Context: an optimization exercise on an open-source flow, tuned for small area. The choices shown serve that exercise and are no tape-out recipe.
At most, simulation tests tie the RTL to the original design; equivalence was not proved.
Not every run is shown, and edits may drop behaviour that the tests do not exercise.
For runs 3 to 5, only the layout was checked, not whether the RTL still works.
No activity file was given, so power comes from the tool's default toggle rates.

==> flow/design.v <==
module ALU_DESIGN #(parameter WIDTH_OP = 16, WIDTH_CMD = 4)(CLK,RST,INP_VALID,MODE,CMD,CE,OPA,OPB,CIN,ERR,RES,OFLOW,COUT,G,L,E);
localparam WIDTH = WIDTH_OP*2;
input [WIDTH_OP-1 : 0] OPA,OPB ;  
input CLK,RST,MODE,CIN,CE;
input [1:0] INP_VALID ;
input [WIDTH_CMD-1:0] CMD ;
output reg ERR,OFLOW,COUT,G,L,E;  
  output reg [WIDTH-1:0] RES;
reg [WIDTH_OP-1 : 0] TEMP_A , TEMP_B ;
reg [WIDTH_OP:0] TEMP_RES ;
reg signed [WIDTH_OP:0] SIGN_RES ;
reg [WIDTH-1:0] TEMP_MULT ;
reg [2:0] valid_pipe;
  localparam ROL_WIDTH = $clog2(WIDTH_OP);
reg [ROL_WIDTH-1 : 0] rotation ;
reg [ ( WIDTH_OP-(ROL_WIDTH+2)) : 0 ] err_flag;
always@(posedge CLK, posedge RST) begin
        if(RST) begin  
                ERR <= 1'b0;
                OFLOW <= 1'b0;
                COUT <= 1'b0;
                G <= 1'b0;
                L <= 1'b0;
                E <= 1'b0;
                RES <= {WIDTH{1'b0}};
                valid_pipe <= 3'd0;
                TEMP_A <= 0;
                TEMP_B <= 0;
                SIGN_RES <= 0;
                TEMP_RES <= 0;
                TEMP_MULT <= 0;
                rotation <= 0;
                err_flag <= 0;
        end
        else if(CE) begin
                ERR <= 1'b0;
                OFLOW <= 1'b0;
                COUT <= 1'b0;
                G <= 1'b0;
                L <= 1'b0;
                E <= 1'b0;
                RES <= {WIDTH{1'b0}};
                if(MODE)  
                begin
                        case(CMD)
                          4'd0 : begin  
                            valid_pipe <= {valid_pipe[1:0],(INP_VALID == 2'b11)};
                            if(valid_pipe[0]) begin  
                              TEMP_RES <= 0;
                            end
                            if(INP_VALID == 2'b11) begin
                                TEMP_RES <= OPA + OPB ;
                            end
                            if(valid_pipe[0]) begin
                              RES <= TEMP_RES ;
                              COUT <= (TEMP_RES[WIDTH_OP])? 1 : 0 ;
                            end
                            if(INP_VALID == 2'b10 || INP_VALID == 2'b01 || INP_VALID == 2'b00) begin
                              RES <= {WIDTH{1'b0}};
                              ERR <= 1'b1;
                              COUT <= 1'b0;
                            end
                          end
                          4'd1 : begin   
                            valid_pipe <= {valid_pipe[1:0],(INP_VALID == 2'b11)};
                            if(valid_pipe[0]) begin  
                              TEMP_RES <= 0;
                              TEMP_A <= 0;
                              TEMP_B <= 0;
                            end
                            if(INP_VALID == 2'b11) begin
                                TEMP_RES <= OPA - OPB ;
                                TEMP_A <= OPA;
                                TEMP_B <= OPB;
                            end
                            if(valid_pipe[0]) begin
                                RES <= TEMP_RES ;
                                OFLOW <= (TEMP_A < TEMP_B)? 1 : 0 ;
                            end
                            if(INP_VALID == 2'b10 || INP_VALID == 2'b01 || INP_VALID == 2'b00) begin
                                RES <= {WIDTH{1'b0}};
                                ERR <= 1'b1;
                                OFLOW <= 1'b0;
                            end
                          end
                          4'd2 : begin   
                            valid_pipe <= {valid_pipe[1:0],(INP_VALID == 2'b11)};
                            if(valid_pipe[0]) begin  
                              TEMP_RES <= 0;
                            end
                            if(INP_VALID == 2'b11) begin
                                TEMP_RES <= OPA + OPB + CIN ;
                            end
                            if(valid_pipe[0]) begin
                              RES <= TEMP_RES ;
                              COUT <= (TEMP_RES[WIDTH_OP])? 1 : 0 ;
                            end
                            if(INP_VALID == 2'b10 || INP_VALID == 2'b01 || INP_VALID == 2'b00) begin
                              RES <= {WIDTH{1'b0}};
                              ERR <= 1'b1;
                              COUT <= 1'b0;
                            end
                          end
                          4'd3 : begin  
                            valid_pipe <= {valid_pipe[1:0],(INP_VALID == 2'b11)};
                            if(valid_pipe[0]) begin  
                              TEMP_RES <= 0;
                            end
                            if(INP_VALID == 2'b11) begin
                                TEMP_RES <= OPA - OPB - CIN ;
                            end
                            if(valid_pipe[0]) begin
                              RES <= TEMP_RES ;
                              OFLOW <= (OPA < (OPB+CIN) )? 1 : 0 ;
                            end
                            if(INP_VALID == 2'b10 || INP_VALID == 2'b01 || INP_VALID == 2'b00) begin
                              RES <= {WIDTH{1'b0}};
                              ERR <= 1'b1;
                              OFLOW <= 1'b0;
                            end
                          end
                         4'd4 : begin  
                           valid_pipe <= {valid_pipe[1:0],(INP_VALID == 2'b01)};
                           if(valid_pipe[0]) begin  
                             TEMP_RES <= 0;
                           end
                           if(INP_VALID == 2'b01) begin
                             TEMP_RES <= OPA + 1 ;
                           end
                           if(valid_pipe[0]) begin
                             RES <= TEMP_RES ;
                             OFLOW <= (TEMP_RES[WIDTH_OP])? 1 : 0;
                           end
                           if(INP_VALID == 2'b10 || INP_VALID == 2'b11 || INP_VALID == 2'b00) begin
                             RES <= {WIDTH{1'b0}};
                             ERR <= 1'b1;
                             OFLOW <= 1'b0;
                           end
                         end
                         4'd5 : begin  
                           valid_pipe <= {valid_pipe[1:0],(INP_VALID == 2'b01)};
                           if(valid_pipe[0]) begin  
                             TEMP_RES <= 0;
                           end
                           if(INP_VALID == 2'b01) begin
                             TEMP_RES <= OPA - 1 ;
                           end
                           if(valid_pipe[0]) begin
                             RES <= TEMP_RES ;
                             OFLOW <= (TEMP_RES[WIDTH_OP])? 1 : 0;
                           end
                           if(INP_VALID == 2'b10 || INP_VALID == 2'b11 || INP_VALID == 2'b00) begin
                             RES <= {WIDTH{1'b0}};
                             ERR <= 1'b1;
                             OFLOW <= 1'b0;
                           end
                         end
                         4'd6 : begin  
                           valid_pipe <= {valid_pipe[1:0],(INP_VALID == 2'b10)};
                           if(valid_pipe[0]) begin  
                             TEMP_RES <= 0;
                           end
                           if(INP_VALID == 2'b10) begin
                             TEMP_RES <= OPB + 1 ;
                           end
                           if(valid_pipe[0]) begin
                             RES <= TEMP_RES;
                             OFLOW <= (TEMP_RES[WIDTH_OP])? 1 : 0;
                           end
                           if(INP_VALID == 2'b11 || INP_VALID == 2'b01 || INP_VALID == 2'b00) begin
                             RES <= {WIDTH{1'b0}};
                             ERR <= 1'b1;
                             OFLOW <= 1'b0;
                           end
                         end
                         4'd7 : begin  
                           valid_pipe <= {valid_pipe[1:0],(INP_VALID == 2'b10)};
                           if(valid_pipe[0]) begin  
                             TEMP_RES <= 0;
                           end
                           if(INP_VALID == 2'b10) begin
                             TEMP_RES <= OPB - 1'b1 ;
                           end
                           if(valid_pipe[0]) begin
                             RES <= TEMP_RES ;
                             OFLOW <= (TEMP_RES[WIDTH_OP])? 1 : 0;
                           end
                           if(INP_VALID == 2'b11 || INP_VALID == 2'b01 || INP_VALID == 2'b00) begin
                             RES <= {WIDTH{1'b0}};
                             ERR <= 1'b1;
                             OFLOW <= 1'b0;
                           end
                         end
                         4'd8 : begin  
                           valid_pipe <= {valid_pipe[1:0],(INP_VALID == 2'b11)};
                           if(valid_pipe[0]) begin  
                             TEMP_A <= 0;
                             TEMP_B <= 0;
                             TEMP_RES <= 0;
                           end
                           if(INP_VALID == 2'b11) begin
                                TEMP_A <= OPA ;
                                TEMP_B <= OPB ;
                                TEMP_RES <= {WIDTH{1'b0}};
                            end
                           if(valid_pipe[0]) begin
                             RES <= TEMP_RES ;
                             if(TEMP_A == TEMP_B) begin
                               E <= 1'b1;
                               G <= 1'b0;
                               L <= 1'b0;
                             end
                             else if(TEMP_A > TEMP_B) begin
                               E <= 1'b0;
                               G <= 1'b1;
                               L <= 1'b0;
                             end
                             else begin
                               E <= 1'b0;
                               G <= 1'b0;
                               L <= 1'b1;
                             end
                           end
                           if(INP_VALID == 2'b10 || INP_VALID == 2'b01 || INP_VALID == 2'b00) begin
                              RES <= {WIDTH{1'b0}};
                              ERR <= 1'b1;
                              OFLOW <= 1'b0;
                            end
                         end
                         4'd9 : begin  
                           valid_pipe <= {valid_pipe[1:0],(INP_VALID == 2'b11)};
                           if(INP_VALID == 2'b11) begin
                             TEMP_A <= OPA ;
                             TEMP_B <= OPB ;
                           end
                           if(valid_pipe[0]) begin
                             TEMP_MULT <= (TEMP_A + 1) * (TEMP_B + 1) ;
                           end
                           if(valid_pipe[1]) begin
                             RES <= TEMP_MULT ;
                           end
                           if(INP_VALID == 2'b10 || INP_VALID == 2'b01 || INP_VALID == 2'b00) begin
                              RES <= {WIDTH{1'b0}};
                              ERR <= 1'b1;
                            end
                         end
                         4'd10 : begin  
                           valid_pipe <= {valid_pipe[1:0],(INP_VALID == 2'b11)};
                           if(valid_pipe[1]) begin  
                             TEMP_MULT <= 0;
                             TEMP_A <= 0;
                             TEMP_B <= 0;
                           end
                           if(INP_VALID == 2'b11) begin
                             TEMP_A <= OPA ;
                             TEMP_B <= OPB ;
                           end
                           if(valid_pipe[0]) begin
                             TEMP_MULT <= (TEMP_A <<< 1) * (TEMP_B) ;  
                           end
                           if(valid_pipe[1]) begin
                             RES <= TEMP_MULT ;
                           end
                           if(INP_VALID == 2'b10 || INP_VALID == 2'b01 || INP_VALID == 2'b00) begin
                              RES <= {WIDTH{1'b0}};
                              ERR <= 1'b1;
                              COUT <= 1'b0;
                            end
                         end
                         4'd11 : begin  
                           valid_pipe <= {valid_pipe[1:0],(INP_VALID == 2'b11)};
                           if(valid_pipe[0]) begin  
                             SIGN_RES <= 0;
                             TEMP_A <= 0;
                             TEMP_B <= 0;
                           end
                           if(INP_VALID == 2'b11) begin
                             SIGN_RES <= $signed(OPA)+$signed(OPB) ;  
                             TEMP_A <= OPA;
                             TEMP_B <= OPB;
                           end
                           if(valid_pipe[0]) begin  
                             RES <= SIGN_RES ;
                             OFLOW <= (~TEMP_A[WIDTH_OP-1] && ~TEMP_B[WIDTH_OP-1] && SIGN_RES[WIDTH_OP-1] || TEMP_A[WIDTH_OP-1]  && TEMP_B[WIDTH_OP-1]  && ~SIGN_RES[WIDTH_OP-1] )? 1 : 0 ;
                             COUT <= (~TEMP_A[WIDTH_OP-1] && ~TEMP_B[WIDTH_OP-1] && SIGN_RES[WIDTH_OP-1] || TEMP_A[WIDTH_OP-1]  && TEMP_B[WIDTH_OP-1]  && ~SIGN_RES[WIDTH_OP-1] )? 1 : 0 ;
                             if($signed(TEMP_A) == $signed(TEMP_B)) begin
                               E <= 1'b1;
                               G <= 1'b0;
                               L <= 1'b0;
                             end
                             else if($signed(TEMP_A) > $signed(TEMP_B)) begin
                               E <= 1'b0;
                               G <= 1'b1;
                               L <= 1'b0;
                             end
                             else begin
                               E <= 1'b0;
                               G <= 1'b0;
                               L <= 1'b1;
                             end
                           end
                           if(INP_VALID == 2'b10 || INP_VALID == 2'b01 || INP_VALID == 2'b00) begin
                              RES <= {WIDTH{1'b0}};
                              ERR <= 1'b1;
                              COUT <= 1'b0;
                            end
                         end
                         4'd12 : begin  
                           valid_pipe <= {valid_pipe[1:0],(INP_VALID == 2'b11)};
                           if(valid_pipe[0]) begin  
                             SIGN_RES <= 0;
                             TEMP_A <= 0;
                             TEMP_B <= 0;
                           end
                           if(INP_VALID == 2'b11) begin
                             SIGN_RES <= $signed(OPA)-$signed(OPB);
                             TEMP_A <= OPA;
                             TEMP_B <= OPB;
                           end
                           if(valid_pipe[0]) begin
                             RES <= SIGN_RES;
                             OFLOW <= ( (TEMP_A[WIDTH_OP-1] != TEMP_B[WIDTH_OP-1]) && SIGN_RES[WIDTH_OP-1] != TEMP_A[WIDTH_OP-1] ) ? 1 : 0 ;
                             COUT <= ( (TEMP_A[WIDTH_OP-1] != TEMP_B[WIDTH_OP-1]) && SIGN_RES[WIDTH_OP-1] != TEMP_A[WIDTH_OP-1] ) ? 1 : 0 ;
                             if($signed(TEMP_A) == $signed(TEMP_B)) begin
                               E <= 1'b1;
                               G <= 1'b0;
                               L <= 1'b0;
                             end
                             else if($signed(TEMP_A) > $signed(TEMP_B)) begin
                               E <= 1'b0;
                               G <= 1'b1;
                               L <= 1'b0;
                             end
                             else begin
                               E <= 1'b0;
                               G <= 1'b0;
                               L <= 1'b1;
                             end
                           end
                           if(INP_VALID == 2'b10 || INP_VALID == 2'b01 || INP_VALID == 2'b00) begin
                              RES <= {WIDTH{1'b0}};
                              ERR <= 1'b1;
                              OFLOW <= 1'b0;
                            end
                         end
                         default : begin
                           RES <= {WIDTH{1'b0}};
                           ERR <= 1'b1;
                         end
                     endcase
               end
               else begin  
                case(CMD)
                 4'd0 : begin  
                         valid_pipe <= {valid_pipe[1:0],(INP_VALID==2'b11)};
                         if(valid_pipe[0]) begin  
                           TEMP_RES <= 0;
                         end
                         if(INP_VALID == 2'b11) begin
                                        TEMP_RES <= OPA & OPB ;
                                 end
                         if(valid_pipe[0])begin
                                        RES <= TEMP_RES;
                                 end
                                 if(INP_VALID == 2'b10 || INP_VALID == 2'b01 || INP_VALID == 2'b00) begin
                                 ERR <= 1;
                                 RES <= {WIDTH{1'b0}};
                                 end
                                end
                 4'd1 : begin  
                      valid_pipe <= {valid_pipe[1:0],(INP_VALID==2'b11)};
                      if(valid_pipe[0]) begin  
                        TEMP_RES <= 0;
                      end
                      if(INP_VALID == 2'b11) begin
                                TEMP_RES <= ~(OPA & OPB);
                      end
                      if(valid_pipe[0])begin
                          RES <= TEMP_RES ;
                      end
                      if(INP_VALID == 2'b10 || INP_VALID == 2'b01 || INP_VALID == 2'b00) begin
                                ERR <= 1;
                                RES <= {WIDTH{1'b0}};
                      end
                   end
                  4'd2 : begin  
                     valid_pipe <= {valid_pipe[1:0],(INP_VALID==2'b11)};
                     if(valid_pipe[0]) begin  
                       TEMP_RES <= 0;
                     end
                        if(INP_VALID == 2'b11) begin
                                TEMP_RES <= OPA | OPB ;
                        end
                        if(valid_pipe[0])begin
                          RES <= TEMP_RES ;
                        end
                        if(INP_VALID == 2'b10 || INP_VALID == 2'b01 || INP_VALID == 2'b00) begin
                                ERR <= 1;
                                RES <= {WIDTH{1'b0}};
                        end
                       end
                   4'd3 : begin  
                                 valid_pipe <= {valid_pipe[1:0],(INP_VALID==2'b11)};
                                 if(valid_pipe[0]) begin  
                                   TEMP_RES <= 0;
                                 end
                     if(INP_VALID == 2'b11) begin
                        TEMP_RES <= ~(OPA | OPB) ;
                     end
                     if(valid_pipe[0])begin
                        RES <= TEMP_RES;
                     end
                     if(INP_VALID == 2'b10 || INP_VALID == 2'b01 || INP_VALID == 2'b00) begin
                        ERR <= 1;
                        RES <= {WIDTH{1'b0}};
                     end
                    end
                   4'd4 : begin  
                                 valid_pipe <= {valid_pipe[1:0],(INP_VALID==2'b11)};
                                 if(valid_pipe[0]) begin  
                                   TEMP_A <= 0;
                                   TEMP_B <= 0;
                                 end
                     if(INP_VALID == 2'b11) begin
                                        TEMP_RES <= (OPA ^ OPB);
                                  end
                        if(valid_pipe[0])begin
                          RES <= TEMP_RES;
                        end
                        if(INP_VALID == 2'b10 || INP_VALID == 2'b01 || INP_VALID == 2'b00) begin
                                        ERR <= 1;
                                        RES <= {WIDTH{1'b0}};
                                 end
                                end
                   4'd5 : begin   
                    valid_pipe <= {valid_pipe[1:0],(INP_VALID==2'b11)};
                    if(valid_pipe[0]) begin  
                      TEMP_A <= 0;
                      TEMP_B <= 0;
                    end
                     if(INP_VALID == 2'b11) begin
                                        TEMP_RES <= ~(OPA ^ OPB) ;                                   end
                     if(valid_pipe[0])begin
                          RES <= TEMP_RES;
                         end
                         if(INP_VALID == 2'b10 || INP_VALID == 2'b01 || INP_VALID == 2'b00) begin
                                        ERR <= 1;
                                        RES <= {WIDTH{1'b0}};
                                 end
                                end
             4'd6 : begin   
                  valid_pipe <= {valid_pipe[1:0],(INP_VALID==2'b01)};
                  if(valid_pipe[0]) begin  
                    TEMP_A <= 0;
                  end
                  if(INP_VALID == 2'b01)begin
                                TEMP_A <= OPA;
                          end
                  if(valid_pipe[0])begin
                                RES <= ~(TEMP_A);
                          end
                  if(INP_VALID == 2'b10 || INP_VALID == 2'b11 || INP_VALID == 2'b00) begin
                                        ERR <= 1;
                                        RES <= {WIDTH{1'b0}};
                                 end
                                end
            4'd7 : begin   
                  valid_pipe <= {valid_pipe[1:0],(INP_VALID==2'b10)};
                  if(valid_pipe[0]) begin  
                    TEMP_B <= 0;
                  end
                  if(INP_VALID == 2'b10) begin
                                  TEMP_B <= OPB;
                          end
                  if(valid_pipe[0])begin
                                RES <= ~TEMP_B;
                          end
                  if(INP_VALID == 2'b11 || INP_VALID == 2'b01 || INP_VALID == 2'b00) begin
                                ERR <= 1;
                                RES <= {WIDTH{1'b0}};
                  end
                 end
              4'd8 : begin   
                  valid_pipe <= {valid_pipe[1:0],(INP_VALID==2'b01)};
                  if(valid_pipe[0]) begin  
                    TEMP_A <= 0;
                  end
                  if(INP_VALID == 2'b01) begin
                                TEMP_A <= OPA >> 1;
                  end
                  if(valid_pipe[0])begin
                      RES <= TEMP_A;
                  end
                  if(INP_VALID == 2'b10 || INP_VALID == 2'b11 || INP_VALID == 2'b00) begin
                                ERR <= 1;
                                RES <= {WIDTH{1'b0}};
                  end
                 end
                4'd9 : begin   
                    valid_pipe <= {valid_pipe[1:0],(INP_VALID==2'b01)};
                    if(valid_pipe[0]) begin  
                      TEMP_A <= 0;
                    end
                    if(INP_VALID == 2'b01) begin
                                TEMP_A <= OPA;
                      end
                      if(valid_pipe[0])begin
                                RES <= (TEMP_A << 1);
                      end
                      if(INP_VALID == 2'b10 || INP_VALID == 2'b11 || INP_VALID == 2'b00) begin
                                ERR <= 1;
                                RES <= {WIDTH{1'b0}};
                            end
                          end
                   4'd10 : begin   
                        valid_pipe <= {valid_pipe[1:0],(INP_VALID==2'b10)};
                        if(valid_pipe[0]) begin  
                          TEMP_B <= 0;
                        end
                        if(INP_VALID == 2'b10) begin
                                TEMP_B <= OPB;
                            end
                        if(valid_pipe[0])begin
                                RES <= (TEMP_B >> 1);
                        end
                        if(INP_VALID == 2'b11 || INP_VALID == 2'b01 || INP_VALID == 2'b00) begin
                                ERR <= 1;
                                RES <= {WIDTH{1'b0}};
                           end
                          end
                   4'd11 : begin   
                        valid_pipe <= {valid_pipe[1:0],(INP_VALID==2'b10)};
                        if(valid_pipe[0]) begin  
                          TEMP_B <= 0;
                        end
                        if(INP_VALID == 2'b10) begin
                                    TEMP_B <= OPB;
                            end
                        if(valid_pipe[0])begin
                                RES <= (TEMP_B << 1);
                        end
                        if(INP_VALID == 2'b11 || INP_VALID == 2'b01 || INP_VALID == 2'b00) begin
                                ERR <= 1;
                                RES <= {WIDTH{1'b0}};
                        end
                    end
                4'd12 : begin  
                  valid_pipe <= {valid_pipe[1:0], (INP_VALID==2'b11)};
                  if(valid_pipe[0]) begin  
                    TEMP_A <= 0;
                    TEMP_B <= 0;
                    rotation <= 0;
                    err_flag <= 0;
                  end
                  if(INP_VALID == 2'b11) begin
                      TEMP_A <= OPA;
                      rotation <= OPB[ROL_WIDTH-1:0] ;
                      err_flag <= OPB[WIDTH_OP-1 : ROL_WIDTH + 1] ;
                  end
                  if(valid_pipe[0]) begin  
                    RES <= { ( (TEMP_A << rotation) | (TEMP_A >> WIDTH_OP - rotation) ) };
                    if(err_flag != 0) ERR <= 1'b1 ;
                  end
                  if(INP_VALID == 2'b10 || INP_VALID == 2'b01 || INP_VALID == 2'b00) begin
                                        ERR <= 1;
                                        RES <= {WIDTH{1'b0}};
                          end
                end
                4'd13 : begin
                           valid_pipe <= {valid_pipe[1:0], (INP_VALID==2'b11)};
                           if(valid_pipe[0]) begin  
                             TEMP_A <= 0;
                             TEMP_B <= 0;
                             rotation <= 0;
                             err_flag <= 0;
                           end
                           if(INP_VALID==2'b11) begin
                                TEMP_A <= OPA;
                                rotation <= OPB[ROL_WIDTH-1:0];
                                err_flag <= OPB[WIDTH_OP-1 : ROL_WIDTH + 1] ;
                           end
                  if(valid_pipe[0])begin
                    RES <= { ( (TEMP_A >> rotation) | (TEMP_A << WIDTH_OP - rotation) )};
                    if(err_flag != 0) ERR <= 1'b1 ;
                  end
                  if(INP_VALID == 2'b10 || INP_VALID == 2'b01 || INP_VALID == 2'b00) begin
                                        ERR <= 1;
                                        RES <= {WIDTH{1'b0}};
                          end
                end
                default : begin
                        ERR <= 1'b1;
                        OFLOW <= 1'b0;
                        COUT <= 1'b0;
                        G <= 1'b0;
                        L <= 1'b0;
                        E <= 1'b0;
                        RES <= {WIDTH{1'b0}};
                end
              endcase
          end
        end
        else begin  
                ERR <= 1'b0;
                OFLOW <= 1'b0;
                COUT <= 1'b0;
                G <= 1'b0;
                L <= 1'b0;
                E <= 1'b0;
                RES <= {WIDTH{1'b0}};
        end
end
endmodule
==> flow/run.sh <==
#!/bin/bash
# synth_recipe.tcl (not shown) runs the flow's synth.tcl, then flattens the netlist and writes it again
# the make line also repeats each setting of config.mk as NAME=value (left out here)
make -C /OpenROAD-flow-scripts/flow DESIGN_CONFIG=/design/flow/config.mk WORK_HOME=/design/flow/orfs CLKGATE_MAP_FILE= SYNTH_SCRIPT=/design/flow/synth_recipe.tcl finish
==> flow/config.mk <==
export PLATFORM = sky130hd
export DESIGN_NAME = ALU_DESIGN
export DESIGN_NICKNAME = ALU_DESIGN
export VERILOG_FILES = /design/flow/design.v
export SDC_FILE = /design/flow/constraint.sdc
export NUM_CORES = 4
export LEC_CHECK = 0
export CAP_MARGIN = 20
export CORE_MARGIN = 2
export CORE_UTILIZATION = 40
export SLEW_MARGIN = 20
==> flow/constraint.sdc <==
create_clock -name core_clock -period 10.0 [get_ports {CLK}]
set_input_delay 2.0000 -clock core_clock [delete_from_list [all_inputs] [get_ports {CLK}]]
set_output_delay 2.0000 -clock core_clock [all_outputs]
set_load 0.01 [all_outputs]
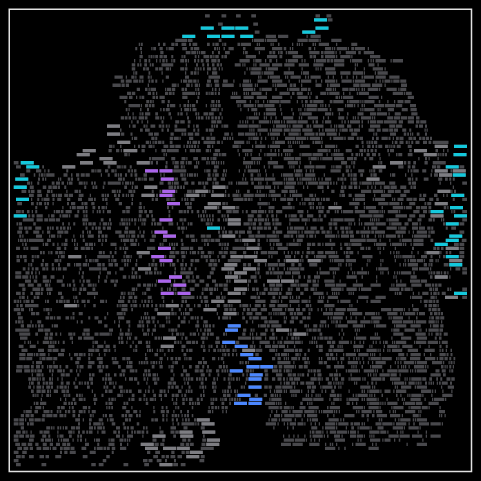
*Sequential cells grouped by signal name, run 1*
(1.5 px per um) Other sequential cells in the stronger gray, the rest of the logic in the fainter gray.
name in the netlist	color	placed flops
`RES`	cyan	32
`SIGN_RES`	purple	17
`TEMP_A`	blue	16
not colored	88
Final Core Density: 43.21%
storage element area: 3830 sq um

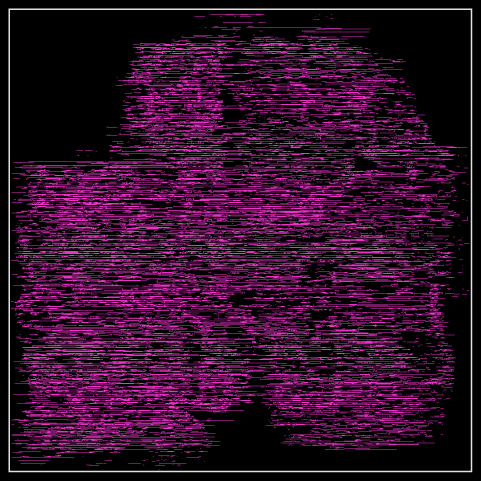
*Signal wires on met1, run 1*
(1.5 px per um)
main direction	horizontal
nets with wire on the layer	5058
longest straight run	165 um
total number of vias: 36628
Routed Wire Length: 157100 um

==> impl_metrics.py, run 1 <==
metrics = {
    "synthesis": {
        "netlist_area_sq_um": 36770,
        "synth_xor_area_share_pct": 4.729,
        "synthArstFlopShare_pct": 100.0,
        "ys_seq_elements": 153,
        "synth_most_common_cell": "nand2_1",
        "synth_area_leaders": "fa_1 (23%), ha_1 (10%), dfrtp_1 (10%)",
        "synth_cell_type_count": 96,
        "synthAdderAreaFrac_pct": 33.20,
        "avgSynthCellArea_sq_um": 7.623,
        "ys_warn_count": 1,
        "synth_enable_flop_cells": 0,
    },
    "worst_setup_path": {
        "worst_r2r_endpoint": "TEMP_MULT[31]",
        "crit_path_max_incr_delay_ns": 0.69,
        "startpoint_type": "flop",
        "crit_family": "adder cells",
        "crit_cells": 27,
        "rrSetupSlack_ns": 1.91,
        "worstPathRequired_ns": 10.36,
        "critPathKind": "reg2reg",
        "critical_path_buf_inv_count": 5,
        "r2r_start": "TEMP_B[3]",
        "rr_worst_depth": 27,
    },
    "final_layout": {
        "multi_input_area_share_pct": 74.63,
        "inverters": 619,
        "largest_cell_class": "multi-input gates",
        "drive_above_1_share_pct": 5.170,
        "final_cell_mix": "nand2_1 (683), inv_1 (613), nor2_1 (423)",
        "n_antenna_cell": 3,
        "seq_cell_count": 153,
        "clock_cell_area_share_pct": 1.486,
    },
    "clock_network": {
        "cts_tree": "yes",
        "root_buffer": "clkbuf_16",
        "clkLatencyLatePin_ns": 0.53,
        "cts.sinks": 153,
    },
    "die": {
        "coreArea_sq_um": 91390,
        "tap_cells": 1186,
        "die_h_um": 307.2,
        "die_w_um": 307.2,
        "dieArea_sq_um": 94370,
        "rows": 111,
    },
    "power": {
        "powerDensity_nw_per_um2": 231.7,
        "pwr-share-clk_pct": 7.8,
        "power_leakage_nw": 17.39,
        "pg_comb_mw": 7.55,
        "p_int_mw": 3.777,
        "maxPowerGroup": "combinational cells",
        "power.switching_mw": 5.374,
    },
    "route": {
        "top_layer": "met5",
        "vias_per_cell": 6.179,
        "met3_length_um": 15310,
        "wl_met1_um": 61070,
    },
    "global_routing": {
        "grt_util_met2_pct": 51.62,
        "grt_busiest_layer": "met2",
        "met3_usage_pct": 6.283,
        "antenna_found_initial": 8,
    },
    "outcome": {
        "status": "complete, no violations",
    },
    "timing": {
        "skew_ns": 0.02868,
        "fin_crit_ns": 8.094,
        "finalSetupTns_ns": 0,
    },
    "placed_design": {
        "portBuffers": 80,
        "dp_hpwl_um": 117500,
    },
    "run": {
        "maxCapViolations": 0,
    },
}
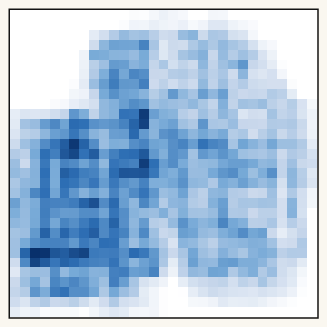
*Signal metal coverage by tile, run 1*
(1 px per um) 31 x 31 tiles, from white (low) to dark blue (high), scaled to the fullest tile. Values are wire area over tile area, all layers added.
emptiest ninth of the die	top left
fullest tile	0.84
nearly empty tiles	17%
Tot GR Track Use: 33.03%
wire length per cell: 26.49 um

-- run 1: flip-flops by register name, summed over array words and instances, names as in the netlist, 2 cells and up --
register    count
err_flag       11
TEMP_B         16
RES            32
SIGN_RES       17
TEMP_A         16
TEMP_RES       17
valid_pipe      2
TEMP_MULT      32
rotation        4
-- run 1: metrics by stage --
step | hold slack (ns) | util (%) | power [mW] | cells | worst slack [ns]
after floorplan | 0.4376 | - | 5.810 | 4824 | 2.705
after global placement | 0.4700 | 42.52 | 8.257 | 5893 | 2.083
after detailed placement | 0.4695 | 42.52 | 8.319 | 5893 | 1.971
after CTS | 0.4847 | 43.16 | 9.074 | 5925 | 1.965
after global routing | 0.5010 | 43.20 | 9.949 | 5925 | 1.429
final | 0.4812 | 43.21 | 9.151 | 5928 | 1.906
-- run 1: worst max-delay path by stage --
stage,endpoint,startpoint,slack (ns)
final,TEMP_MULT[31],TEMP_B[3],1.91
after CTS,TEMP_MULT[28],TEMP_B[1],1.96
after detailed placement,TEMP_MULT[28],TEMP_B[1],1.97
after global routing,TEMP_MULT[28],TEMP_B[1],1.43
after floorplan,TEMP_MULT[31],TEMP_A[5],2.71
after global placement,TEMP_MULT[28],TEMP_B[1],2.08
==> run 2: a larger rewrite; changed files in full <==
==> flow/design.v <==
module ALU_DESIGN #(parameter WIDTH_OP = 16, WIDTH_CMD = 4)(CLK,RST,INP_VALID,MODE,CMD,CE,OPA,OPB,CIN,ERR,RES,OFLOW,COUT,G,L,E);
localparam WIDTH = WIDTH_OP*2;
input [WIDTH_OP-1 : 0] OPA,OPB ;
input CLK,RST,MODE,CIN,CE;
input [1:0] INP_VALID ;
input [WIDTH_CMD-1:0] CMD ;
output reg ERR,OFLOW,COUT,G,L,E;
output reg [WIDTH-1:0] RES;
reg [15:0] TEMP_A, TEMP_B;
reg [16:0] TEMP_RES, SIGN_RES;
reg [31:0] TEMP_MULT;
reg        zero_res, zero_sign, zero_mult;    
reg [1:0]  valid_pipe;
reg [3:0]  rotation;
reg        err_flag;
wire v0 = valid_pipe[0];
wire v1 = valid_pipe[1];
wire [15:0] c;                       
assign c = 16'd1 << CMD;
wire m1 = MODE, m0 = ~MODE;
wire legal = MODE ? (CMD <= 4'd12) : (CMD <= 4'd13);
wire need01 = m1 ? (c[4] | c[5]) : (c[6] | c[8] | c[9]);
wire need10 = m1 ? (c[6] | c[7]) : (c[7] | c[10] | c[11]);
wire need11 = ~need01 & ~need10;
wire ivok = need01 ? (INP_VALID == 2'b01) : need10 ? (INP_VALID == 2'b10) : (INP_VALID == 2'b11);
wire ok = legal & ivok;
wire mul9  = m1 & c[9];
wire mul10 = m1 & c[10];
wire mulc  = mul9 | mul10;
wire vsel  = mulc ? v1 : v0;
wire g     = ok & vsel;             
wire useA = ~(m1 & (c[6] | c[7]));
wire decB = m1 & c[7];
wire useB = ~(m1 & (c[4] | c[5]));
wire invY = m1 & (c[1] | c[3] | c[5] | c[12]);
wire sgn  = m1 & (c[11] | c[12]);
wire ci   = m1 & (c[1] | c[4] | c[6] | c[12] | (c[2] & CIN) | (c[3] & ~CIN));
wire [15:0] X = (OPA & {16{useA}}) | {16{decB}};
wire [15:0] Y = (OPB & {16{useB}}) ^ {16{invY}};
wire X16 = decB | (sgn & OPA[15]);
wire Y16 = invY ^ (sgn & OPB[15]);
wire aw1, aw2;
alu_fa u_aw1 (.a(X[0]), .b(Y[0]), .c(ci), .s(aw1), .co(aw2));
wire aw3, aw4;
alu_fa u_aw3 (.a(X[1]), .b(Y[1]), .c(aw2), .s(aw3), .co(aw4));
wire aw5, aw6;
alu_fa u_aw5 (.a(X[2]), .b(Y[2]), .c(aw4), .s(aw5), .co(aw6));
wire aw7, aw8;
alu_fa u_aw7 (.a(X[3]), .b(Y[3]), .c(aw6), .s(aw7), .co(aw8));
wire aw9, aw10;
alu_fa u_aw9 (.a(X[4]), .b(Y[4]), .c(aw8), .s(aw9), .co(aw10));
wire aw11, aw12;
alu_fa u_aw11 (.a(X[5]), .b(Y[5]), .c(aw10), .s(aw11), .co(aw12));
wire aw13, aw14;
alu_fa u_aw13 (.a(X[6]), .b(Y[6]), .c(aw12), .s(aw13), .co(aw14));
wire aw15, aw16;
alu_fa u_aw15 (.a(X[7]), .b(Y[7]), .c(aw14), .s(aw15), .co(aw16));
wire aw17, aw18;
alu_fa u_aw17 (.a(X[8]), .b(Y[8]), .c(aw16), .s(aw17), .co(aw18));
wire aw19, aw20;
alu_fa u_aw19 (.a(X[9]), .b(Y[9]), .c(aw18), .s(aw19), .co(aw20));
wire aw21, aw22;
alu_fa u_aw21 (.a(X[10]), .b(Y[10]), .c(aw20), .s(aw21), .co(aw22));
wire aw23, aw24;
alu_fa u_aw23 (.a(X[11]), .b(Y[11]), .c(aw22), .s(aw23), .co(aw24));
wire aw25, aw26;
alu_fa u_aw25 (.a(X[12]), .b(Y[12]), .c(aw24), .s(aw25), .co(aw26));
wire aw27, aw28;
alu_fa u_aw27 (.a(X[13]), .b(Y[13]), .c(aw26), .s(aw27), .co(aw28));
wire aw29, aw30;
alu_fa u_aw29 (.a(X[14]), .b(Y[14]), .c(aw28), .s(aw29), .co(aw30));
wire aw31, aw32;
alu_fa u_aw31 (.a(X[15]), .b(Y[15]), .c(aw30), .s(aw31), .co(aw32));
wire [16:0] s16;
assign s16 = {aw32, aw31, aw29, aw27, aw25, aw23, aw21, aw19, aw17, aw15, aw13, aw11, aw9, aw7, aw5, aw3, aw1};
wire [16:0] sum = {X16 ^ Y16 ^ s16[16], s16[15:0]};
reg [16:0] lres;
always @(*) begin
  case (CMD[2:0])
    3'd0: lres = {1'b0, OPA & OPB};
    3'd1: lres = {1'b1, ~(OPA & OPB)};
    3'd2: lres = {1'b0, OPA | OPB};
    3'd3: lres = {1'b1, ~(OPA | OPB)};
    3'd4: lres = {1'b0, OPA ^ OPB};
    default: lres = {1'b1, ~(OPA ^ OPB)};
  endcase
end
wire [15:0] cx = TEMP_A ^ TEMP_B;
wire [16:0] ltc;
assign ltc[0] = 1'b0;
genvar gi;
generate for (gi = 0; gi < 16; gi = gi + 1) begin : cmpchain
  assign ltc[gi+1] = (~TEMP_A[gi] & TEMP_B[gi]) | (~cx[gi] & ltc[gi]);
end endgenerate
wire ult = ltc[16];
wire eq  = ~|cx;
wire slt = (TEMP_A[15] ^ TEMP_B[15]) ? TEMP_A[15] : ult;
wire lt  = sgn ? slt : ult;
wire [16:0] a2 = mul9 ? {1'b0, TEMP_A} : {TEMP_A, 1'b0};
wire [15:0] ea = ~(TEMP_A & {16{mul9}});
wire [15:0] eb = ~(TEMP_B & {16{mul9}});
wire [16:0] pp0 = ~(a2 & {17{TEMP_B[0]}});
wire [16:0] pp1 = ~(a2 & {17{TEMP_B[1]}});
wire [16:0] pp2 = ~(a2 & {17{TEMP_B[2]}});
wire [16:0] pp3 = ~(a2 & {17{TEMP_B[3]}});
wire [16:0] pp4 = ~(a2 & {17{TEMP_B[4]}});
wire [16:0] pp5 = ~(a2 & {17{TEMP_B[5]}});
wire [16:0] pp6 = ~(a2 & {17{TEMP_B[6]}});
wire [16:0] pp7 = ~(a2 & {17{TEMP_B[7]}});
wire [16:0] pp8 = ~(a2 & {17{TEMP_B[8]}});
wire [16:0] pp9 = ~(a2 & {17{TEMP_B[9]}});
wire [16:0] pp10 = ~(a2 & {17{TEMP_B[10]}});
wire [16:0] pp11 = ~(a2 & {17{TEMP_B[11]}});
wire [16:0] pp12 = ~(a2 & {17{TEMP_B[12]}});
wire [16:0] pp13 = ~(a2 & {17{TEMP_B[13]}});
wire [16:0] pp14 = ~(a2 & {17{TEMP_B[14]}});
wire [16:0] pp15 = ~(a2 & {17{TEMP_B[15]}});
wire mul9n = ~mul9;
wire [31:0] prodn;
wire [31:0] prod = ~prodn;
wire mw1, mw2;
alu_fa u_mw1 (.a(pp0[11]), .b(pp1[10]), .c(1'b1), .s(mw1), .co(mw2));
wire mw3, mw4;
alu_fa u_mw3 (.a(pp0[12]), .b(pp1[11]), .c(pp2[10]), .s(mw3), .co(mw4));
wire mw5, mw6;
alu_fa u_mw5 (.a(pp3[9]), .b(pp4[8]), .c(1'b1), .s(mw5), .co(mw6));
wire mw7, mw8;
alu_fa u_mw7 (.a(pp0[13]), .b(pp1[12]), .c(pp2[11]), .s(mw7), .co(mw8));
wire mw9, mw10;
alu_fa u_mw9 (.a(pp3[10]), .b(pp4[9]), .c(pp5[8]), .s(mw9), .co(mw10));
wire mw11, mw12;
alu_fa u_mw11 (.a(pp6[7]), .b(pp7[6]), .c(1'b1), .s(mw11), .co(mw12));
wire mw13, mw14;
alu_fa u_mw13 (.a(pp0[14]), .b(pp1[13]), .c(pp2[12]), .s(mw13), .co(mw14));
wire mw15, mw16;
alu_fa u_mw15 (.a(pp3[11]), .b(pp4[10]), .c(pp5[9]), .s(mw15), .co(mw16));
wire mw17, mw18;
alu_fa u_mw17 (.a(pp6[8]), .b(pp7[7]), .c(pp8[6]), .s(mw17), .co(mw18));
wire mw19, mw20;
alu_fa u_mw19 (.a(pp9[5]), .b(pp10[4]), .c(1'b1), .s(mw19), .co(mw20));
wire mw21, mw22;
alu_fa u_mw21 (.a(pp0[15]), .b(pp1[14]), .c(pp2[13]), .s(mw21), .co(mw22));
wire mw23, mw24;
alu_fa u_mw23 (.a(pp3[12]), .b(pp4[11]), .c(pp5[10]), .s(mw23), .co(mw24));
wire mw25, mw26;
alu_fa u_mw25 (.a(pp6[9]), .b(pp7[8]), .c(pp8[7]), .s(mw25), .co(mw26));
wire mw27, mw28;
alu_fa u_mw27 (.a(pp9[6]), .b(pp10[5]), .c(pp11[4]), .s(mw27), .co(mw28));
wire mw29, mw30;
alu_fa u_mw29 (.a(pp12[3]), .b(pp13[2]), .c(1'b1), .s(mw29), .co(mw30));
wire mw31, mw32;
alu_fa u_mw31 (.a(pp0[16]), .b(pp1[15]), .c(pp2[14]), .s(mw31), .co(mw32));
wire mw33, mw34;
alu_fa u_mw33 (.a(pp3[13]), .b(pp4[12]), .c(pp5[11]), .s(mw33), .co(mw34));
wire mw35, mw36;
alu_fa u_mw35 (.a(pp6[10]), .b(pp7[9]), .c(pp8[8]), .s(mw35), .co(mw36));
wire mw37, mw38;
alu_fa u_mw37 (.a(pp9[7]), .b(pp10[6]), .c(pp11[5]), .s(mw37), .co(mw38));
wire mw39, mw40;
alu_fa u_mw39 (.a(pp1[16]), .b(pp2[15]), .c(pp3[14]), .s(mw39), .co(mw40));
wire mw41, mw42;
alu_fa u_mw41 (.a(pp4[13]), .b(pp5[12]), .c(pp6[11]), .s(mw41), .co(mw42));
wire mw43, mw44;
alu_fa u_mw43 (.a(pp7[10]), .b(pp8[9]), .c(pp9[8]), .s(mw43), .co(mw44));
wire mw45, mw46;
alu_fa u_mw45 (.a(pp2[16]), .b(pp3[15]), .c(pp4[14]), .s(mw45), .co(mw46));
wire mw47, mw48;
alu_fa u_mw47 (.a(pp5[13]), .b(pp6[12]), .c(pp7[11]), .s(mw47), .co(mw48));
wire mw49, mw50;
alu_fa u_mw49 (.a(pp3[16]), .b(pp4[15]), .c(pp5[14]), .s(mw49), .co(mw50));
wire mw51, mw52;
alu_fa u_mw51 (.a(pp0[7]), .b(pp1[6]), .c(1'b1), .s(mw51), .co(mw52));
wire mw53, mw54;
alu_fa u_mw53 (.a(pp0[8]), .b(pp1[7]), .c(pp2[6]), .s(mw53), .co(mw54));
wire mw55, mw56;
alu_fa u_mw55 (.a(pp3[5]), .b(pp4[4]), .c(1'b1), .s(mw55), .co(mw56));
wire mw57, mw58;
alu_fa u_mw57 (.a(pp0[9]), .b(pp1[8]), .c(pp2[7]), .s(mw57), .co(mw58));
wire mw59, mw60;
alu_fa u_mw59 (.a(pp3[6]), .b(pp4[5]), .c(pp5[4]), .s(mw59), .co(mw60));
wire mw61, mw62;
alu_fa u_mw61 (.a(pp6[3]), .b(pp7[2]), .c(1'b1), .s(mw61), .co(mw62));
wire mw63, mw64;
alu_fa u_mw63 (.a(pp0[10]), .b(pp1[9]), .c(pp2[8]), .s(mw63), .co(mw64));
wire mw65, mw66;
alu_fa u_mw65 (.a(pp3[7]), .b(pp4[6]), .c(pp5[5]), .s(mw65), .co(mw66));
wire mw67, mw68;
alu_fa u_mw67 (.a(pp6[4]), .b(pp7[3]), .c(pp8[2]), .s(mw67), .co(mw68));
wire mw69, mw70;
alu_fa u_mw69 (.a(pp9[1]), .b(pp10[0]), .c(1'b1), .s(mw69), .co(mw70));
wire mw71, mw72;
alu_fa u_mw71 (.a(pp2[9]), .b(pp3[8]), .c(pp4[7]), .s(mw71), .co(mw72));
wire mw73, mw74;
alu_fa u_mw73 (.a(pp5[6]), .b(pp6[5]), .c(pp7[4]), .s(mw73), .co(mw74));
wire mw75, mw76;
alu_fa u_mw75 (.a(pp8[3]), .b(pp9[2]), .c(pp10[1]), .s(mw75), .co(mw76));
wire mw77, mw78;
alu_fa u_mw77 (.a(pp11[0]), .b(ea[11]), .c(eb[11]), .s(mw77), .co(mw78));
wire mw79, mw80;
alu_fa u_mw79 (.a(pp5[7]), .b(pp6[6]), .c(pp7[5]), .s(mw79), .co(mw80));
wire mw81, mw82;
alu_fa u_mw81 (.a(pp8[4]), .b(pp9[3]), .c(pp10[2]), .s(mw81), .co(mw82));
wire mw83, mw84;
alu_fa u_mw83 (.a(pp11[1]), .b(pp12[0]), .c(ea[12]), .s(mw83), .co(mw84));
wire mw85, mw86;
alu_fa u_mw85 (.a(eb[12]), .b(mw2), .c(mw3), .s(mw85), .co(mw86));
wire mw87, mw88;
alu_fa u_mw87 (.a(pp8[5]), .b(pp9[4]), .c(pp10[3]), .s(mw87), .co(mw88));
wire mw89, mw90;
alu_fa u_mw89 (.a(pp11[2]), .b(pp12[1]), .c(pp13[0]), .s(mw89), .co(mw90));
wire mw91, mw92;
alu_fa u_mw91 (.a(ea[13]), .b(eb[13]), .c(mw4), .s(mw91), .co(mw92));
wire mw93, mw94;
alu_fa u_mw93 (.a(mw6), .b(mw7), .c(mw9), .s(mw93), .co(mw94));
wire mw95, mw96;
alu_fa u_mw95 (.a(pp11[3]), .b(pp12[2]), .c(pp13[1]), .s(mw95), .co(mw96));
wire mw97, mw98;
alu_fa u_mw97 (.a(pp14[0]), .b(ea[14]), .c(eb[14]), .s(mw97), .co(mw98));
wire mw99, mw100;
alu_fa u_mw99 (.a(mw8), .b(mw10), .c(mw12), .s(mw99), .co(mw100));
wire mw101, mw102;
alu_fa u_mw101 (.a(mw13), .b(mw15), .c(mw17), .s(mw101), .co(mw102));
wire mw103, mw104;
alu_fa u_mw103 (.a(pp14[1]), .b(pp15[0]), .c(ea[15]), .s(mw103), .co(mw104));
wire mw105, mw106;
alu_fa u_mw105 (.a(eb[15]), .b(mw14), .c(mw16), .s(mw105), .co(mw106));
wire mw107, mw108;
alu_fa u_mw107 (.a(mw18), .b(mw20), .c(mw21), .s(mw107), .co(mw108));
wire mw109, mw110;
alu_fa u_mw109 (.a(mw23), .b(mw25), .c(mw27), .s(mw109), .co(mw110));
wire mw111, mw112;
alu_fa u_mw111 (.a(pp12[4]), .b(pp13[3]), .c(pp14[2]), .s(mw111), .co(mw112));
wire mw113, mw114;
alu_fa u_mw113 (.a(pp15[1]), .b(mw22), .c(mw24), .s(mw113), .co(mw114));
wire mw115, mw116;
alu_fa u_mw115 (.a(mw26), .b(mw28), .c(mw30), .s(mw115), .co(mw116));
wire mw117, mw118;
alu_fa u_mw117 (.a(mw31), .b(mw33), .c(mw35), .s(mw117), .co(mw118));
wire mw119, mw120;
alu_fa u_mw119 (.a(pp10[7]), .b(pp11[6]), .c(pp12[5]), .s(mw119), .co(mw120));
wire mw121, mw122;
alu_fa u_mw121 (.a(pp13[4]), .b(pp14[3]), .c(pp15[2]), .s(mw121), .co(mw122));
wire mw123, mw124;
alu_fa u_mw123 (.a(mw32), .b(mw34), .c(mw36), .s(mw123), .co(mw124));
wire mw125, mw126;
alu_fa u_mw125 (.a(mw38), .b(mw39), .c(mw41), .s(mw125), .co(mw126));
wire mw127, mw128;
alu_fa u_mw127 (.a(pp8[10]), .b(pp9[9]), .c(pp10[8]), .s(mw127), .co(mw128));
wire mw129, mw130;
alu_fa u_mw129 (.a(pp11[7]), .b(pp12[6]), .c(pp13[5]), .s(mw129), .co(mw130));
wire mw131, mw132;
alu_fa u_mw131 (.a(pp14[4]), .b(pp15[3]), .c(mw40), .s(mw131), .co(mw132));
wire mw133, mw134;
alu_fa u_mw133 (.a(mw42), .b(mw44), .c(mw45), .s(mw133), .co(mw134));
wire mw135, mw136;
alu_fa u_mw135 (.a(pp6[13]), .b(pp7[12]), .c(pp8[11]), .s(mw135), .co(mw136));
wire mw137, mw138;
alu_fa u_mw137 (.a(pp9[10]), .b(pp10[9]), .c(pp11[8]), .s(mw137), .co(mw138));
wire mw139, mw140;
alu_fa u_mw139 (.a(pp12[7]), .b(pp13[6]), .c(pp14[5]), .s(mw139), .co(mw140));
wire mw141, mw142;
alu_fa u_mw141 (.a(pp15[4]), .b(mw46), .c(mw48), .s(mw141), .co(mw142));
wire mw143, mw144;
alu_fa u_mw143 (.a(pp4[16]), .b(pp5[15]), .c(pp6[14]), .s(mw143), .co(mw144));
wire mw145, mw146;
alu_fa u_mw145 (.a(pp7[13]), .b(pp8[12]), .c(pp9[11]), .s(mw145), .co(mw146));
wire mw147, mw148;
alu_fa u_mw147 (.a(pp10[10]), .b(pp11[9]), .c(pp12[8]), .s(mw147), .co(mw148));
wire mw149, mw150;
alu_fa u_mw149 (.a(pp13[7]), .b(pp14[6]), .c(pp15[5]), .s(mw149), .co(mw150));
wire mw151, mw152;
alu_fa u_mw151 (.a(pp5[16]), .b(pp6[15]), .c(pp7[14]), .s(mw151), .co(mw152));
wire mw153, mw154;
alu_fa u_mw153 (.a(pp8[13]), .b(pp9[12]), .c(pp10[11]), .s(mw153), .co(mw154));
wire mw155, mw156;
alu_fa u_mw155 (.a(pp11[10]), .b(pp12[9]), .c(pp13[8]), .s(mw155), .co(mw156));
wire mw157, mw158;
alu_fa u_mw157 (.a(pp6[16]), .b(pp7[15]), .c(pp8[14]), .s(mw157), .co(mw158));
wire mw159, mw160;
alu_fa u_mw159 (.a(pp9[13]), .b(pp10[12]), .c(pp11[11]), .s(mw159), .co(mw160));
wire mw161, mw162;
alu_fa u_mw161 (.a(pp7[16]), .b(pp8[15]), .c(pp9[14]), .s(mw161), .co(mw162));
wire mw163, mw164;
alu_fa u_mw163 (.a(pp0[4]), .b(pp1[3]), .c(1'b1), .s(mw163), .co(mw164));
wire mw165, mw166;
alu_fa u_mw165 (.a(pp0[5]), .b(pp1[4]), .c(pp2[3]), .s(mw165), .co(mw166));
wire mw167, mw168;
alu_fa u_mw167 (.a(pp3[2]), .b(pp4[1]), .c(1'b1), .s(mw167), .co(mw168));
wire mw169, mw170;
alu_fa u_mw169 (.a(pp0[6]), .b(pp1[5]), .c(pp2[4]), .s(mw169), .co(mw170));
wire mw171, mw172;
alu_fa u_mw171 (.a(pp3[3]), .b(pp4[2]), .c(pp5[1]), .s(mw171), .co(mw172));
wire mw173, mw174;
alu_fa u_mw173 (.a(pp6[0]), .b(ea[6]), .c(1'b1), .s(mw173), .co(mw174));
wire mw175, mw176;
alu_fa u_mw175 (.a(pp2[5]), .b(pp3[4]), .c(pp4[3]), .s(mw175), .co(mw176));
wire mw177, mw178;
alu_fa u_mw177 (.a(pp5[2]), .b(pp6[1]), .c(pp7[0]), .s(mw177), .co(mw178));
wire mw179, mw180;
alu_fa u_mw179 (.a(ea[7]), .b(eb[7]), .c(mw51), .s(mw179), .co(mw180));
wire mw181, mw182;
alu_fa u_mw181 (.a(pp5[3]), .b(pp6[2]), .c(pp7[1]), .s(mw181), .co(mw182));
wire mw183, mw184;
alu_fa u_mw183 (.a(pp8[0]), .b(ea[8]), .c(eb[8]), .s(mw183), .co(mw184));
wire mw185, mw186;
alu_fa u_mw185 (.a(mw52), .b(mw53), .c(mw55), .s(mw185), .co(mw186));
wire mw187, mw188;
alu_fa u_mw187 (.a(pp8[1]), .b(pp9[0]), .c(ea[9]), .s(mw187), .co(mw188));
wire mw189, mw190;
alu_fa u_mw189 (.a(eb[9]), .b(mw54), .c(mw56), .s(mw189), .co(mw190));
wire mw191, mw192;
alu_fa u_mw191 (.a(mw57), .b(mw59), .c(mw61), .s(mw191), .co(mw192));
wire mw193, mw194;
alu_fa u_mw193 (.a(ea[10]), .b(eb[10]), .c(mw58), .s(mw193), .co(mw194));
wire mw195, mw196;
alu_fa u_mw195 (.a(mw60), .b(mw62), .c(mw63), .s(mw195), .co(mw196));
wire mw197, mw198;
alu_fa u_mw197 (.a(mw65), .b(mw67), .c(mw69), .s(mw197), .co(mw198));
wire mw199, mw200;
alu_fa u_mw199 (.a(mw64), .b(mw66), .c(mw68), .s(mw199), .co(mw200));
wire mw201, mw202;
alu_fa u_mw201 (.a(mw70), .b(mw1), .c(mw71), .s(mw201), .co(mw202));
wire mw203, mw204;
alu_fa u_mw203 (.a(mw73), .b(mw75), .c(mw77), .s(mw203), .co(mw204));
wire mw205, mw206;
alu_fa u_mw205 (.a(mw72), .b(mw74), .c(mw76), .s(mw205), .co(mw206));
wire mw207, mw208;
alu_fa u_mw207 (.a(mw78), .b(mw5), .c(mw79), .s(mw207), .co(mw208));
wire mw209, mw210;
alu_fa u_mw209 (.a(mw81), .b(mw83), .c(mw85), .s(mw209), .co(mw210));
wire mw211, mw212;
alu_fa u_mw211 (.a(mw80), .b(mw82), .c(mw84), .s(mw211), .co(mw212));
wire mw213, mw214;
alu_fa u_mw213 (.a(mw11), .b(mw87), .c(mw89), .s(mw213), .co(mw214));
wire mw215, mw216;
alu_fa u_mw215 (.a(mw91), .b(mw86), .c(mw93), .s(mw215), .co(mw216));
wire mw217, mw218;
alu_fa u_mw217 (.a(mw88), .b(mw90), .c(mw19), .s(mw217), .co(mw218));
wire mw219, mw220;
alu_fa u_mw219 (.a(mw95), .b(mw97), .c(mw92), .s(mw219), .co(mw220));
wire mw221, mw222;
alu_fa u_mw221 (.a(mw99), .b(mw94), .c(mw101), .s(mw221), .co(mw222));
wire mw223, mw224;
alu_fa u_mw223 (.a(mw96), .b(mw98), .c(mw29), .s(mw223), .co(mw224));
wire mw225, mw226;
alu_fa u_mw225 (.a(mw103), .b(mw100), .c(mw105), .s(mw225), .co(mw226));
wire mw227, mw228;
alu_fa u_mw227 (.a(mw102), .b(mw107), .c(mw109), .s(mw227), .co(mw228));
wire mw229, mw230;
alu_fa u_mw229 (.a(mw104), .b(mw37), .c(mw111), .s(mw229), .co(mw230));
wire mw231, mw232;
alu_fa u_mw231 (.a(mw106), .b(mw113), .c(mw115), .s(mw231), .co(mw232));
wire mw233, mw234;
alu_fa u_mw233 (.a(mw108), .b(mw110), .c(mw117), .s(mw233), .co(mw234));
wire mw235, mw236;
alu_fa u_mw235 (.a(mw112), .b(mw43), .c(mw119), .s(mw235), .co(mw236));
wire mw237, mw238;
alu_fa u_mw237 (.a(mw121), .b(mw114), .c(mw116), .s(mw237), .co(mw238));
wire mw239, mw240;
alu_fa u_mw239 (.a(mw123), .b(mw118), .c(mw125), .s(mw239), .co(mw240));
wire mw241, mw242;
alu_fa u_mw241 (.a(mw120), .b(mw122), .c(mw47), .s(mw241), .co(mw242));
wire mw243, mw244;
alu_fa u_mw243 (.a(mw127), .b(mw129), .c(mw124), .s(mw243), .co(mw244));
wire mw245, mw246;
alu_fa u_mw245 (.a(mw131), .b(mw126), .c(mw133), .s(mw245), .co(mw246));
wire mw247, mw248;
alu_fa u_mw247 (.a(mw128), .b(mw130), .c(mw49), .s(mw247), .co(mw248));
wire mw249, mw250;
alu_fa u_mw249 (.a(mw135), .b(mw137), .c(mw139), .s(mw249), .co(mw250));
wire mw251, mw252;
alu_fa u_mw251 (.a(mw132), .b(mw141), .c(mw134), .s(mw251), .co(mw252));
wire mw253, mw254;
alu_fa u_mw253 (.a(mw50), .b(mw136), .c(mw138), .s(mw253), .co(mw254));
wire mw255, mw256;
alu_fa u_mw255 (.a(mw140), .b(mw143), .c(mw145), .s(mw255), .co(mw256));
wire mw257, mw258;
alu_fa u_mw257 (.a(mw147), .b(mw149), .c(mw142), .s(mw257), .co(mw258));
wire mw259, mw260;
alu_fa u_mw259 (.a(pp14[7]), .b(pp15[6]), .c(mw144), .s(mw259), .co(mw260));
wire mw261, mw262;
alu_fa u_mw261 (.a(mw146), .b(mw148), .c(mw150), .s(mw261), .co(mw262));
wire mw263, mw264;
alu_fa u_mw263 (.a(mw151), .b(mw153), .c(mw155), .s(mw263), .co(mw264));
wire mw265, mw266;
alu_fa u_mw265 (.a(pp12[10]), .b(pp13[9]), .c(pp14[8]), .s(mw265), .co(mw266));
wire mw267, mw268;
alu_fa u_mw267 (.a(pp15[7]), .b(mw152), .c(mw154), .s(mw267), .co(mw268));
wire mw269, mw270;
alu_fa u_mw269 (.a(mw156), .b(mw157), .c(mw159), .s(mw269), .co(mw270));
wire mw271, mw272;
alu_fa u_mw271 (.a(pp10[13]), .b(pp11[12]), .c(pp12[11]), .s(mw271), .co(mw272));
wire mw273, mw274;
alu_fa u_mw273 (.a(pp13[10]), .b(pp14[9]), .c(pp15[8]), .s(mw273), .co(mw274));
wire mw275, mw276;
alu_fa u_mw275 (.a(mw158), .b(mw160), .c(mw161), .s(mw275), .co(mw276));
wire mw277, mw278;
alu_fa u_mw277 (.a(pp8[16]), .b(pp9[15]), .c(pp10[14]), .s(mw277), .co(mw278));
wire mw279, mw280;
alu_fa u_mw279 (.a(pp11[13]), .b(pp12[12]), .c(pp13[11]), .s(mw279), .co(mw280));
wire mw281, mw282;
alu_fa u_mw281 (.a(pp14[10]), .b(pp15[9]), .c(mw162), .s(mw281), .co(mw282));
wire mw283, mw284;
alu_fa u_mw283 (.a(pp9[16]), .b(pp10[15]), .c(pp11[14]), .s(mw283), .co(mw284));
wire mw285, mw286;
alu_fa u_mw285 (.a(pp12[13]), .b(pp13[12]), .c(pp14[11]), .s(mw285), .co(mw286));
wire mw287, mw288;
alu_fa u_mw287 (.a(pp10[16]), .b(pp11[15]), .c(pp12[14]), .s(mw287), .co(mw288));
wire mw289, mw290;
alu_fa u_mw289 (.a(pp0[2]), .b(pp1[1]), .c(1'b1), .s(mw289), .co(mw290));
wire mw291, mw292;
alu_fa u_mw291 (.a(pp0[3]), .b(pp1[2]), .c(pp2[1]), .s(mw291), .co(mw292));
wire mw293, mw294;
alu_fa u_mw293 (.a(pp3[0]), .b(ea[3]), .c(1'b1), .s(mw293), .co(mw294));
wire mw295, mw296;
alu_fa u_mw295 (.a(pp2[2]), .b(pp3[1]), .c(pp4[0]), .s(mw295), .co(mw296));
wire mw297, mw298;
alu_fa u_mw297 (.a(ea[4]), .b(eb[4]), .c(mw163), .s(mw297), .co(mw298));
wire mw299, mw300;
alu_fa u_mw299 (.a(pp5[0]), .b(ea[5]), .c(eb[5]), .s(mw299), .co(mw300));
wire mw301, mw302;
alu_fa u_mw301 (.a(mw164), .b(mw165), .c(mw167), .s(mw301), .co(mw302));
wire mw303, mw304;
alu_fa u_mw303 (.a(eb[6]), .b(mw166), .c(mw168), .s(mw303), .co(mw304));
wire mw305, mw306;
alu_fa u_mw305 (.a(mw169), .b(mw171), .c(mw173), .s(mw305), .co(mw306));
wire mw307, mw308;
alu_fa u_mw307 (.a(mw170), .b(mw172), .c(mw174), .s(mw307), .co(mw308));
wire mw309, mw310;
alu_fa u_mw309 (.a(mw175), .b(mw177), .c(mw179), .s(mw309), .co(mw310));
wire mw311, mw312;
alu_fa u_mw311 (.a(mw176), .b(mw178), .c(mw181), .s(mw311), .co(mw312));
wire mw313, mw314;
alu_fa u_mw313 (.a(mw183), .b(mw180), .c(mw185), .s(mw313), .co(mw314));
wire mw315, mw316;
alu_fa u_mw315 (.a(mw182), .b(mw184), .c(mw187), .s(mw315), .co(mw316));
wire mw317, mw318;
alu_fa u_mw317 (.a(mw189), .b(mw186), .c(mw191), .s(mw317), .co(mw318));
wire mw319, mw320;
alu_fa u_mw319 (.a(mw188), .b(mw190), .c(mw193), .s(mw319), .co(mw320));
wire mw321, mw322;
alu_fa u_mw321 (.a(mw192), .b(mw195), .c(mw197), .s(mw321), .co(mw322));
wire mw323, mw324;
alu_fa u_mw323 (.a(mw194), .b(mw199), .c(mw196), .s(mw323), .co(mw324));
wire mw325, mw326;
alu_fa u_mw325 (.a(mw198), .b(mw201), .c(mw203), .s(mw325), .co(mw326));
wire mw327, mw328;
alu_fa u_mw327 (.a(mw200), .b(mw205), .c(mw202), .s(mw327), .co(mw328));
wire mw329, mw330;
alu_fa u_mw329 (.a(mw204), .b(mw207), .c(mw209), .s(mw329), .co(mw330));
wire mw331, mw332;
alu_fa u_mw331 (.a(mw206), .b(mw211), .c(mw208), .s(mw331), .co(mw332));
wire mw333, mw334;
alu_fa u_mw333 (.a(mw213), .b(mw210), .c(mw215), .s(mw333), .co(mw334));
wire mw335, mw336;
alu_fa u_mw335 (.a(mw212), .b(mw214), .c(mw217), .s(mw335), .co(mw336));
wire mw337, mw338;
alu_fa u_mw337 (.a(mw219), .b(mw216), .c(mw221), .s(mw337), .co(mw338));
wire mw339, mw340;
alu_fa u_mw339 (.a(mw218), .b(mw223), .c(mw220), .s(mw339), .co(mw340));
wire mw341, mw342;
alu_fa u_mw341 (.a(mw225), .b(mw222), .c(mw227), .s(mw341), .co(mw342));
wire mw343, mw344;
alu_fa u_mw343 (.a(mw224), .b(mw229), .c(mw226), .s(mw343), .co(mw344));
wire mw345, mw346;
alu_fa u_mw345 (.a(mw231), .b(mw228), .c(mw233), .s(mw345), .co(mw346));
wire mw347, mw348;
alu_fa u_mw347 (.a(mw230), .b(mw235), .c(mw237), .s(mw347), .co(mw348));
wire mw349, mw350;
alu_fa u_mw349 (.a(mw232), .b(mw234), .c(mw239), .s(mw349), .co(mw350));
wire mw351, mw352;
alu_fa u_mw351 (.a(mw236), .b(mw241), .c(mw238), .s(mw351), .co(mw352));
wire mw353, mw354;
alu_fa u_mw353 (.a(mw243), .b(mw240), .c(mw245), .s(mw353), .co(mw354));
wire mw355, mw356;
alu_fa u_mw355 (.a(mw242), .b(mw247), .c(mw249), .s(mw355), .co(mw356));
wire mw357, mw358;
alu_fa u_mw357 (.a(mw244), .b(mw251), .c(mw246), .s(mw357), .co(mw358));
wire mw359, mw360;
alu_fa u_mw359 (.a(mw253), .b(mw248), .c(mw250), .s(mw359), .co(mw360));
wire mw361, mw362;
alu_fa u_mw361 (.a(mw255), .b(mw257), .c(mw252), .s(mw361), .co(mw362));
wire mw363, mw364;
alu_fa u_mw363 (.a(mw254), .b(mw259), .c(mw261), .s(mw363), .co(mw364));
wire mw365, mw366;
alu_fa u_mw365 (.a(mw256), .b(mw263), .c(mw258), .s(mw365), .co(mw366));
wire mw367, mw368;
alu_fa u_mw367 (.a(mw265), .b(mw260), .c(mw262), .s(mw367), .co(mw368));
wire mw369, mw370;
alu_fa u_mw369 (.a(mw267), .b(mw264), .c(mw269), .s(mw369), .co(mw370));
wire mw371, mw372;
alu_fa u_mw371 (.a(mw266), .b(mw271), .c(mw273), .s(mw371), .co(mw372));
wire mw373, mw374;
alu_fa u_mw373 (.a(mw268), .b(mw270), .c(mw275), .s(mw373), .co(mw374));
wire mw375, mw376;
alu_fa u_mw375 (.a(mw272), .b(mw274), .c(mw277), .s(mw375), .co(mw376));
wire mw377, mw378;
alu_fa u_mw377 (.a(mw279), .b(mw281), .c(mw276), .s(mw377), .co(mw378));
wire mw379, mw380;
alu_fa u_mw379 (.a(pp15[10]), .b(mw278), .c(mw280), .s(mw379), .co(mw380));
wire mw381, mw382;
alu_fa u_mw381 (.a(mw283), .b(mw285), .c(mw282), .s(mw381), .co(mw382));
wire mw383, mw384;
alu_fa u_mw383 (.a(pp13[13]), .b(pp14[12]), .c(pp15[11]), .s(mw383), .co(mw384));
wire mw385, mw386;
alu_fa u_mw385 (.a(mw284), .b(mw286), .c(mw287), .s(mw385), .co(mw386));
wire mw387, mw388;
alu_fa u_mw387 (.a(pp11[16]), .b(pp12[15]), .c(pp13[14]), .s(mw387), .co(mw388));
wire mw389, mw390;
alu_fa u_mw389 (.a(pp14[13]), .b(pp15[12]), .c(mw288), .s(mw389), .co(mw390));
wire mw391, mw392;
alu_fa u_mw391 (.a(pp12[16]), .b(pp13[15]), .c(pp14[14]), .s(mw391), .co(mw392));
wire mw393, mw394;
alu_fa u_mw393 (.a(pp0[0]), .b(ea[0]), .c(1'b1), .s(mw393), .co(mw394));
wire mw395, mw396;
alu_fa u_mw395 (.a(pp0[1]), .b(pp1[0]), .c(ea[1]), .s(mw395), .co(mw396));
wire mw397, mw398;
alu_fa u_mw397 (.a(pp2[0]), .b(ea[2]), .c(eb[2]), .s(mw397), .co(mw398));
wire mw399, mw400;
alu_fa u_mw399 (.a(eb[3]), .b(mw290), .c(mw291), .s(mw399), .co(mw400));
wire mw401, mw402;
alu_fa u_mw401 (.a(mw292), .b(mw294), .c(mw295), .s(mw401), .co(mw402));
wire mw403, mw404;
alu_fa u_mw403 (.a(mw296), .b(mw299), .c(mw298), .s(mw403), .co(mw404));
wire mw405, mw406;
alu_fa u_mw405 (.a(mw300), .b(mw303), .c(mw302), .s(mw405), .co(mw406));
wire mw407, mw408;
alu_fa u_mw407 (.a(mw304), .b(mw307), .c(mw306), .s(mw407), .co(mw408));
wire mw409, mw410;
alu_fa u_mw409 (.a(mw308), .b(mw311), .c(mw310), .s(mw409), .co(mw410));
wire mw411, mw412;
alu_fa u_mw411 (.a(mw312), .b(mw315), .c(mw314), .s(mw411), .co(mw412));
wire mw413, mw414;
alu_fa u_mw413 (.a(mw316), .b(mw319), .c(mw318), .s(mw413), .co(mw414));
wire mw415, mw416;
alu_fa u_mw415 (.a(mw320), .b(mw323), .c(mw322), .s(mw415), .co(mw416));
wire mw417, mw418;
alu_fa u_mw417 (.a(mw324), .b(mw327), .c(mw326), .s(mw417), .co(mw418));
wire mw419, mw420;
alu_fa u_mw419 (.a(mw328), .b(mw331), .c(mw330), .s(mw419), .co(mw420));
wire mw421, mw422;
alu_fa u_mw421 (.a(mw332), .b(mw335), .c(mw334), .s(mw421), .co(mw422));
wire mw423, mw424;
alu_fa u_mw423 (.a(mw336), .b(mw339), .c(mw338), .s(mw423), .co(mw424));
wire mw425, mw426;
alu_fa u_mw425 (.a(mw340), .b(mw343), .c(mw342), .s(mw425), .co(mw426));
wire mw427, mw428;
alu_fa u_mw427 (.a(mw344), .b(mw347), .c(mw346), .s(mw427), .co(mw428));
wire mw429, mw430;
alu_fa u_mw429 (.a(mw351), .b(mw348), .c(mw350), .s(mw429), .co(mw430));
wire mw431, mw432;
alu_fa u_mw431 (.a(mw355), .b(mw352), .c(mw357), .s(mw431), .co(mw432));
wire mw433, mw434;
alu_fa u_mw433 (.a(mw359), .b(mw356), .c(mw358), .s(mw433), .co(mw434));
wire mw435, mw436;
alu_fa u_mw435 (.a(mw360), .b(mw363), .c(mw365), .s(mw435), .co(mw436));
wire mw437, mw438;
alu_fa u_mw437 (.a(mw367), .b(mw364), .c(mw369), .s(mw437), .co(mw438));
wire mw439, mw440;
alu_fa u_mw439 (.a(mw371), .b(mw368), .c(mw370), .s(mw439), .co(mw440));
wire mw441, mw442;
alu_fa u_mw441 (.a(mw372), .b(mw375), .c(mw377), .s(mw441), .co(mw442));
wire mw443, mw444;
alu_fa u_mw443 (.a(mw379), .b(mw376), .c(mw381), .s(mw443), .co(mw444));
wire mw445, mw446;
alu_fa u_mw445 (.a(mw383), .b(mw380), .c(mw385), .s(mw445), .co(mw446));
wire mw447, mw448;
alu_fa u_mw447 (.a(mw384), .b(mw387), .c(mw389), .s(mw447), .co(mw448));
wire mw449, mw450;
alu_fa u_mw449 (.a(pp15[13]), .b(mw388), .c(mw391), .s(mw449), .co(mw450));
wire mw451, mw452;
alu_fa u_mw451 (.a(pp13[16]), .b(pp14[15]), .c(pp15[14]), .s(mw451), .co(mw452));
wire mw453, mw454;
alu_fa u_mw453 (.a(eb[0]), .b(mul9n), .c(1'b1), .s(mw453), .co(mw454));
wire mw455, mw456;
alu_fa u_mw455 (.a(eb[1]), .b(mw394), .c(mw395), .s(mw455), .co(mw456));
wire mw457, mw458;
alu_fa u_mw457 (.a(mw396), .b(mw289), .c(mw397), .s(mw457), .co(mw458));
wire mw459, mw460;
alu_fa u_mw459 (.a(mw398), .b(mw293), .c(mw399), .s(mw459), .co(mw460));
wire mw461, mw462;
alu_fa u_mw461 (.a(mw400), .b(mw297), .c(mw401), .s(mw461), .co(mw462));
wire mw463, mw464;
alu_fa u_mw463 (.a(mw402), .b(mw301), .c(mw403), .s(mw463), .co(mw464));
wire mw465, mw466;
alu_fa u_mw465 (.a(mw305), .b(mw404), .c(mw405), .s(mw465), .co(mw466));
wire mw467, mw468;
alu_fa u_mw467 (.a(mw406), .b(mw407), .c(mw309), .s(mw467), .co(mw468));
wire mw469, mw470;
alu_fa u_mw469 (.a(mw408), .b(mw313), .c(mw409), .s(mw469), .co(mw470));
wire mw471, mw472;
alu_fa u_mw471 (.a(mw317), .b(mw410), .c(mw411), .s(mw471), .co(mw472));
wire mw473, mw474;
alu_fa u_mw473 (.a(mw321), .b(mw412), .c(mw413), .s(mw473), .co(mw474));
wire mw475, mw476;
alu_fa u_mw475 (.a(mw325), .b(mw414), .c(mw415), .s(mw475), .co(mw476));
wire mw477, mw478;
alu_fa u_mw477 (.a(mw416), .b(mw417), .c(mw329), .s(mw477), .co(mw478));
wire mw479, mw480;
alu_fa u_mw479 (.a(mw418), .b(mw333), .c(mw419), .s(mw479), .co(mw480));
wire mw481, mw482;
alu_fa u_mw481 (.a(mw337), .b(mw420), .c(mw421), .s(mw481), .co(mw482));
wire mw483, mw484;
alu_fa u_mw483 (.a(mw341), .b(mw422), .c(mw423), .s(mw483), .co(mw484));
wire mw485, mw486;
alu_fa u_mw485 (.a(mw345), .b(mw424), .c(mw425), .s(mw485), .co(mw486));
wire mw487, mw488;
alu_fa u_mw487 (.a(mw349), .b(mw426), .c(mw427), .s(mw487), .co(mw488));
wire mw489, mw490;
alu_fa u_mw489 (.a(mw353), .b(mw428), .c(mw429), .s(mw489), .co(mw490));
wire mw491, mw492;
alu_fa u_mw491 (.a(mw354), .b(mw430), .c(mw431), .s(mw491), .co(mw492));
wire mw493, mw494;
alu_fa u_mw493 (.a(mw361), .b(mw433), .c(mw432), .s(mw493), .co(mw494));
wire mw495, mw496;
alu_fa u_mw495 (.a(mw362), .b(mw434), .c(mw435), .s(mw495), .co(mw496));
wire mw497, mw498;
alu_fa u_mw497 (.a(mw366), .b(mw437), .c(mw436), .s(mw497), .co(mw498));
wire mw499, mw500;
alu_fa u_mw499 (.a(mw373), .b(mw439), .c(mw438), .s(mw499), .co(mw500));
wire mw501, mw502;
alu_fa u_mw501 (.a(mw374), .b(mw440), .c(mw441), .s(mw501), .co(mw502));
wire mw503, mw504;
alu_fa u_mw503 (.a(mw378), .b(mw442), .c(mw443), .s(mw503), .co(mw504));
wire mw505, mw506;
alu_fa u_mw505 (.a(mw382), .b(mw445), .c(mw444), .s(mw505), .co(mw506));
wire mw507, mw508;
alu_fa u_mw507 (.a(mw386), .b(mw447), .c(mw446), .s(mw507), .co(mw508));
wire mw509, mw510;
alu_fa u_mw509 (.a(mw390), .b(mw449), .c(mw448), .s(mw509), .co(mw510));
wire mw511, mw512;
alu_fa u_mw511 (.a(mw392), .b(mw451), .c(mw450), .s(mw511), .co(mw512));
wire mw513, mw514;
alu_fa u_mw513 (.a(pp14[16]), .b(pp15[15]), .c(mw452), .s(mw513), .co(mw514));
wire mw515, mw516;
alu_fa u_mw515 (.a(mw393), .b(mw453), .c(1'b1), .s(mw515), .co(mw516));
wire mw517, mw518;
alu_fa u_mw517 (.a(mw455), .b(mw454), .c(mw516), .s(mw517), .co(mw518));
wire mw519, mw520;
alu_fa u_mw519 (.a(mw457), .b(mw456), .c(mw518), .s(mw519), .co(mw520));
wire mw521, mw522;
alu_fa u_mw521 (.a(mw459), .b(mw458), .c(mw520), .s(mw521), .co(mw522));
wire mw523, mw524;
alu_fa u_mw523 (.a(mw461), .b(mw460), .c(mw522), .s(mw523), .co(mw524));
wire mw525, mw526;
alu_fa u_mw525 (.a(mw463), .b(mw462), .c(mw524), .s(mw525), .co(mw526));
wire mw527, mw528;
alu_fa u_mw527 (.a(mw465), .b(mw464), .c(mw526), .s(mw527), .co(mw528));
wire mw529, mw530;
alu_fa u_mw529 (.a(mw467), .b(mw466), .c(mw528), .s(mw529), .co(mw530));
wire mw531, mw532;
alu_fa u_mw531 (.a(mw469), .b(mw468), .c(mw530), .s(mw531), .co(mw532));
wire mw533, mw534;
alu_fa u_mw533 (.a(mw471), .b(mw470), .c(mw532), .s(mw533), .co(mw534));
wire mw535, mw536;
alu_fa u_mw535 (.a(mw473), .b(mw472), .c(1'b1), .s(mw535), .co(mw536));
wire mw537, mw538;
alu_fa u_mw537 (.a(mw475), .b(mw474), .c(mw536), .s(mw537), .co(mw538));
wire mw539, mw540;
alu_fa u_mw539 (.a(mw477), .b(mw476), .c(mw538), .s(mw539), .co(mw540));
wire mw541, mw542;
alu_fa u_mw541 (.a(mw479), .b(mw478), .c(mw540), .s(mw541), .co(mw542));
wire mw543, mw544;
alu_fa u_mw543 (.a(mw481), .b(mw480), .c(mw542), .s(mw543), .co(mw544));
wire mw545 = mw535 ^ ~mw534;
wire mw546 = ~mw535;
wire mw547 = mw537 ^ (~mw534 & mw546);
wire mw548 = mw546 & ~mw537;
wire mw549 = mw539 ^ (~mw534 & mw548);
wire mw550 = mw548 & ~mw539;
wire mw551 = mw541 ^ (~mw534 & mw550);
wire mw552 = mw550 & ~mw541;
wire mw553 = mw543 ^ (~mw534 & mw552);
wire mw554 = mw552 & ~mw543;
wire mw555 = ~(~mw544 | (~mw534 & mw554));
wire mw556, mw557;
alu_fa u_mw556 (.a(mw483), .b(mw482), .c(1'b1), .s(mw556), .co(mw557));
wire mw558, mw559;
alu_fa u_mw558 (.a(mw485), .b(mw484), .c(mw557), .s(mw558), .co(mw559));
wire mw560, mw561;
alu_fa u_mw560 (.a(mw487), .b(mw486), .c(mw559), .s(mw560), .co(mw561));
wire mw562, mw563;
alu_fa u_mw562 (.a(mw489), .b(mw488), .c(mw561), .s(mw562), .co(mw563));
wire mw564, mw565;
alu_fa u_mw564 (.a(mw491), .b(mw490), .c(mw563), .s(mw564), .co(mw565));
wire mw566 = mw556 ^ ~mw555;
wire mw567 = ~mw556;
wire mw568 = mw558 ^ (~mw555 & mw567);
wire mw569 = mw567 & ~mw558;
wire mw570 = mw560 ^ (~mw555 & mw569);
wire mw571 = mw569 & ~mw560;
wire mw572 = mw562 ^ (~mw555 & mw571);
wire mw573 = mw571 & ~mw562;
wire mw574 = mw564 ^ (~mw555 & mw573);
wire mw575 = mw573 & ~mw564;
wire mw576 = ~(~mw565 | (~mw555 & mw575));
wire mw577, mw578;
alu_fa u_mw577 (.a(mw493), .b(mw492), .c(1'b1), .s(mw577), .co(mw578));
wire mw579, mw580;
alu_fa u_mw579 (.a(mw495), .b(mw494), .c(mw578), .s(mw579), .co(mw580));
wire mw581, mw582;
alu_fa u_mw581 (.a(mw497), .b(mw496), .c(mw580), .s(mw581), .co(mw582));
wire mw583, mw584;
alu_fa u_mw583 (.a(mw499), .b(mw498), .c(mw582), .s(mw583), .co(mw584));
wire mw585, mw586;
alu_fa u_mw585 (.a(mw501), .b(mw500), .c(mw584), .s(mw585), .co(mw586));
wire mw587 = mw577 ^ ~mw576;
wire mw588 = ~mw577;
wire mw589 = mw579 ^ (~mw576 & mw588);
wire mw590 = mw588 & ~mw579;
wire mw591 = mw581 ^ (~mw576 & mw590);
wire mw592 = mw590 & ~mw581;
wire mw593 = mw583 ^ (~mw576 & mw592);
wire mw594 = mw592 & ~mw583;
wire mw595 = mw585 ^ (~mw576 & mw594);
wire mw596 = mw594 & ~mw585;
wire mw597 = ~(~mw586 | (~mw576 & mw596));
wire mw598, mw599;
alu_fa u_mw598 (.a(mw503), .b(mw502), .c(1'b1), .s(mw598), .co(mw599));
wire mw600, mw601;
alu_fa u_mw600 (.a(mw505), .b(mw504), .c(mw599), .s(mw600), .co(mw601));
wire mw602, mw603;
alu_fa u_mw602 (.a(mw507), .b(mw506), .c(mw601), .s(mw602), .co(mw603));
wire mw604, mw605;
alu_fa u_mw604 (.a(mw509), .b(mw508), .c(mw603), .s(mw604), .co(mw605));
wire mw606, mw607;
alu_fa u_mw606 (.a(mw511), .b(mw510), .c(mw605), .s(mw606), .co(mw607));
wire mw608, mw609;
alu_fa u_mw608 (.a(mw513), .b(mw512), .c(mw607), .s(mw608), .co(mw609));
wire mw610, mw611;
alu_fa u_mw610 (.a(pp15[16]), .b(mw514), .c(mw609), .s(mw610), .co(mw611));
wire mw612 = mw598 ^ ~mw597;
wire mw613 = ~mw598;
wire mw614 = mw600 ^ (~mw597 & mw613);
wire mw615 = mw613 & ~mw600;
wire mw616 = mw602 ^ (~mw597 & mw615);
wire mw617 = mw615 & ~mw602;
wire mw618 = mw604 ^ (~mw597 & mw617);
wire mw619 = mw617 & ~mw604;
wire mw620 = mw606 ^ (~mw597 & mw619);
wire mw621 = mw619 & ~mw606;
wire mw622 = mw608 ^ (~mw597 & mw621);
wire mw623 = mw621 & ~mw608;
wire mw624 = mw610 ^ (~mw597 & mw623);
assign prodn = {mw624, mw622, mw620, mw618, mw616, mw614, mw612, mw595, mw593, mw591, mw589, mw587, mw574, mw572, mw570, mw568, mw566, mw553, mw551, mw549, mw547, mw545, mw533, mw531, mw529, mw527, mw525, mw523, mw521, mw519, mw517, mw515};
wire [31:0] dbl = {TEMP_A, TEMP_A};
wire [3:0]  rsh = c[13] ? rotation : (4'd0 - rotation);
wire [15:0] rot = dbl >> rsh;
reg [31:0] rsel;
always @(*) begin
  if (m1) begin
    if (mulc)               rsel = zero_mult ? 32'd0 : TEMP_MULT;
    else if (sgn)           rsel = zero_sign ? 32'd0 : {{15{SIGN_RES[16]}}, SIGN_RES};
    else                    rsel = zero_res ? 32'd0 : {15'd0, TEMP_RES};
  end else begin
    case (CMD)
      4'd6:  rsel = {16'hFFFF, ~TEMP_A};
      4'd7:  rsel = {16'hFFFF, ~TEMP_B};
      4'd8:  rsel = {16'd0, TEMP_A};
      4'd9:  rsel = {15'd0, TEMP_A, 1'b0};
      4'd10: rsel = {17'd0, TEMP_B[15:1]};
      4'd11: rsel = {15'd0, TEMP_B, 1'b0};
      4'd12, 4'd13: rsel = {16'd0, rot};
      default: rsel = zero_res ? 32'd0 : {15'd0, TEMP_RES};
    endcase
  end
end
wire sr15 = SIGN_RES[15] & ~zero_sign;
wire tr16 = TEMP_RES[16] & ~zero_res;
wire ovf_add = (~TEMP_A[15] & ~TEMP_B[15] & sr15) | (TEMP_A[15] & TEMP_B[15] & ~sr15);
wire ovf_sub = (TEMP_A[15] ^ TEMP_B[15]) & (sr15 ^ TEMP_A[15]);
wire opb_max = &OPB;
always @(posedge CLK or posedge RST) begin
  if (RST) begin
    ERR <= 1'b0; OFLOW <= 1'b0; COUT <= 1'b0; G <= 1'b0; L <= 1'b0; E <= 1'b0;
    RES <= 32'd0;
  end else if (CE) begin
    RES   <= g ? rsel : 32'd0;
    ERR   <= ~ok | (m0 & (c[12] | c[13]) & v0 & err_flag);
    COUT  <= m1 & ((g & (c[0] | c[2]) & tr16) |
                   (g & c[11] & ovf_add) | (v0 & c[12] & ovf_sub));
    OFLOW <= m1 & ((g & (c[4] | c[5] | c[6] | c[7]) & tr16) |
                   (g & c[1] & ult) |
                   (g & c[3] & sum[16] & ~(opb_max & CIN)) |
                   (v0 & c[11] & ovf_add) | (g & c[12] & ovf_sub));
    E     <= m1 & v0 & (c[8] | sgn) & eq;
    G     <= m1 & v0 & (c[8] | sgn) & ~eq & ~lt;
    L     <= m1 & v0 & (c[8] | sgn) & lt;
  end else begin
    ERR <= 1'b0; OFLOW <= 1'b0; COUT <= 1'b0; G <= 1'b0; L <= 1'b0; E <= 1'b0;
    RES <= 32'd0;
  end
end
wire ldTR  = m1 ? (c[0] | c[1] | c[2] | c[3] | c[4] | c[5] | c[6] | c[7] | c[8])
                : (c[0] | c[1] | c[2] | c[3] | c[4] | c[5]);
wire clrTR = m1 ? (c[0] | c[1] | c[2] | c[3] | c[4] | c[5] | c[6] | c[7] | c[8])
                : (c[0] | c[1] | c[2] | c[3]);
wire ldA   = m1 ? (c[1] | c[8] | c[9] | c[10] | c[11] | c[12])
                : (c[6] | c[8] | c[9] | c[12] | c[13]);
wire clrA  = m1 ? (c[1] | c[8] | c[11] | c[12])
                : (c[4] | c[5] | c[6] | c[8] | c[9] | c[12] | c[13]);
wire ldB   = m1 ? (c[1] | c[8] | c[9] | c[10] | c[11] | c[12])
                : (c[7] | c[10] | c[11]);
wire clrB  = m1 ? (c[1] | c[8] | c[11] | c[12])
                : (c[4] | c[5] | c[7] | c[10] | c[11] | c[12] | c[13]);
wire clrAB1 = mul10 & v1;           
always @(posedge CLK or posedge RST) begin
  if (RST) begin
    TEMP_A <= 16'd0; TEMP_B <= 16'd0;
    zero_res <= 1'b1; zero_sign <= 1'b1; zero_mult <= 1'b1;
    valid_pipe <= 2'd0; rotation <= 4'd0; err_flag <= 1'b0;
  end else if (CE & legal) begin
    valid_pipe <= {v0, ok};
    if (ok & ldTR)            zero_res <= m1 & c[8];
    else if (v0 & clrTR)      zero_res <= 1'b1;
    if (ok & sgn)             zero_sign <= 1'b0;
    else if (v0 & sgn)        zero_sign <= 1'b1;
    if (v0 & mulc)            zero_mult <= 1'b0;
    else if (clrAB1)          zero_mult <= 1'b1;
    if (ok & ldA)             TEMP_A <= (m0 & c[8]) ? {1'b0, OPA[15:1]} : OPA;
    else if ((v0 & clrA) | clrAB1) TEMP_A <= 16'd0;
    if (ok & ldB)             TEMP_B <= OPB;
    else if ((v0 & clrB) | clrAB1) TEMP_B <= 16'd0;
    if (ok & m0 & (c[12] | c[13])) begin
      rotation <= OPB[3:0];
      err_flag <= |OPB[15:5];
    end else if (v0 & m0 & (c[12] | c[13])) begin
      rotation <= 4'd0;
      err_flag <= 1'b0;
    end
  end
end
always @(posedge CLK) begin
  if (CE & legal) begin
    if (ok & ldTR & ~(m1 & c[8])) TEMP_RES <= m1 ? sum : lres;
    if (ok & sgn)             SIGN_RES <= sum;
    if (v0 & mulc)            TEMP_MULT <= prod;
  end
end
endmodule
module alu_fa (a, b, c, s, co);
input a, b, c;
output s, co;
assign s = a ^ b ^ c;
assign co = (a & b) | (a & c) | (b & c);
endmodule
==> flow/config.mk <==
export PLATFORM = sky130hd
export DESIGN_NAME = ALU_DESIGN
export DESIGN_NICKNAME = ALU_DESIGN
export VERILOG_FILES = /design/flow/design.v
export SDC_FILE = /design/flow/constraint.sdc
export NUM_CORES = 4
export LEC_CHECK = 0
export ABC_AREA = 1
export CAP_MARGIN = 20
export CORE_MARGIN = 2
export CORE_UTILIZATION = 40
export SLEW_MARGIN = 20
export SYNTH_HIERARCHICAL = 1
export SYNTH_MINIMUM_KEEP_SIZE = 0
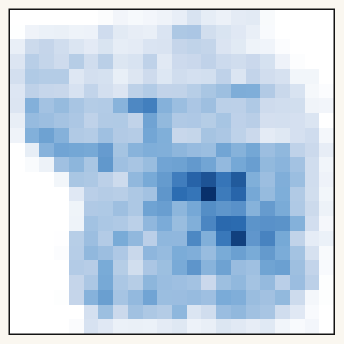
*Signal metal coverage by tile, run 2*
(1.5 px per um) 22 x 22 tiles, from white (low) to dark blue (high), scaled to the fullest tile. Values are wire area over tile area, all layers added.
fullest tile	0.78
nearly empty tiles	16%
emptiest ninth of the die	top right
densest ninth of the die	middle
Tot GR Track Use: 27.13%
Routed Wire Length: 60230 um
wire length per cell: 21.69 um
total number of vias: 15366

==> run 2 against run 1 <==
Routed wire length is 62% lower. Via count decreased by 58%. Count of clock-buffer cells in the layout shrank 2. Sequential share of layout area is 9.5 points higher. First-iteration DRC count shrank 66%. Combinational power shrank 59%. Critical path type is now in2reg. Clock skew decreased by 0.015 ns.
==> impl_metrics.py, run 2 <==
metrics = {
    "global_routing": {
        "antenna_found_initial": 0,
        "met3_usage_pct": 5.285,
        "grt_busiest_layer": "met2",
        "grt_pass1_vias": 16058,
        "grt_util_met2_pct": 43.67,
        "grt_first_pass_wirelength_um": 95130,
        "overflow": 0,
    },
    "synthesis": {
        "avgSynthCellArea_sq_um": 8.826,
        "synth_cell_type_count": 51,
        "synth_compound_area_share_pct": 10.43,
        "ys_warn_count": 7,
        "synthSimpleGateAreaFrac_pct": 20.25,
        "ys.flop_type": "dfrtp_1",
        "synthAdderAreaFrac_pct": 37.90,
        "synth_xor_area_share_pct": 1.794,
        "synthArstFlopShare_pct": 54.79,
        "synth_enable_flop_cells": 66,
        "synth_most_common_cell": "nand2_1",
        "synth_area_leaders": "fa_1 (34%), nand2_1 (13%), edfxtp_1 (11%)",
        "synth_top_family_by_area": "adder cells",
        "ys_seq_elements": 146,
        "netlist_area_sq_um": 17930,
    },
    "die": {
        "dieArea_sq_um": 46520,
        "rows": 77,
        "die_w_um": 215.7,
        "coreArea_sq_um": 44220,
        "die_h_um": 215.7,
        "start_util_pct": 40.54,
    },
    "worst_setup_path": {
        "crit_path_max_incr_delay_ns": 0.43,
        "crit_path_start": "CMD[1]",
        "rrSetupSlack_ns": 2.75,
        "worstPathMaxFanout": 3,
        "endpoint": "OFLOW",
        "worst_r2r_endpoint": "TEMP_MULT[26]",
        "crit_cells": 34,
        "critPathKind": "in2reg",
        "r2r_start": "TEMP_A[0]",
        "critical_path_buf_inv_count": 3,
        "startpoint_type": "input port",
        "worstPathRequired_ns": 10.41,
        "crit_family": "adder cells",
        "rr_worst_depth": 27,
        "crit_arrival_ns": 10.05,
    },
    "clock_network": {
        "clkTransAtPathRegs_ns": 0.07,
        "clkLatencyLatePin_ns": 0.46,
        "cts.sinks": 146,
        "cts_tree": "yes",
        "cts_htree_levels": 4,
        "clock_path_buffers": 2,
        "root_buffer": "clkbuf_16",
        "post_cts_buffers": 0,
    },
    "placed_design": {
        "dp_slack_ns": -0.5405,
        "dpl.cell_count": 2745,
        "portBuffers": 80,
        "dp_hpwl_um": 48150,
    },
    "power": {
        "powerDensity_nw_per_um2": 224.5,
        "combPwrFrac_pct": 66.5,
        "power.switching_mw": 2.241,
        "power_leakage_nw": 7.412,
        "p_int_mw": 2.414,
        "pwr-share-clk_pct": 13.2,
        "total_power_mw": 4.655,
        "swShare_pct": 48.14,
    },
    "route": {
        "vias_per_cell": 5.533,
        "met3_length_um": 4581,
        "wl_met2_um": 28350,
        "wl_met1_um": 25180,
        "top_layer": "met4",
    },
    "timing": {
        "fin_crit_ns": 9.641,
        "post-route-period-util_pct": 96.41,
        "rsz0062_at_grt": "false",
        "setup-violations-final": 0,
        "fmax_ghz": 0.1037,
        "fin_hold_ws_ns": 0.5290,
        "drv_slew": 0,
        "max_slew_margin_pct": 25.68,
        "worst_pin_slew_ns": 1.115,
        "skew_ns": 0.01320,
        "finalSetupTns_ns": 0,
        "fin_ws_ns": 0.3594,
    },
    "final_layout": {
        "synthToLayoutAreaGrowth_pct": 15.67,
        "final_cells": 2777,
        "drive_above_1_share_pct": 11.26,
        "regArea_sq_um": 3989,
        "final_cell_mix": "nand2_1 (625), fa_1 (297), inv_1 (152)",
        "nFillCells": 4285,
        "multiInputGateArea_sq_um": 12900,
        "final_core_util_pct": 46.89,
        "reg.largest.list": "RES x32, TEMP_MULT x32",
        "n_antenna_cell": 0,
    },
    "min_path": {
        "min-delay-path-class": "reg2reg",
        "worstHoldStart": "zero_mult",
    },
    "outcome": {
        "status": "complete, no violations",
    },
    "run": {
        "maxCapViolations": 0,
    },
}
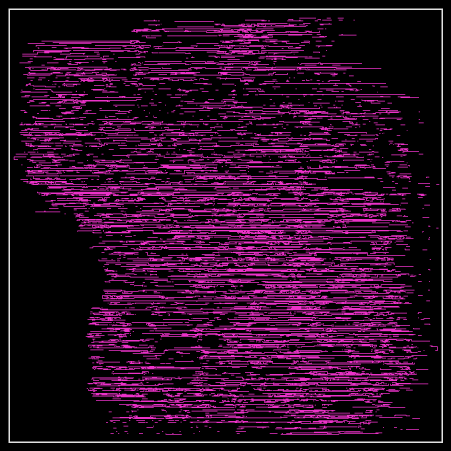
*Signal wires on met1, run 2*
(2 px per um)
longest straight run	78.2 um
nets with wire on the layer	2300
share of all routed wire	42%
main direction	horizontal
wire length on this layer	25.2 mm
Global Route met1 Usage: 36.55%

[run 2: cell types whose count changed in the layout (fill, tap and decap cells not counted), sizes merged, moves of 45 or more]
cell    delta
inv      -445
nor2     -329
a21oi    -266
ha       -252
xnor2    -144
fa       -113
and2      -91
o21ai     -91
dfrtp     -76
nor3      -71
edfxtp    +66
nor2b     -46
a31oi     -45
[run 2: power by group through the flow]
stage / sequential [mW] / combinational (mW) / clock [mW]
after floorplan: 0.862 / 2.15 / 0
after global placement: 0.957 / 3.02 / 0
after detailed placement: 0.950 / 3.09 / 0
after CTS: 0.939 / 3.11 / 0.619
after global routing: 0.951 / 3.53 / 0.645
final: 0.947 / 3.10 / 0.613
[run 2: layout make-up]
type,count,share of cell area [%]
Multi-Input combinational cell,1617,62.24
Sequential cell,146,19.24
Timing Repair Buffer,220,9.172
Tap cell,592,3.572
Inverter,170,3.108
Clock buffer,18,2.070
Clock inverter,14,0.6034
[run 2: worst min path at each step]
stage          cells after the start  slack, ns         to
2_1_floorplan                      2       0.47   err_flag
3_3_place_gp                       2       0.50   err_flag
3_5_place_dp                       2       0.52  zero_mult
4_1_cts                            2       0.53  zero_mult
5_1_grt                            2       0.56  zero_mult
6_report                           2       0.53  zero_mult
==> run 3, diff against run 2 <==
--- a/flow/design.v
+++ b/flow/design.v
@@ -74,17 +74,15 @@
 wire [16:0] s16;
 assign s16 = {aw32, aw31, aw29, aw27, aw25, aw23, aw21, aw19, aw17, aw15, aw13, aw11, aw9, aw7, aw5, aw3, aw1};
 wire [16:0] sum = {X16 ^ Y16 ^ s16[16], s16[15:0]};
-reg [16:0] lres;
-always @(*) begin
-  case (CMD[2:0])
-    3'd0: lres = {1'b0, OPA & OPB};
-    3'd1: lres = {1'b1, ~(OPA & OPB)};
-    3'd2: lres = {1'b0, OPA | OPB};
-    3'd3: lres = {1'b1, ~(OPA | OPB)};
-    3'd4: lres = {1'b0, OPA ^ OPB};
-    default: lres = {1'b1, ~(OPA ^ OPB)};
-  endcase
-end
+wire lt00 = CMD[0];
+wire lt01 = CMD[0] ^ (CMD[1] | CMD[2]);
+wire lt11 = ~CMD[0] ^ CMD[2];
+wire [16:0] lres;
+assign lres[16] = CMD[0];
+genvar li;
+generate for (li = 0; li < 16; li = li + 1) begin : lbits
+  alu_lbit u_lbit (.a(OPA[li]), .b(OPB[li]), .t00(lt00), .t01(lt01), .t11(lt11), .o(lres[li]));
+end endgenerate
 wire [15:0] cx = TEMP_A ^ TEMP_B;
 wire [16:0] ltc;
 assign ltc[0] = 1'b0;
@@ -743,9 +741,16 @@
 wire mw623 = mw621 & ~mw608;
 wire mw624 = mw610 ^ (~mw597 & mw623);
 assign prodn = {mw624, mw622, mw620, mw618, mw616, mw614, mw612, mw595, mw593, mw591, mw589, mw587, mw574, mw572, mw570, mw568, mw566, mw553, mw551, mw549, mw547, mw545, mw533, mw531, mw529, mw527, mw525, mw523, mw521, mw519, mw517, mw515};
-wire [31:0] dbl = {TEMP_A, TEMP_A};
-wire [3:0]  rsh = c[13] ? rotation : (4'd0 - rotation);
-wire [15:0] rot = dbl >> rsh;
+wire rol = ~c[13];
+wire [3:0] rsh = {rotation[3] ^ (rol & (rotation[2] | rotation[1] | rotation[0])),
+                  rotation[2] ^ (rol & (rotation[1] | rotation[0])),
+                  rotation[1] ^ (rol & rotation[0]),
+                  rotation[0]};
+wire [15:0] rt0 = TEMP_A;
+wire [15:0] rt1 = rsh[0] ? {rt0[0],   rt0[15:1]} : rt0;
+wire [15:0] rt2 = rsh[1] ? {rt1[1:0], rt1[15:2]} : rt1;
+wire [15:0] rt3 = rsh[2] ? {rt2[3:0], rt2[15:4]} : rt2;
+wire [15:0] rot = rsh[3] ? {rt3[7:0], rt3[15:8]} : rt3;
 reg [31:0] rsel;
 always @(*) begin
   if (m1) begin
@@ -838,6 +843,11 @@
   end
 end
 endmodule
+module alu_lbit (a, b, t00, t01, t11, o);
+input a, b, t00, t01, t11;
+output o;
+assign o = (a ^ b) ? t01 : (a ? t11 : t00);
+endmodule
 module alu_fa (a, b, c, s, co);
 input a, b, c;
 output s, co;
==> flow/flow/run.sh (new file) <==
#!/bin/bash
# Own flow: the standard layout (standard.sh), with its synthesis changed only in the
# script of the final ABC mapping (an area-oriented one, flow/abc_area_deep.script), and
# port buffers of the smallest buffer cell. Registers are inferred and mapped exactly as in
# the standard synthesis. Each tool's output goes to the ORFS logs; make's to flow_make.log.
set -euo pipefail
W=$PWD
# synthesis script = ORFS synth.tcl with the final abc call's -script argument replaced
python3 - "$FLOW_HOME/scripts/synth.tcl" "$W/my_synth.tcl" <<'PY'
import sys
s = open(sys.argv[1]).read()
old = "  log_cmd abc {*}$abc_args\n"
assert s.count(old) == 1
s = s.replace(old, "  set abc_args [lreplace $abc_args 1 1 $::env(MY_ABC_SCRIPT)]\n" + old)
open(sys.argv[2], "w").write(s)
PY
# The standard flow's synthesis wrapper, sourcing the script above instead of ORFS's
sed "s#\$::env(SCRIPTS_DIR)/synth.tcl#$W/my_synth.tcl#" synth_recipe.tcl > my_synth_recipe.tcl
grep -q "$W/my_synth.tcl" my_synth_recipe.tcl
export MY_ABC_SCRIPT=$W/flow/abc_area_deep.script
bash standard.sh SYNTH_SCRIPT=$W/my_synth_recipe.tcl \
  "BUFFER_PORTS_ARGS=-buffer_cell sky130_fd_sc_hd__buf_1" finish > flow_make.log 2>&1
==> flow/flow/abc_area_deep.script (new file) <==
strash
&get -n
&deepsyn -T 60
&put
&get -n
&dch -f
&nf -R 1000
&put
topo
==> flow/standard.sh (new file) <==
#!/bin/bash
# synth_recipe.tcl (not shown) runs the flow's synth.tcl, then flattens the netlist and writes it again
# the make line also repeats each setting of config.mk as NAME=value (left out here)
make -C /OpenROAD-flow-scripts/flow DESIGN_CONFIG=/design/flow/config.mk WORK_HOME=/design/flow/orfs CLKGATE_MAP_FILE= SYNTH_SCRIPT=/design/flow/synth_recipe.tcl "${@:-finish}"
--- a/flow/config.mk
+++ b/flow/config.mk
@@ -5,10 +5,10 @@
 export SDC_FILE = /design/flow/constraint.sdc
 export NUM_CORES = 4
 export LEC_CHECK = 0
-export ABC_AREA = 1
 export CAP_MARGIN = 20
 export CORE_MARGIN = 2
-export CORE_UTILIZATION = 40
+export CORE_UTILIZATION = 60
+export PLACE_DENSITY = 0.7
 export SLEW_MARGIN = 20
 export SYNTH_HIERARCHICAL = 1
 export SYNTH_MINIMUM_KEEP_SIZE = 0
removed: flow/run.sh
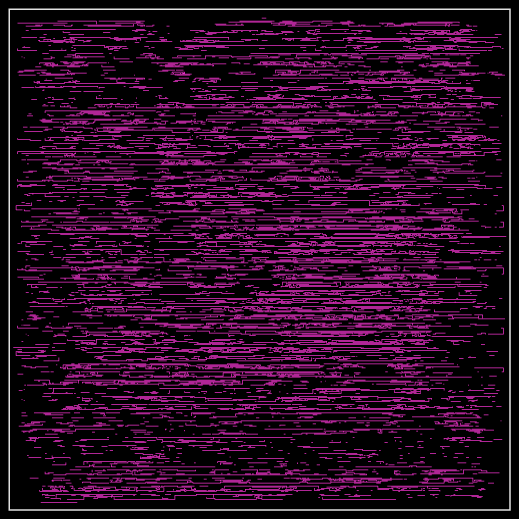
*Signal wires on met1, run 3*
(3 px per um)
longest straight run	47.8 um
nets with wire on the layer	1878
share of all routed wire	36%
wire length on this layer	19400 um
main direction	horizontal
Global Route met1 Usage: 52.19%
total number of vias: 13858

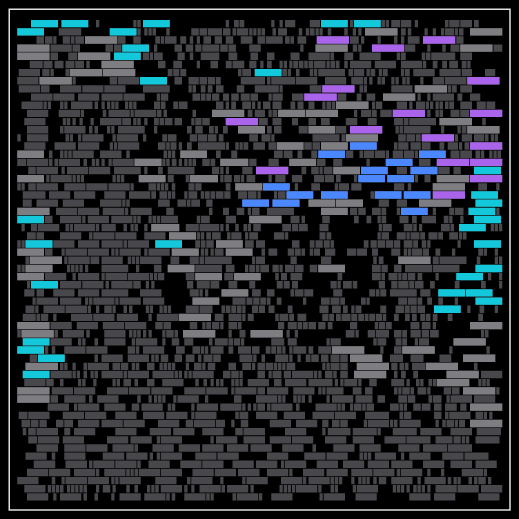
*Sequential cells grouped by signal name, run 3*
(3 px per um) Other sequential cells in the stronger gray, the rest of the logic in the fainter gray.
name in the netlist	color	placed flops
`SIGN_RES`	purple	17
`TEMP_A`	blue	16
`RES`	cyan	32
not colored	81
storage element area: 3988 sq um
Seq. pwr: 0.982 mW
Final Core Density: 71.09%
fraction of area in registers: 21.59%

==> run 3 against run 2 <==
First-iteration DRC count is 22% higher. Sequential power grew 3.7%. Power up 5.2%. Synthesized cell count decreased by 26%. Still clean. Clock power is 4.1% higher. Largest cell class unchanged. Critical endpoint unchanged. Global-route usage up 12 points. Flip-flop and latch count unchanged.
==> impl_metrics.py, run 3 <==
metrics = {
    "worst_setup_path": {
        "r2r_start": "TEMP_A[0]",
        "worst_r2r_endpoint": "TEMP_MULT[31]",
        "endpoint_kind": "flop",
        "rr_worst_depth": 27,
        "worstPathMaxFanout": 9,
        "rrSetupSlack_ns": 1.70,
        "crit_arrival_ns": 10.08,
        "startpoint_type": "input port",
        "critPathKind": "in2reg",
        "worstPathRequired_ns": 10.33,
    },
    "clock_network": {
        "root_buffer": "clkbuf_16",
        "cts_htree_levels": 4,
        "post_cts_buffers": 0,
        "clkLatencyLatePin_ns": 0.44,
        "clkTransAtPathRegs_ns": 0.06,
        "cts_tree": "yes",
        "clock_path_buffers": 2,
        "holdBufCountCts": 0,
        "cts.sinks": 146,
    },
    "timing": {
        "fin_hold_ws_ns": 0.4530,
        "worst_pin_slew_ns": 1.168,
        "drv_slew": 0,
        "rsz0062_at_grt": "true",
        "skew_ns": 0.01398,
        "fin_ws_ns": 0.2512,
        "max_slew_margin_pct": 21.85,
        "finalSetupTns_ns": 0,
        "post-route-period-util_pct": 97.49,
        "fin_crit_ns": 9.749,
        "fmax_ghz": 0.1026,
    },
    "min_path": {
        "min-delay-path-class": "reg2reg",
        "holdPathStages": 1,
        "whs_endpoint": "RES[25]",
        "worstHoldStart": "TEMP_MULT[25]",
    },
    "final_layout": {
        "reg.largest.list": "RES x32, TEMP_MULT x32",
        "final_cells": 2093,
        "multiInputGateArea_sq_um": 12010,
        "synthToLayoutAreaGrowth_pct": 16.74,
        "drive_above_1_share_pct": 12.51,
        "nFillCells": 1971,
        "final_cell_mix": "nand2_1 (416), fa_1 (291), buf_4 (124)",
        "n_antenna_cell": 0,
        "final_common_cell": "nand2_1",
    },
    "global_routing": {
        "grt_pass1_vias": 14472,
        "met3_usage_pct": 10.18,
        "grt_busiest_layer": "met2",
        "grt_util_met2_pct": 63.42,
        "overflow": 0,
        "grt_first_pass_wirelength_um": 83320,
        "antenna_found_initial": 0,
    },
    "power": {
        "powerDensity_nw_per_um2": 265.1,
        "pg_comb_mw": 3.28,
        "power_leakage_nw": 5.823,
        "total_power_mw": 4.896,
        "p_clk_mw": 0.638,
        "p_int_mw": 2.618,
        "power.switching_mw": 2.278,
        "pwr-share-clk_pct": 13.0,
        "swShare_pct": 46.54,
        "maxPowerGroup": "combinational cells",
    },
    "synthesis": {
        "synthArstFlopShare_pct": 54.79,
        "synthAdderAreaFrac_pct": 40.33,
        "synth_area_leaders": "fa_1 (39%), edfxtp_1 (13%), dfrtp_1 (12%)",
        "ys_warn_count": 7,
        "ys.flop_type": "dfrtp_1",
        "synthSimpleGateAreaFrac_pct": 14.99,
        "ys_seq_elements": 146,
        "synth_xor_area_share_pct": 2.325,
        "netlist_area_sq_um": 15820,
        "synth_enable_flop_cells": 66,
        "synth_cell_type_count": 48,
        "synth_compound_area_share_pct": 13.59,
        "avgSynthCellArea_sq_um": 10.57,
        "synth_most_common_cell": "nand2_1",
    },
    "die": {
        "start_util_pct": 60.89,
        "die_h_um": 166.4,
        "dieArea_sq_um": 27690,
        "coreArea_sq_um": 25980,
        "rows": 59,
        "die_w_um": 166.4,
    },
    "placed_design": {
        "gp_congestion": 0.9793,
        "dpl.cell_count": 2059,
        "portBuffers": 80,
        "dp_hpwl_um": 39520,
        "dp_slack_ns": -0.4345,
    },
    "outcome": {
        "status": "complete, no violations",
    },
    "route": {
        "wl_met2_um": 25610,
        "met3_length_um": 5915,
        "vias_per_cell": 6.621,
        "wl_per_cell_um": 25.48,
        "top_layer": "met4",
        "totalWireLength_um": 53320,
    },
}
run 3: changes by cell type in the layout (fill, tap and decap cells not counted), sizes merged, moves of 22 or more:
cell,before,now
buf,140,205
clkinv,8,60
nand3,82,14
a22o,0,22
nand2,640,419
o21ai,140,51
inv,174,4
ha,55,22
clkdlybuf4s50,78,0
o22ai,56,27
run 3: final cells by class:
type	instances	share of cell area [%]
Multi-Input combinational cell	1317	65.02
Clock buffer	23	2.649
Sequential cell	146	21.59
Inverter	56	1.172
Clock inverter	9	0.3861
Timing Repair Buffer	207	6.916
Tap cell	335	2.269
run 3: worst max-delay path by stage:
stage | from | end | slack, ns | cells after the start
floorplan | CMD[1] | TEMP_MULT[31] | -0.16 | 30
finish | MODE | OFLOW | 0.25 | 29
detailed placement | CMD[2] | TEMP_MULT[31] | -0.43 | 27
global placement | CMD[2] | TEMP_MULT[31] | -0.24 | 31
global route | CMD[2] | TEMP_MULT[31] | -0.02 | 31
CTS | CMD[2] | TEMP_MULT[31] | 0.02 | 27
run 3: critical path: cells and delay by family:
kind,cells,cell delay (ns)
buf+inv,1,0.30
fa+ha+maj,16,6.20
simple gates,5,0.49
compound gates,5,0.75
xor+xnor,2,0.31
--- run 4: outline of the changes from run 3 ---
flow/design.v: 856 -> 860 lines; modules unchanged: 2
  ALU_DESIGN: edited, 845 -> 849 lines
==> run 4 against run 3 <==
Critical endpoint unchanged. Count of clock-buffer cells in the layout is 6 lower. Critical path depth stayed put. Core utilization is 1.9 points lower. Still clean on timing, DRC and antenna. Largest power group unchanged. Cell area is 0.16% lower. Combinational power is 49% higher. Synthesized cell count is 0.33% higher.
==> impl_metrics.py, run 4 <==
metrics = {
    "worst_setup_path": {
        "critical_path_buf_inv_count": 2,
        "worstPathMaxFanout": 3,
        "endpoint": "OFLOW",
        "rr_worst_depth": 29,
        "endpoint_kind": "flop",
        "r2r_start": "TEMP_A[1]",
        "rrSetupSlack_ns": 1.24,
        "crit_path_start": "MODE",
        "startpoint_type": "input port",
        "crit_family": "adder cells",
        "crit_arrival_ns": 10.07,
        "critPathKind": "in2reg",
        "worst_r2r_endpoint": "TEMP_MULT[31]",
        "worstPathRequired_ns": 10.36,
        "cp_common_cell": "fa_1",
        "crit_cells": 29,
    },
    "clock_network": {
        "clkLatencyLatePin_ns": 0.45,
        "holdBufCountCts": 0,
        "root_buffer": "clkbuf_16",
        "post_cts_buffers": 0,
        "cts.sinks": 147,
        "cts_tree": "yes",
        "clkTransAtPathRegs_ns": 0.08,
        "clock_path_buffers": 2,
        "cts_htree_levels": 4,
    },
    "power": {
        "total_power_mw": 6.722,
        "vdd_drop_max_v": 0.0003692,
        "power_leakage_nw": 5.947,
    },
    "final_layout": {
        "final_core_util_pct": 69.20,
        "multiInputGateArea_sq_um": 12090,
        "multi_input_area_share_pct": 65.57,
        "seq_share_pct": 21.79,
        "final_cell_mix": "nand2_1 (364), fa_1 (299), buf_4 (87)",
        "final_cells": 2084,
        "seq_cell_count": 147,
        "inverters": 68,
        "n_antenna_cell": 1,
        "buf_share_pct": 5.625,
        "multi_input_cells": 1323,
        "final_common_cell": "nand2_1",
        "largest_cell_class": "multi-input gates",
        "final.clkbuf_count": 17,
        "nNonClkBuffers": 172,
        "synthToLayoutAreaGrowth_pct": 14.39,
        "drive_above_1_share_pct": 8.668,
        "clock_cell_area_share_pct": 3.277,
        "reg.largest.list": "RES x32, TEMP_MULT x32",
        "nFillCells": 2043,
        "regArea_sq_um": 4018,
    },
    "placed_design": {
        "dp_hpwl_um": 44060,
        "portBuffers": 80,
        "dpl.cell_count": 2048,
        "dp_slack_ns": -0.4320,
        "gp_congestion": 0.9900,
    },
    "timing": {
        "max_slew_margin_pct": 18.15,
        "drv_slew": 0,
        "fin_ws_ns": 0.2927,
        "fmax_ghz": 0.1030,
        "fin_crit_ns": 9.707,
        "finalSetupTns_ns": 0,
        "worst_pin_slew_ns": 1.228,
        "setup-violations-final": 0,
        "post-route-period-util_pct": 97.07,
        "skew_ns": 0.02396,
        "fin_hold_ws_ns": 0.4871,
        "rsz0062_at_grt": "false",
    },
    "route": {
        "drtIter0Drc": 2087,
        "wl_per_cell_um": 28.53,
        "vias_per_cell": 6.892,
        "first_pass_iters": 10,
    },
    "min_path": {
        "worstHoldStart": "TEMP_MULT[31]",
        "holdPathStages": 1,
        "min-delay-path-class": "reg2reg",
        "whs_endpoint": "RES[31]",
    },
    "global_routing": {
        "antenna_found_initial": 4,
        "overflow": 0,
        "grt_first_pass_wirelength_um": 89730,
        "grt_pass1_vias": 14814,
    },
    "synthesis": {
        "netlist_area_sq_um": 16120,
        "synth_cell_type_count": 50,
        "ys.flop_type": "dfrtp_1",
        "synthTopCellsByCount": "nand2_1 (365), fa_1 (305), dfrtp_1 (77)",
        "avgSynthCellArea_sq_um": 10.73,
        "synth_area_leaders": "fa_1 (38%), edfxtp_1 (12%), dfrtp_1 (12%)",
        "synth_most_common_cell": "nand2_1",
        "synth_enable_flop_cells": 67,
        "synthArstFlopShare_pct": 54.42,
        "ys_warn_count": 7,
        "ys_seq_elements": 147,
    },
    "die": {
        "coreArea_sq_um": 26650,
        "rows": 60,
        "start_util_pct": 60.49,
        "die_h_um": 167.9,
        "die_w_um": 167.9,
        "dieArea_sq_um": 28200,
    },
    "outcome": {
        "status": "complete, no violations",
    },
}
==> run 4: changes by cell type after synthesis, sizes merged, moves of 12 or more <==
cell    change
clkinv     +12
o22ai      +14
nand2      -54
o21ai      +13
a21oi      -14
a31oi      +17
ha         +15
a221oi     -25
==> run 4: metal layers <==
metal	GRT usage (%)	wire length, um
met1	58.92	21310
met2	64.66	26300
met3	13.33	8203
met4	21.36	3623
met5	0	13
==> run 4: power by group <==
| part | internal [mW] | leakage, nW | switching, mW |
|---|---|---|---|
| combinational | 2.06 | 3.99 | 2.82 |
| sequential | 0.958 | 1.67 | 0.195 |
| clock | 0.340 | 0.288 | 0.350 |
| total | 3.35 | 5.95 | 3.37 |
==> run 4: cell families after synthesis <==
family | share of synthesized area [%]
adders and majority gates | 40.75
and+or+nand+nor | 13.24
muxes | 2.173
xor gates and xnor gates | 2.227
AOI/OAI and AO/OA | 15.09
buffers and inverters | 1.583
other | 0.02326
DFF | 24.92
==> run 4: Yosys stat by module, one instance, submodules excluded <==
module      cell area [sq um]  times used  cells  flops+latches
alu_fa                  20.02         305      1              0
ALU_DESIGN               9575           1   1133            147
alu_lbit                27.53          16      4              0
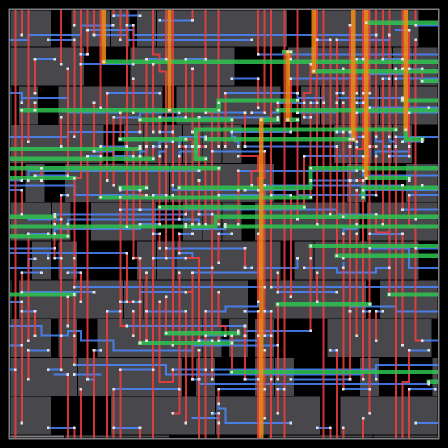
*Zoomed window, run 4*
Window x 27 to 57, y 27 to 57 um. Cells in gray, sequential cells in the stronger gray; small squares are vias.
layer	color
M4	orange
M1	blue
M2	red
M3	green
most frequent	nand2_1 (34), fa_1 (24), conb_1 (3)
sequential cells in the window	0
cells with their middle in the window	67

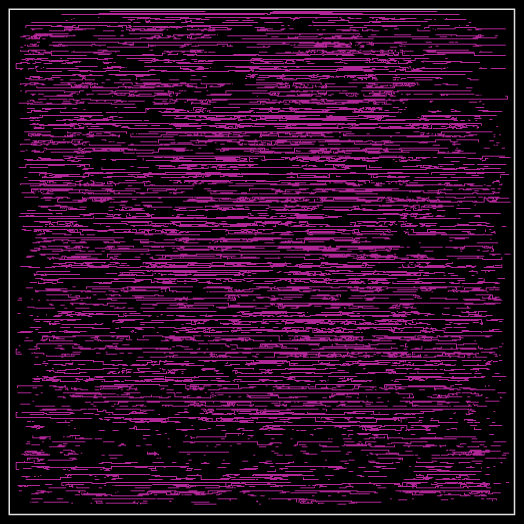
*Signal wires on met1, run 4*
(3 px per um)
main direction	horizontal
wire length on this layer	21.3 mm
nets with wire on the layer	1868
share of all routed wire	36%
total number of vias: 14362
Global Route met1 Usage: 58.92%
Routed Wire Length: 59450 um

==> run 5, diff against run 4 <==
--- a/flow/config.mk
+++ b/flow/config.mk
@@ -5,10 +5,11 @@
 export SDC_FILE = /design/flow/constraint.sdc
 export NUM_CORES = 4
 export LEC_CHECK = 0
-export CAP_MARGIN = 20
+export CAP_MARGIN = 0
 export CORE_MARGIN = 2
 export CORE_UTILIZATION = 60
+export GPL_TIMING_DRIVEN = 0
 export PLACE_DENSITY = 0.7
-export SLEW_MARGIN = 20
+export SLEW_MARGIN = 0
 export SYNTH_HIERARCHICAL = 1
 export SYNTH_MINIMUM_KEEP_SIZE = 0
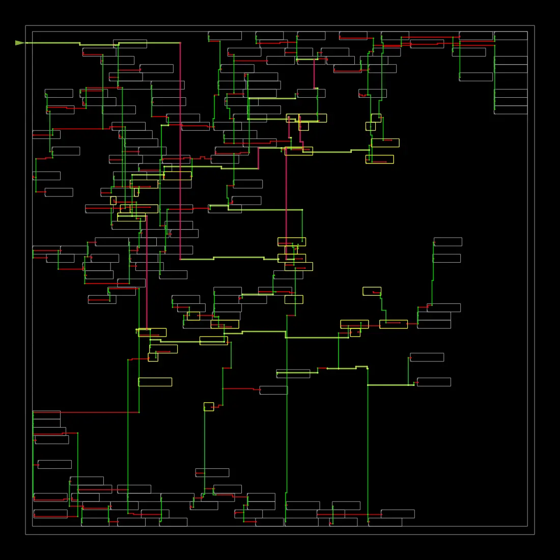
*The clock network, run 5*
clk pwr: 0.680 mW
clock skew: 0.02012 ns

==> run 5 against run 4 <==
Cell area shrank 1.7%. Register-to-register slack lost 0.69 ns. Flip-flop and latch count did not move. Area after synthesis unchanged. Die area stayed put. Count of clock-buffer cells in the layout up 1. Routed wire length fell by 6.9%. Highest routed layer unchanged.
==> impl_metrics.py, run 5 <==
metrics = {
    "die": {
        "die_h_um": 167.9,
        "rows": 60,
        "coreArea_sq_um": 26650,
        "start_util_pct": 60.49,
        "die_w_um": 167.9,
        "dieArea_sq_um": 28200,
        "ios": 81,
    },
    "power": {
        "vdd_drop_max_v": 0.0004232,
        "total_power_mw": 6.259,
        "power_leakage_nw": 5.720,
    },
    "synthesis": {
        "postSynthCellCount": 1502,
        "synth_most_common_cell": "nand2_1",
        "synth_enable_flop_cells": 67,
        "netlist_area_sq_um": 16120,
        "synth_seq_area_share_pct": 24.92,
        "yosys.area.top_type_share_pct": 37.87,
        "ys_seq_elements": 147,
        "synthArstFlopShare_pct": 54.42,
        "synth_area_leaders": "fa_1 (38%), edfxtp_1 (12%), dfrtp_1 (12%)",
        "synth_cell_type_count": 50,
        "ys_warn_count": 7,
        "avgSynthCellArea_sq_um": 10.73,
        "synthTopCellsByCount": "nand2_1 (365), fa_1 (305), dfrtp_1 (77)",
        "ys.flop_type": "dfrtp_1",
    },
    "timing": {
        "drv_slew": 0,
        "worst_pin_slew_ns": 1.445,
        "fmax_ghz": 0.1021,
        "finalHoldViolations": 0,
        "rsz0062_at_grt": "false",
        "fin_crit_ns": 9.794,
        "fin_hold_ws_ns": 0.4979,
        "post-route-period-util_pct": 97.94,
        "max_slew_margin_pct": 3.699,
        "setup-violations-final": 0,
        "finalSetupTns_ns": 0,
    },
    "worst_setup_path": {
        "critPathKind": "in2reg",
        "crit_path_max_incr_delay_ns": 0.41,
        "worstPathMaxFanout": 13,
        "endpoint_kind": "flop",
        "worstPathRequired_ns": 10.36,
        "cp_common_cell": "fa_1",
        "rr_worst_depth": 26,
        "startpoint_type": "input port",
        "crit_family": "adder cells",
        "crit_cells": 29,
        "endpoint": "OFLOW",
        "crit_path_start": "MODE",
        "rrSetupSlack_ns": 0.55,
        "crit_arrival_ns": 10.15,
        "r2r_start": "TEMP_A[1]",
        "worst_r2r_endpoint": "TEMP_MULT[31]",
        "critical_path_buf_inv_count": 2,
    },
    "final_layout": {
        "final_cell_mix": "nand2_1 (364), fa_1 (297), dfrtp_1 (77)",
        "n_antenna_cell": 0,
        "final.clkbuf_count": 18,
        "synthToLayoutAreaGrowth_pct": 12.41,
        "reg.largest.list": "RES x32, TEMP_MULT x32",
        "drive_above_1_share_pct": 5.685,
        "nNonClkBuffers": 101,
        "seq_cell_count": 147,
        "multi_input_area_share_pct": 67.07,
        "nFillCells": 2112,
        "multi_input_cells": 1323,
        "inverters": 68,
        "multiInputGateArea_sq_um": 12160,
        "final_nets": 2043,
        "largest_cell_class": "multi-input gates",
        "clock_cell_area_share_pct": 3.266,
        "buf_share_pct": 3.632,
        "final_common_cell": "nand2_1",
    },
    "clock_network": {
        "ctsResizeCount": 41,
        "clock_path_buffers": 2,
        "cts_htree_levels": 4,
        "clkLatencyLatePin_ns": 0.44,
        "cts_tree": "yes",
        "holdBufCountCts": 0,
        "root_buffer": "clkbuf_16",
        "cts_buffers": 17,
        "cts.sinks": 147,
        "clkTransAtPathRegs_ns": 0.07,
        "post_cts_buffers": 6,
    },
    "placed_design": {
        "dp_hpwl_um": 37720,
        "gp_congestion": 1.011,
        "portBuffers": 80,
    },
    "min_path": {
        "min-delay-path-class": "reg2reg",
        "worstHoldStart": "valid_pipe[1]",
        "whs_endpoint": "valid_pipe[1]",
        "holdPathStages": 2,
    },
    "global_routing": {
        "antenna_found_initial": 1,
        "grt_use_total_pct": 40.85,
        "overflow": 0,
        "grt_first_pass_wirelength_um": 85280,
        "grt_pass1_vias": 14446,
    },
    "route": {
        "vias": 13826,
        "vias_per_cell": 6.872,
        "wl_per_cell_um": 27.50,
        "drtIter0Drc": 1910,
        "antenna_left": 0,
        "first_pass_iters": 9,
        "drc": 0,
        "totalWireLength_um": 55330,
    },
    "run": {
        "maxCapViolations": 0,
    },
    "outcome": {
        "status": "complete, no violations",
    },
}
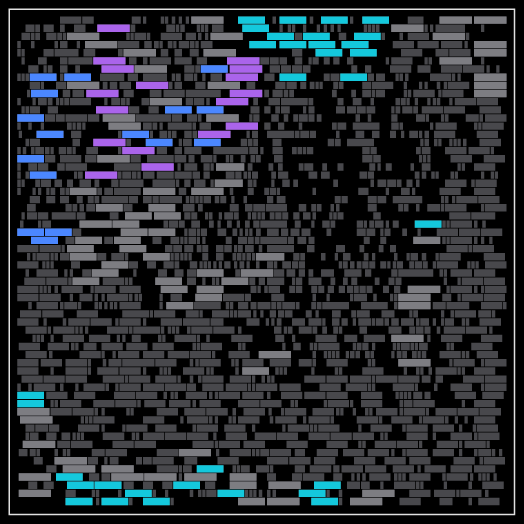
*Sequential cells grouped by signal name, run 5*
(3 px per um) Other sequential cells in the stronger gray, the rest of the logic in the fainter gray.
name in the netlist	color	placed flops
`RES`	cyan	32
`TEMP_A`	blue	16
`SIGN_RES`	purple	17
storage element area: 4018 sq um
Final Core Density: 68.00%
fraction of area in registers: 22.17%
Seq. pwr: 1.40 mW

[run 5: cell counts after synthesis]
No cell type changed its count.
[run 5: where the power goes]
part	switching [mW]	total (mW)	internal, mW
Clock	0.322	0.680	0.358
Combinational	2.28	4.18	1.89
Sequential	0.451	1.40	0.950
Total	3.06	6.26	3.20
[run 5: logic make-up after synthesis]
group	Yosys count	synth area share [%]
AND/OR/NAND/NOR	521	13.24
AO/OA/AOI/OAI	349	15.09
adder cells (fa/ha/maj)	342	40.75
flip-flops	147	24.92
buffers and inverters	68	1.583
XOR/XNOR	41	2.227
multiplexers	33	2.173
other	1	0.02326
[run 5: routing by layer]
metal,vias to the layer above,GRT usage (%),wire (um)
met3,214,10.65,6656
met1,6998,54.61,20210
met4,2,17.58,2806
li1,5615,-,-
met5,-,0,13
met2,997,64.05,25640
[run 5: metrics by stage]
| step | setup slack (ns) | cells | instance area [sq um] |
|---|---|---|---|
| floorplan | 0.06579 | 1538 | 16290 |
| global placement | -5.019 | 1959 | 17010 |
| detailed placement | -2.179 | 1965 | 17150 |
| CTS | 0.01848 | 2007 | 18060 |
| global route | 0.01010 | 2012 | 18120 |
| finish | 0.2065 | 2012 | 18120 |
==> run 6: too many edits to list; what changed since run 5 <==
flow/design.v: 860 -> 860 lines; modules unchanged: 2
  ALU_DESIGN: edited, 849 -> 849 lines
==> flow/flow/run.sh (replaced) <==
#!/bin/bash
# Own flow: the standard layout (standard.sh), with two changes to its synthesis script:
#  - Yosys's extract_fa only looks inside module alu_fa (the full adders written out in the
#    RTL); all other logic is left to ABC;
#  - the final ABC mapping uses an area-oriented script (flow/abc_area_deep.script);
# and port buffers of the smallest buffer cell. Registers are inferred and mapped exactly as
# in the standard synthesis. Each tool's output goes to the ORFS logs; make's to flow_make.log.
set -euo pipefail
W=$PWD
python3 - "$FLOW_HOME/scripts/synth.tcl" "$W/my_synth.tcl" <<'PY'
import sys
s = open(sys.argv[1]).read()
old = "  log_cmd abc {*}$abc_args\n"
assert s.count(old) == 1
s = s.replace(old, "  set abc_args [lreplace $abc_args 1 1 $::env(MY_ABC_SCRIPT)]\n" + old)
old = "  extract_fa {*}[dont_use_extract_fa_args]\n"
assert s.count(old) == 1
s = s.replace(old, "  extract_fa -fa alu_fa\n")
open(sys.argv[2], "w").write(s)
PY
sed "s#\$::env(SCRIPTS_DIR)/synth.tcl#$W/my_synth.tcl#" synth_recipe.tcl > my_synth_recipe.tcl
grep -q "$W/my_synth.tcl" my_synth_recipe.tcl
export MY_ABC_SCRIPT=$W/flow/abc_area_deep.script
bash standard.sh SYNTH_SCRIPT=$W/my_synth_recipe.tcl \
  "BUFFER_PORTS_ARGS=-buffer_cell sky130_fd_sc_hd__buf_1" finish > flow_make.log 2>&1
==> flow/flow/abc_area_deep.script (replaced) <==
strash
&get -n
&deepsyn -J 10 -T 150
&put
&get -n
&dch -f
&nf -R 1000
&put
topo
--- a/flow/config.mk
+++ b/flow/config.mk
@@ -6,10 +6,10 @@
 export NUM_CORES = 4
 export LEC_CHECK = 0
-export CAP_MARGIN = 0
+export CAP_MARGIN = 20
 export CORE_MARGIN = 2
 export CORE_UTILIZATION = 60
-export GPL_TIMING_DRIVEN = 0
+export CTS_BUF_LIST = sky130_fd_sc_hd__clkbuf_4 sky130_fd_sc_hd__clkbuf_8
 export PLACE_DENSITY = 0.7
-export SLEW_MARGIN = 0
+export SLEW_MARGIN = 20
 export SYNTH_HIERARCHICAL = 1
 export SYNTH_MINIMUM_KEEP_SIZE = 0
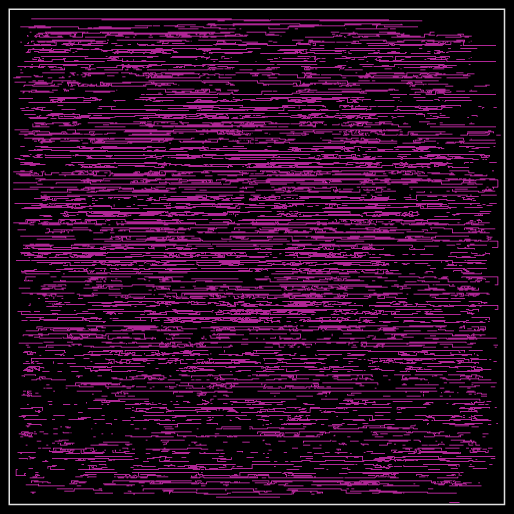
*Signal wires on met1, run 6*
(3 px per um)
main direction	horizontal
longest straight run	66.7 um
nets with wire on the layer	1774
wire length on this layer	20.8 mm
Routed Wire Length: 55300 um
Global Route met1 Usage: 59.72%

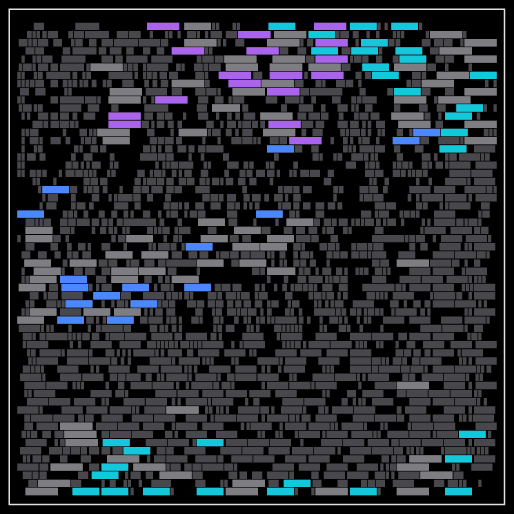
*Sequential cells grouped by signal name, run 6*
(3 px per um) Other sequential cells in the stronger gray, the rest of the logic in the fainter gray.
name in the netlist	color	placed flops
`RES`	cyan	32
`TEMP_A`	blue	16
`SIGN_RES`	purple	17
not colored	82
Seq. pwr: 0.955 mW
fraction of area in registers: 22.91%
Final Core Density: 69.45%

==> run 6 against run 5 <==
Routed wire length is essentially flat. Die area shrank 3.9%. Count of clock-buffer cells in the layout grew 2. First-iteration DRC count grew 12%. Maximum frequency is essentially flat. Power shrank 33%. Via count grew 3.1%. Register-to-register slack gained 0.58 ns. Clock skew shrank 0.0029 ns. Combinational power shrank 35%. Clock power shrank about 20%. Synthesized cell count shrank 1.1%. Critical path type unchanged. Critical endpoint unchanged. Largest power group unchanged. Highest routed layer is now met4.
==> impl_metrics.py, run 6 <==
metrics = {
    "die": {
        "ios": 81,
        "dieArea_sq_um": 27090,
        "rows": 58,
        "die_w_um": 164.6,
    },
    "timing": {
        "skew_ns": 0.01721,
        "post-route-period-util_pct": 98.00,
        "worst_pin_slew_ns": 1.142,
        "fmax_ghz": 0.1020,
        "fin_crit_ns": 9.800,
        "rsz0062_at_grt": "true",
        "drv_slew": 0,
        "finalSetupTns_ns": 0,
        "setup-violations-final": 0,
    },
    "final_layout": {
        "reg.largest.list": "RES x32, TEMP_MULT x32",
        "final_cell_mix": "nand2_1 (357), fa_1 (258), buf_4 (101)",
        "n_antenna_cell": 0,
        "stdcell_area_sq_um": 17540,
        "final_cells": 2030,
        "drive_above_1_share_pct": 9.706,
    },
    "worst_setup_path": {
        "crit_family": "adder cells",
        "crit_cells": 32,
        "startpoint_type": "input port",
        "rr_worst_depth": 32,
        "crit_path_max_incr_delay_ns": 0.40,
        "rrSetupSlack_ns": 1.13,
    },
    "power": {
        "power_leakage_nw": 5.233,
        "swShare_pct": 49.03,
        "p_int_mw": 2.141,
        "pg_comb_mw": 2.70,
        "pwr-share-clk_pct": 13.0,
        "maxPowerGroup": "combinational cells",
    },
    "synthesis": {
        "synth_area_leaders": "fa_1 (35%), edfxtp_1 (13%), dfrtp_1 (12%)",
        "postSynthCellCount": 1486,
        "synthArstFlopShare_pct": 54.42,
        "ys_warn_count": 7,
        "synth_enable_flop_cells": 67,
        "synth_cell_type_count": 56,
    },
    "route": {
        "drc": 0,
        "top_layer": "met4",
        "wl_met1_um": 20840,
    },
    "global_routing": {
        "antenna_found_initial": 0,
        "grt_use_total_pct": 42.13,
        "grt_first_pass_wirelength_um": 83410,
        "overflow": 0,
        "grt_pass1_vias": 14140,
        "met3_usage_pct": 10.85,
    },
    "min_path": {
        "holdPathStages": 1,
        "min-delay-path-class": "reg2reg",
    },
    "clock_network": {
        "clkTransAtPathRegs_ns": 0.09,
        "cts_tree": "yes",
    },
    "placed_design": {
        "dp_hpwl_um": 41100,
    },
    "outcome": {
        "status": "complete, no violations",
    },
}
==> run 6: timing repair <==
action / in CTS / in global routing
setup buffers: 0 / 2
endpoints found under the setup margin: 0 / 6
gates resized for setup: 0 / 4
hold buffers: 0 / 0
==> run 6: worst min path at each step <==
stage / from / endpoint
finish: TEMP_MULT[31] / RES[31]
global route: valid_pipe[1] / valid_pipe[1]
CTS: TEMP_MULT[31] / RES[31]
detailed placement: TEMP_MULT[31] / RES[31]
global placement: TEMP_MULT[31] / RES[31]
floorplan: valid_pipe[1] / valid_pipe[1]
==> run 6: logic make-up after synthesis <==
logic type | after synthesis | share of synthesized area, %
adders and majority gates | 268 | 34.67
xor gates and xnor gates | 49 | 2.773
and+or+nand+nor | 592 | 16.49
AOI/OAI and AO/OA | 339 | 15.98
buffers and inverters | 47 | 1.140
muxes | 44 | 2.983
DFF | 147 | 25.96
==> run 6: layout make-up <==
| class | count | area (sq um) |
|---|---|---|
| repair buffers | 182 | 1089 |
| multi-input cells | 1292 | 11410 |
| well taps | 330 | 412.9 |
| inverters | 47 | 177.7 |
| flip-flops and latches | 147 | 4018 |
| fillers | 1981 | 7715 |
| clock inverters | 12 | 177.7 |
| clock buffers | 20 | 256.5 |

==> port drivers added, routing unchanged <==
How much do the figures lean on ideal ports? The routed layouts below were timed once more, with nothing changed but the port constraints.
Step 1 assumes that a clkbuf_16 drives the clock port and a buf_2 every other input.
Step 2 adds t to the input delays and takes it off the output delays; t is the mean of the earliest and latest rising clock arrival at the registers after step 1. Input paths then give back, and output paths get back, about the clock's delay inside the block.
Three values: ideal, step 1, step 2; two values: the first two.
run | t, ns | slack for setup (ns) | slew at the worst register clock pin (ns)
run 1 | 0.568 | 1.906 / 1.906 / 1.906 | 0.09 / 0.09
run 2 | 0.513 | 0.359 / 0.389 / -0.124 | 0.07 / 0.07
run 3 | 0.483 | 0.251 / 0.279 / -0.205 | 0.07 / 0.07
run 4 | 0.496 | 0.293 / 0.295 / -0.201 | 0.09 / 0.09
run 5 | 0.489 | 0.206 / 0.217 / -0.272 | 0.08 / 0.08
run 6 | 0.516 | 0.200 / 0.223 / -0.292 | 0.10 / 0.10
With both steps, setup timing fails in 5 of these runs, where it was met with ideal ports. For run 4, which loses most, drivers alone change the setup slack by +0.002 ns; drivers and shift together by -0.494 ns.
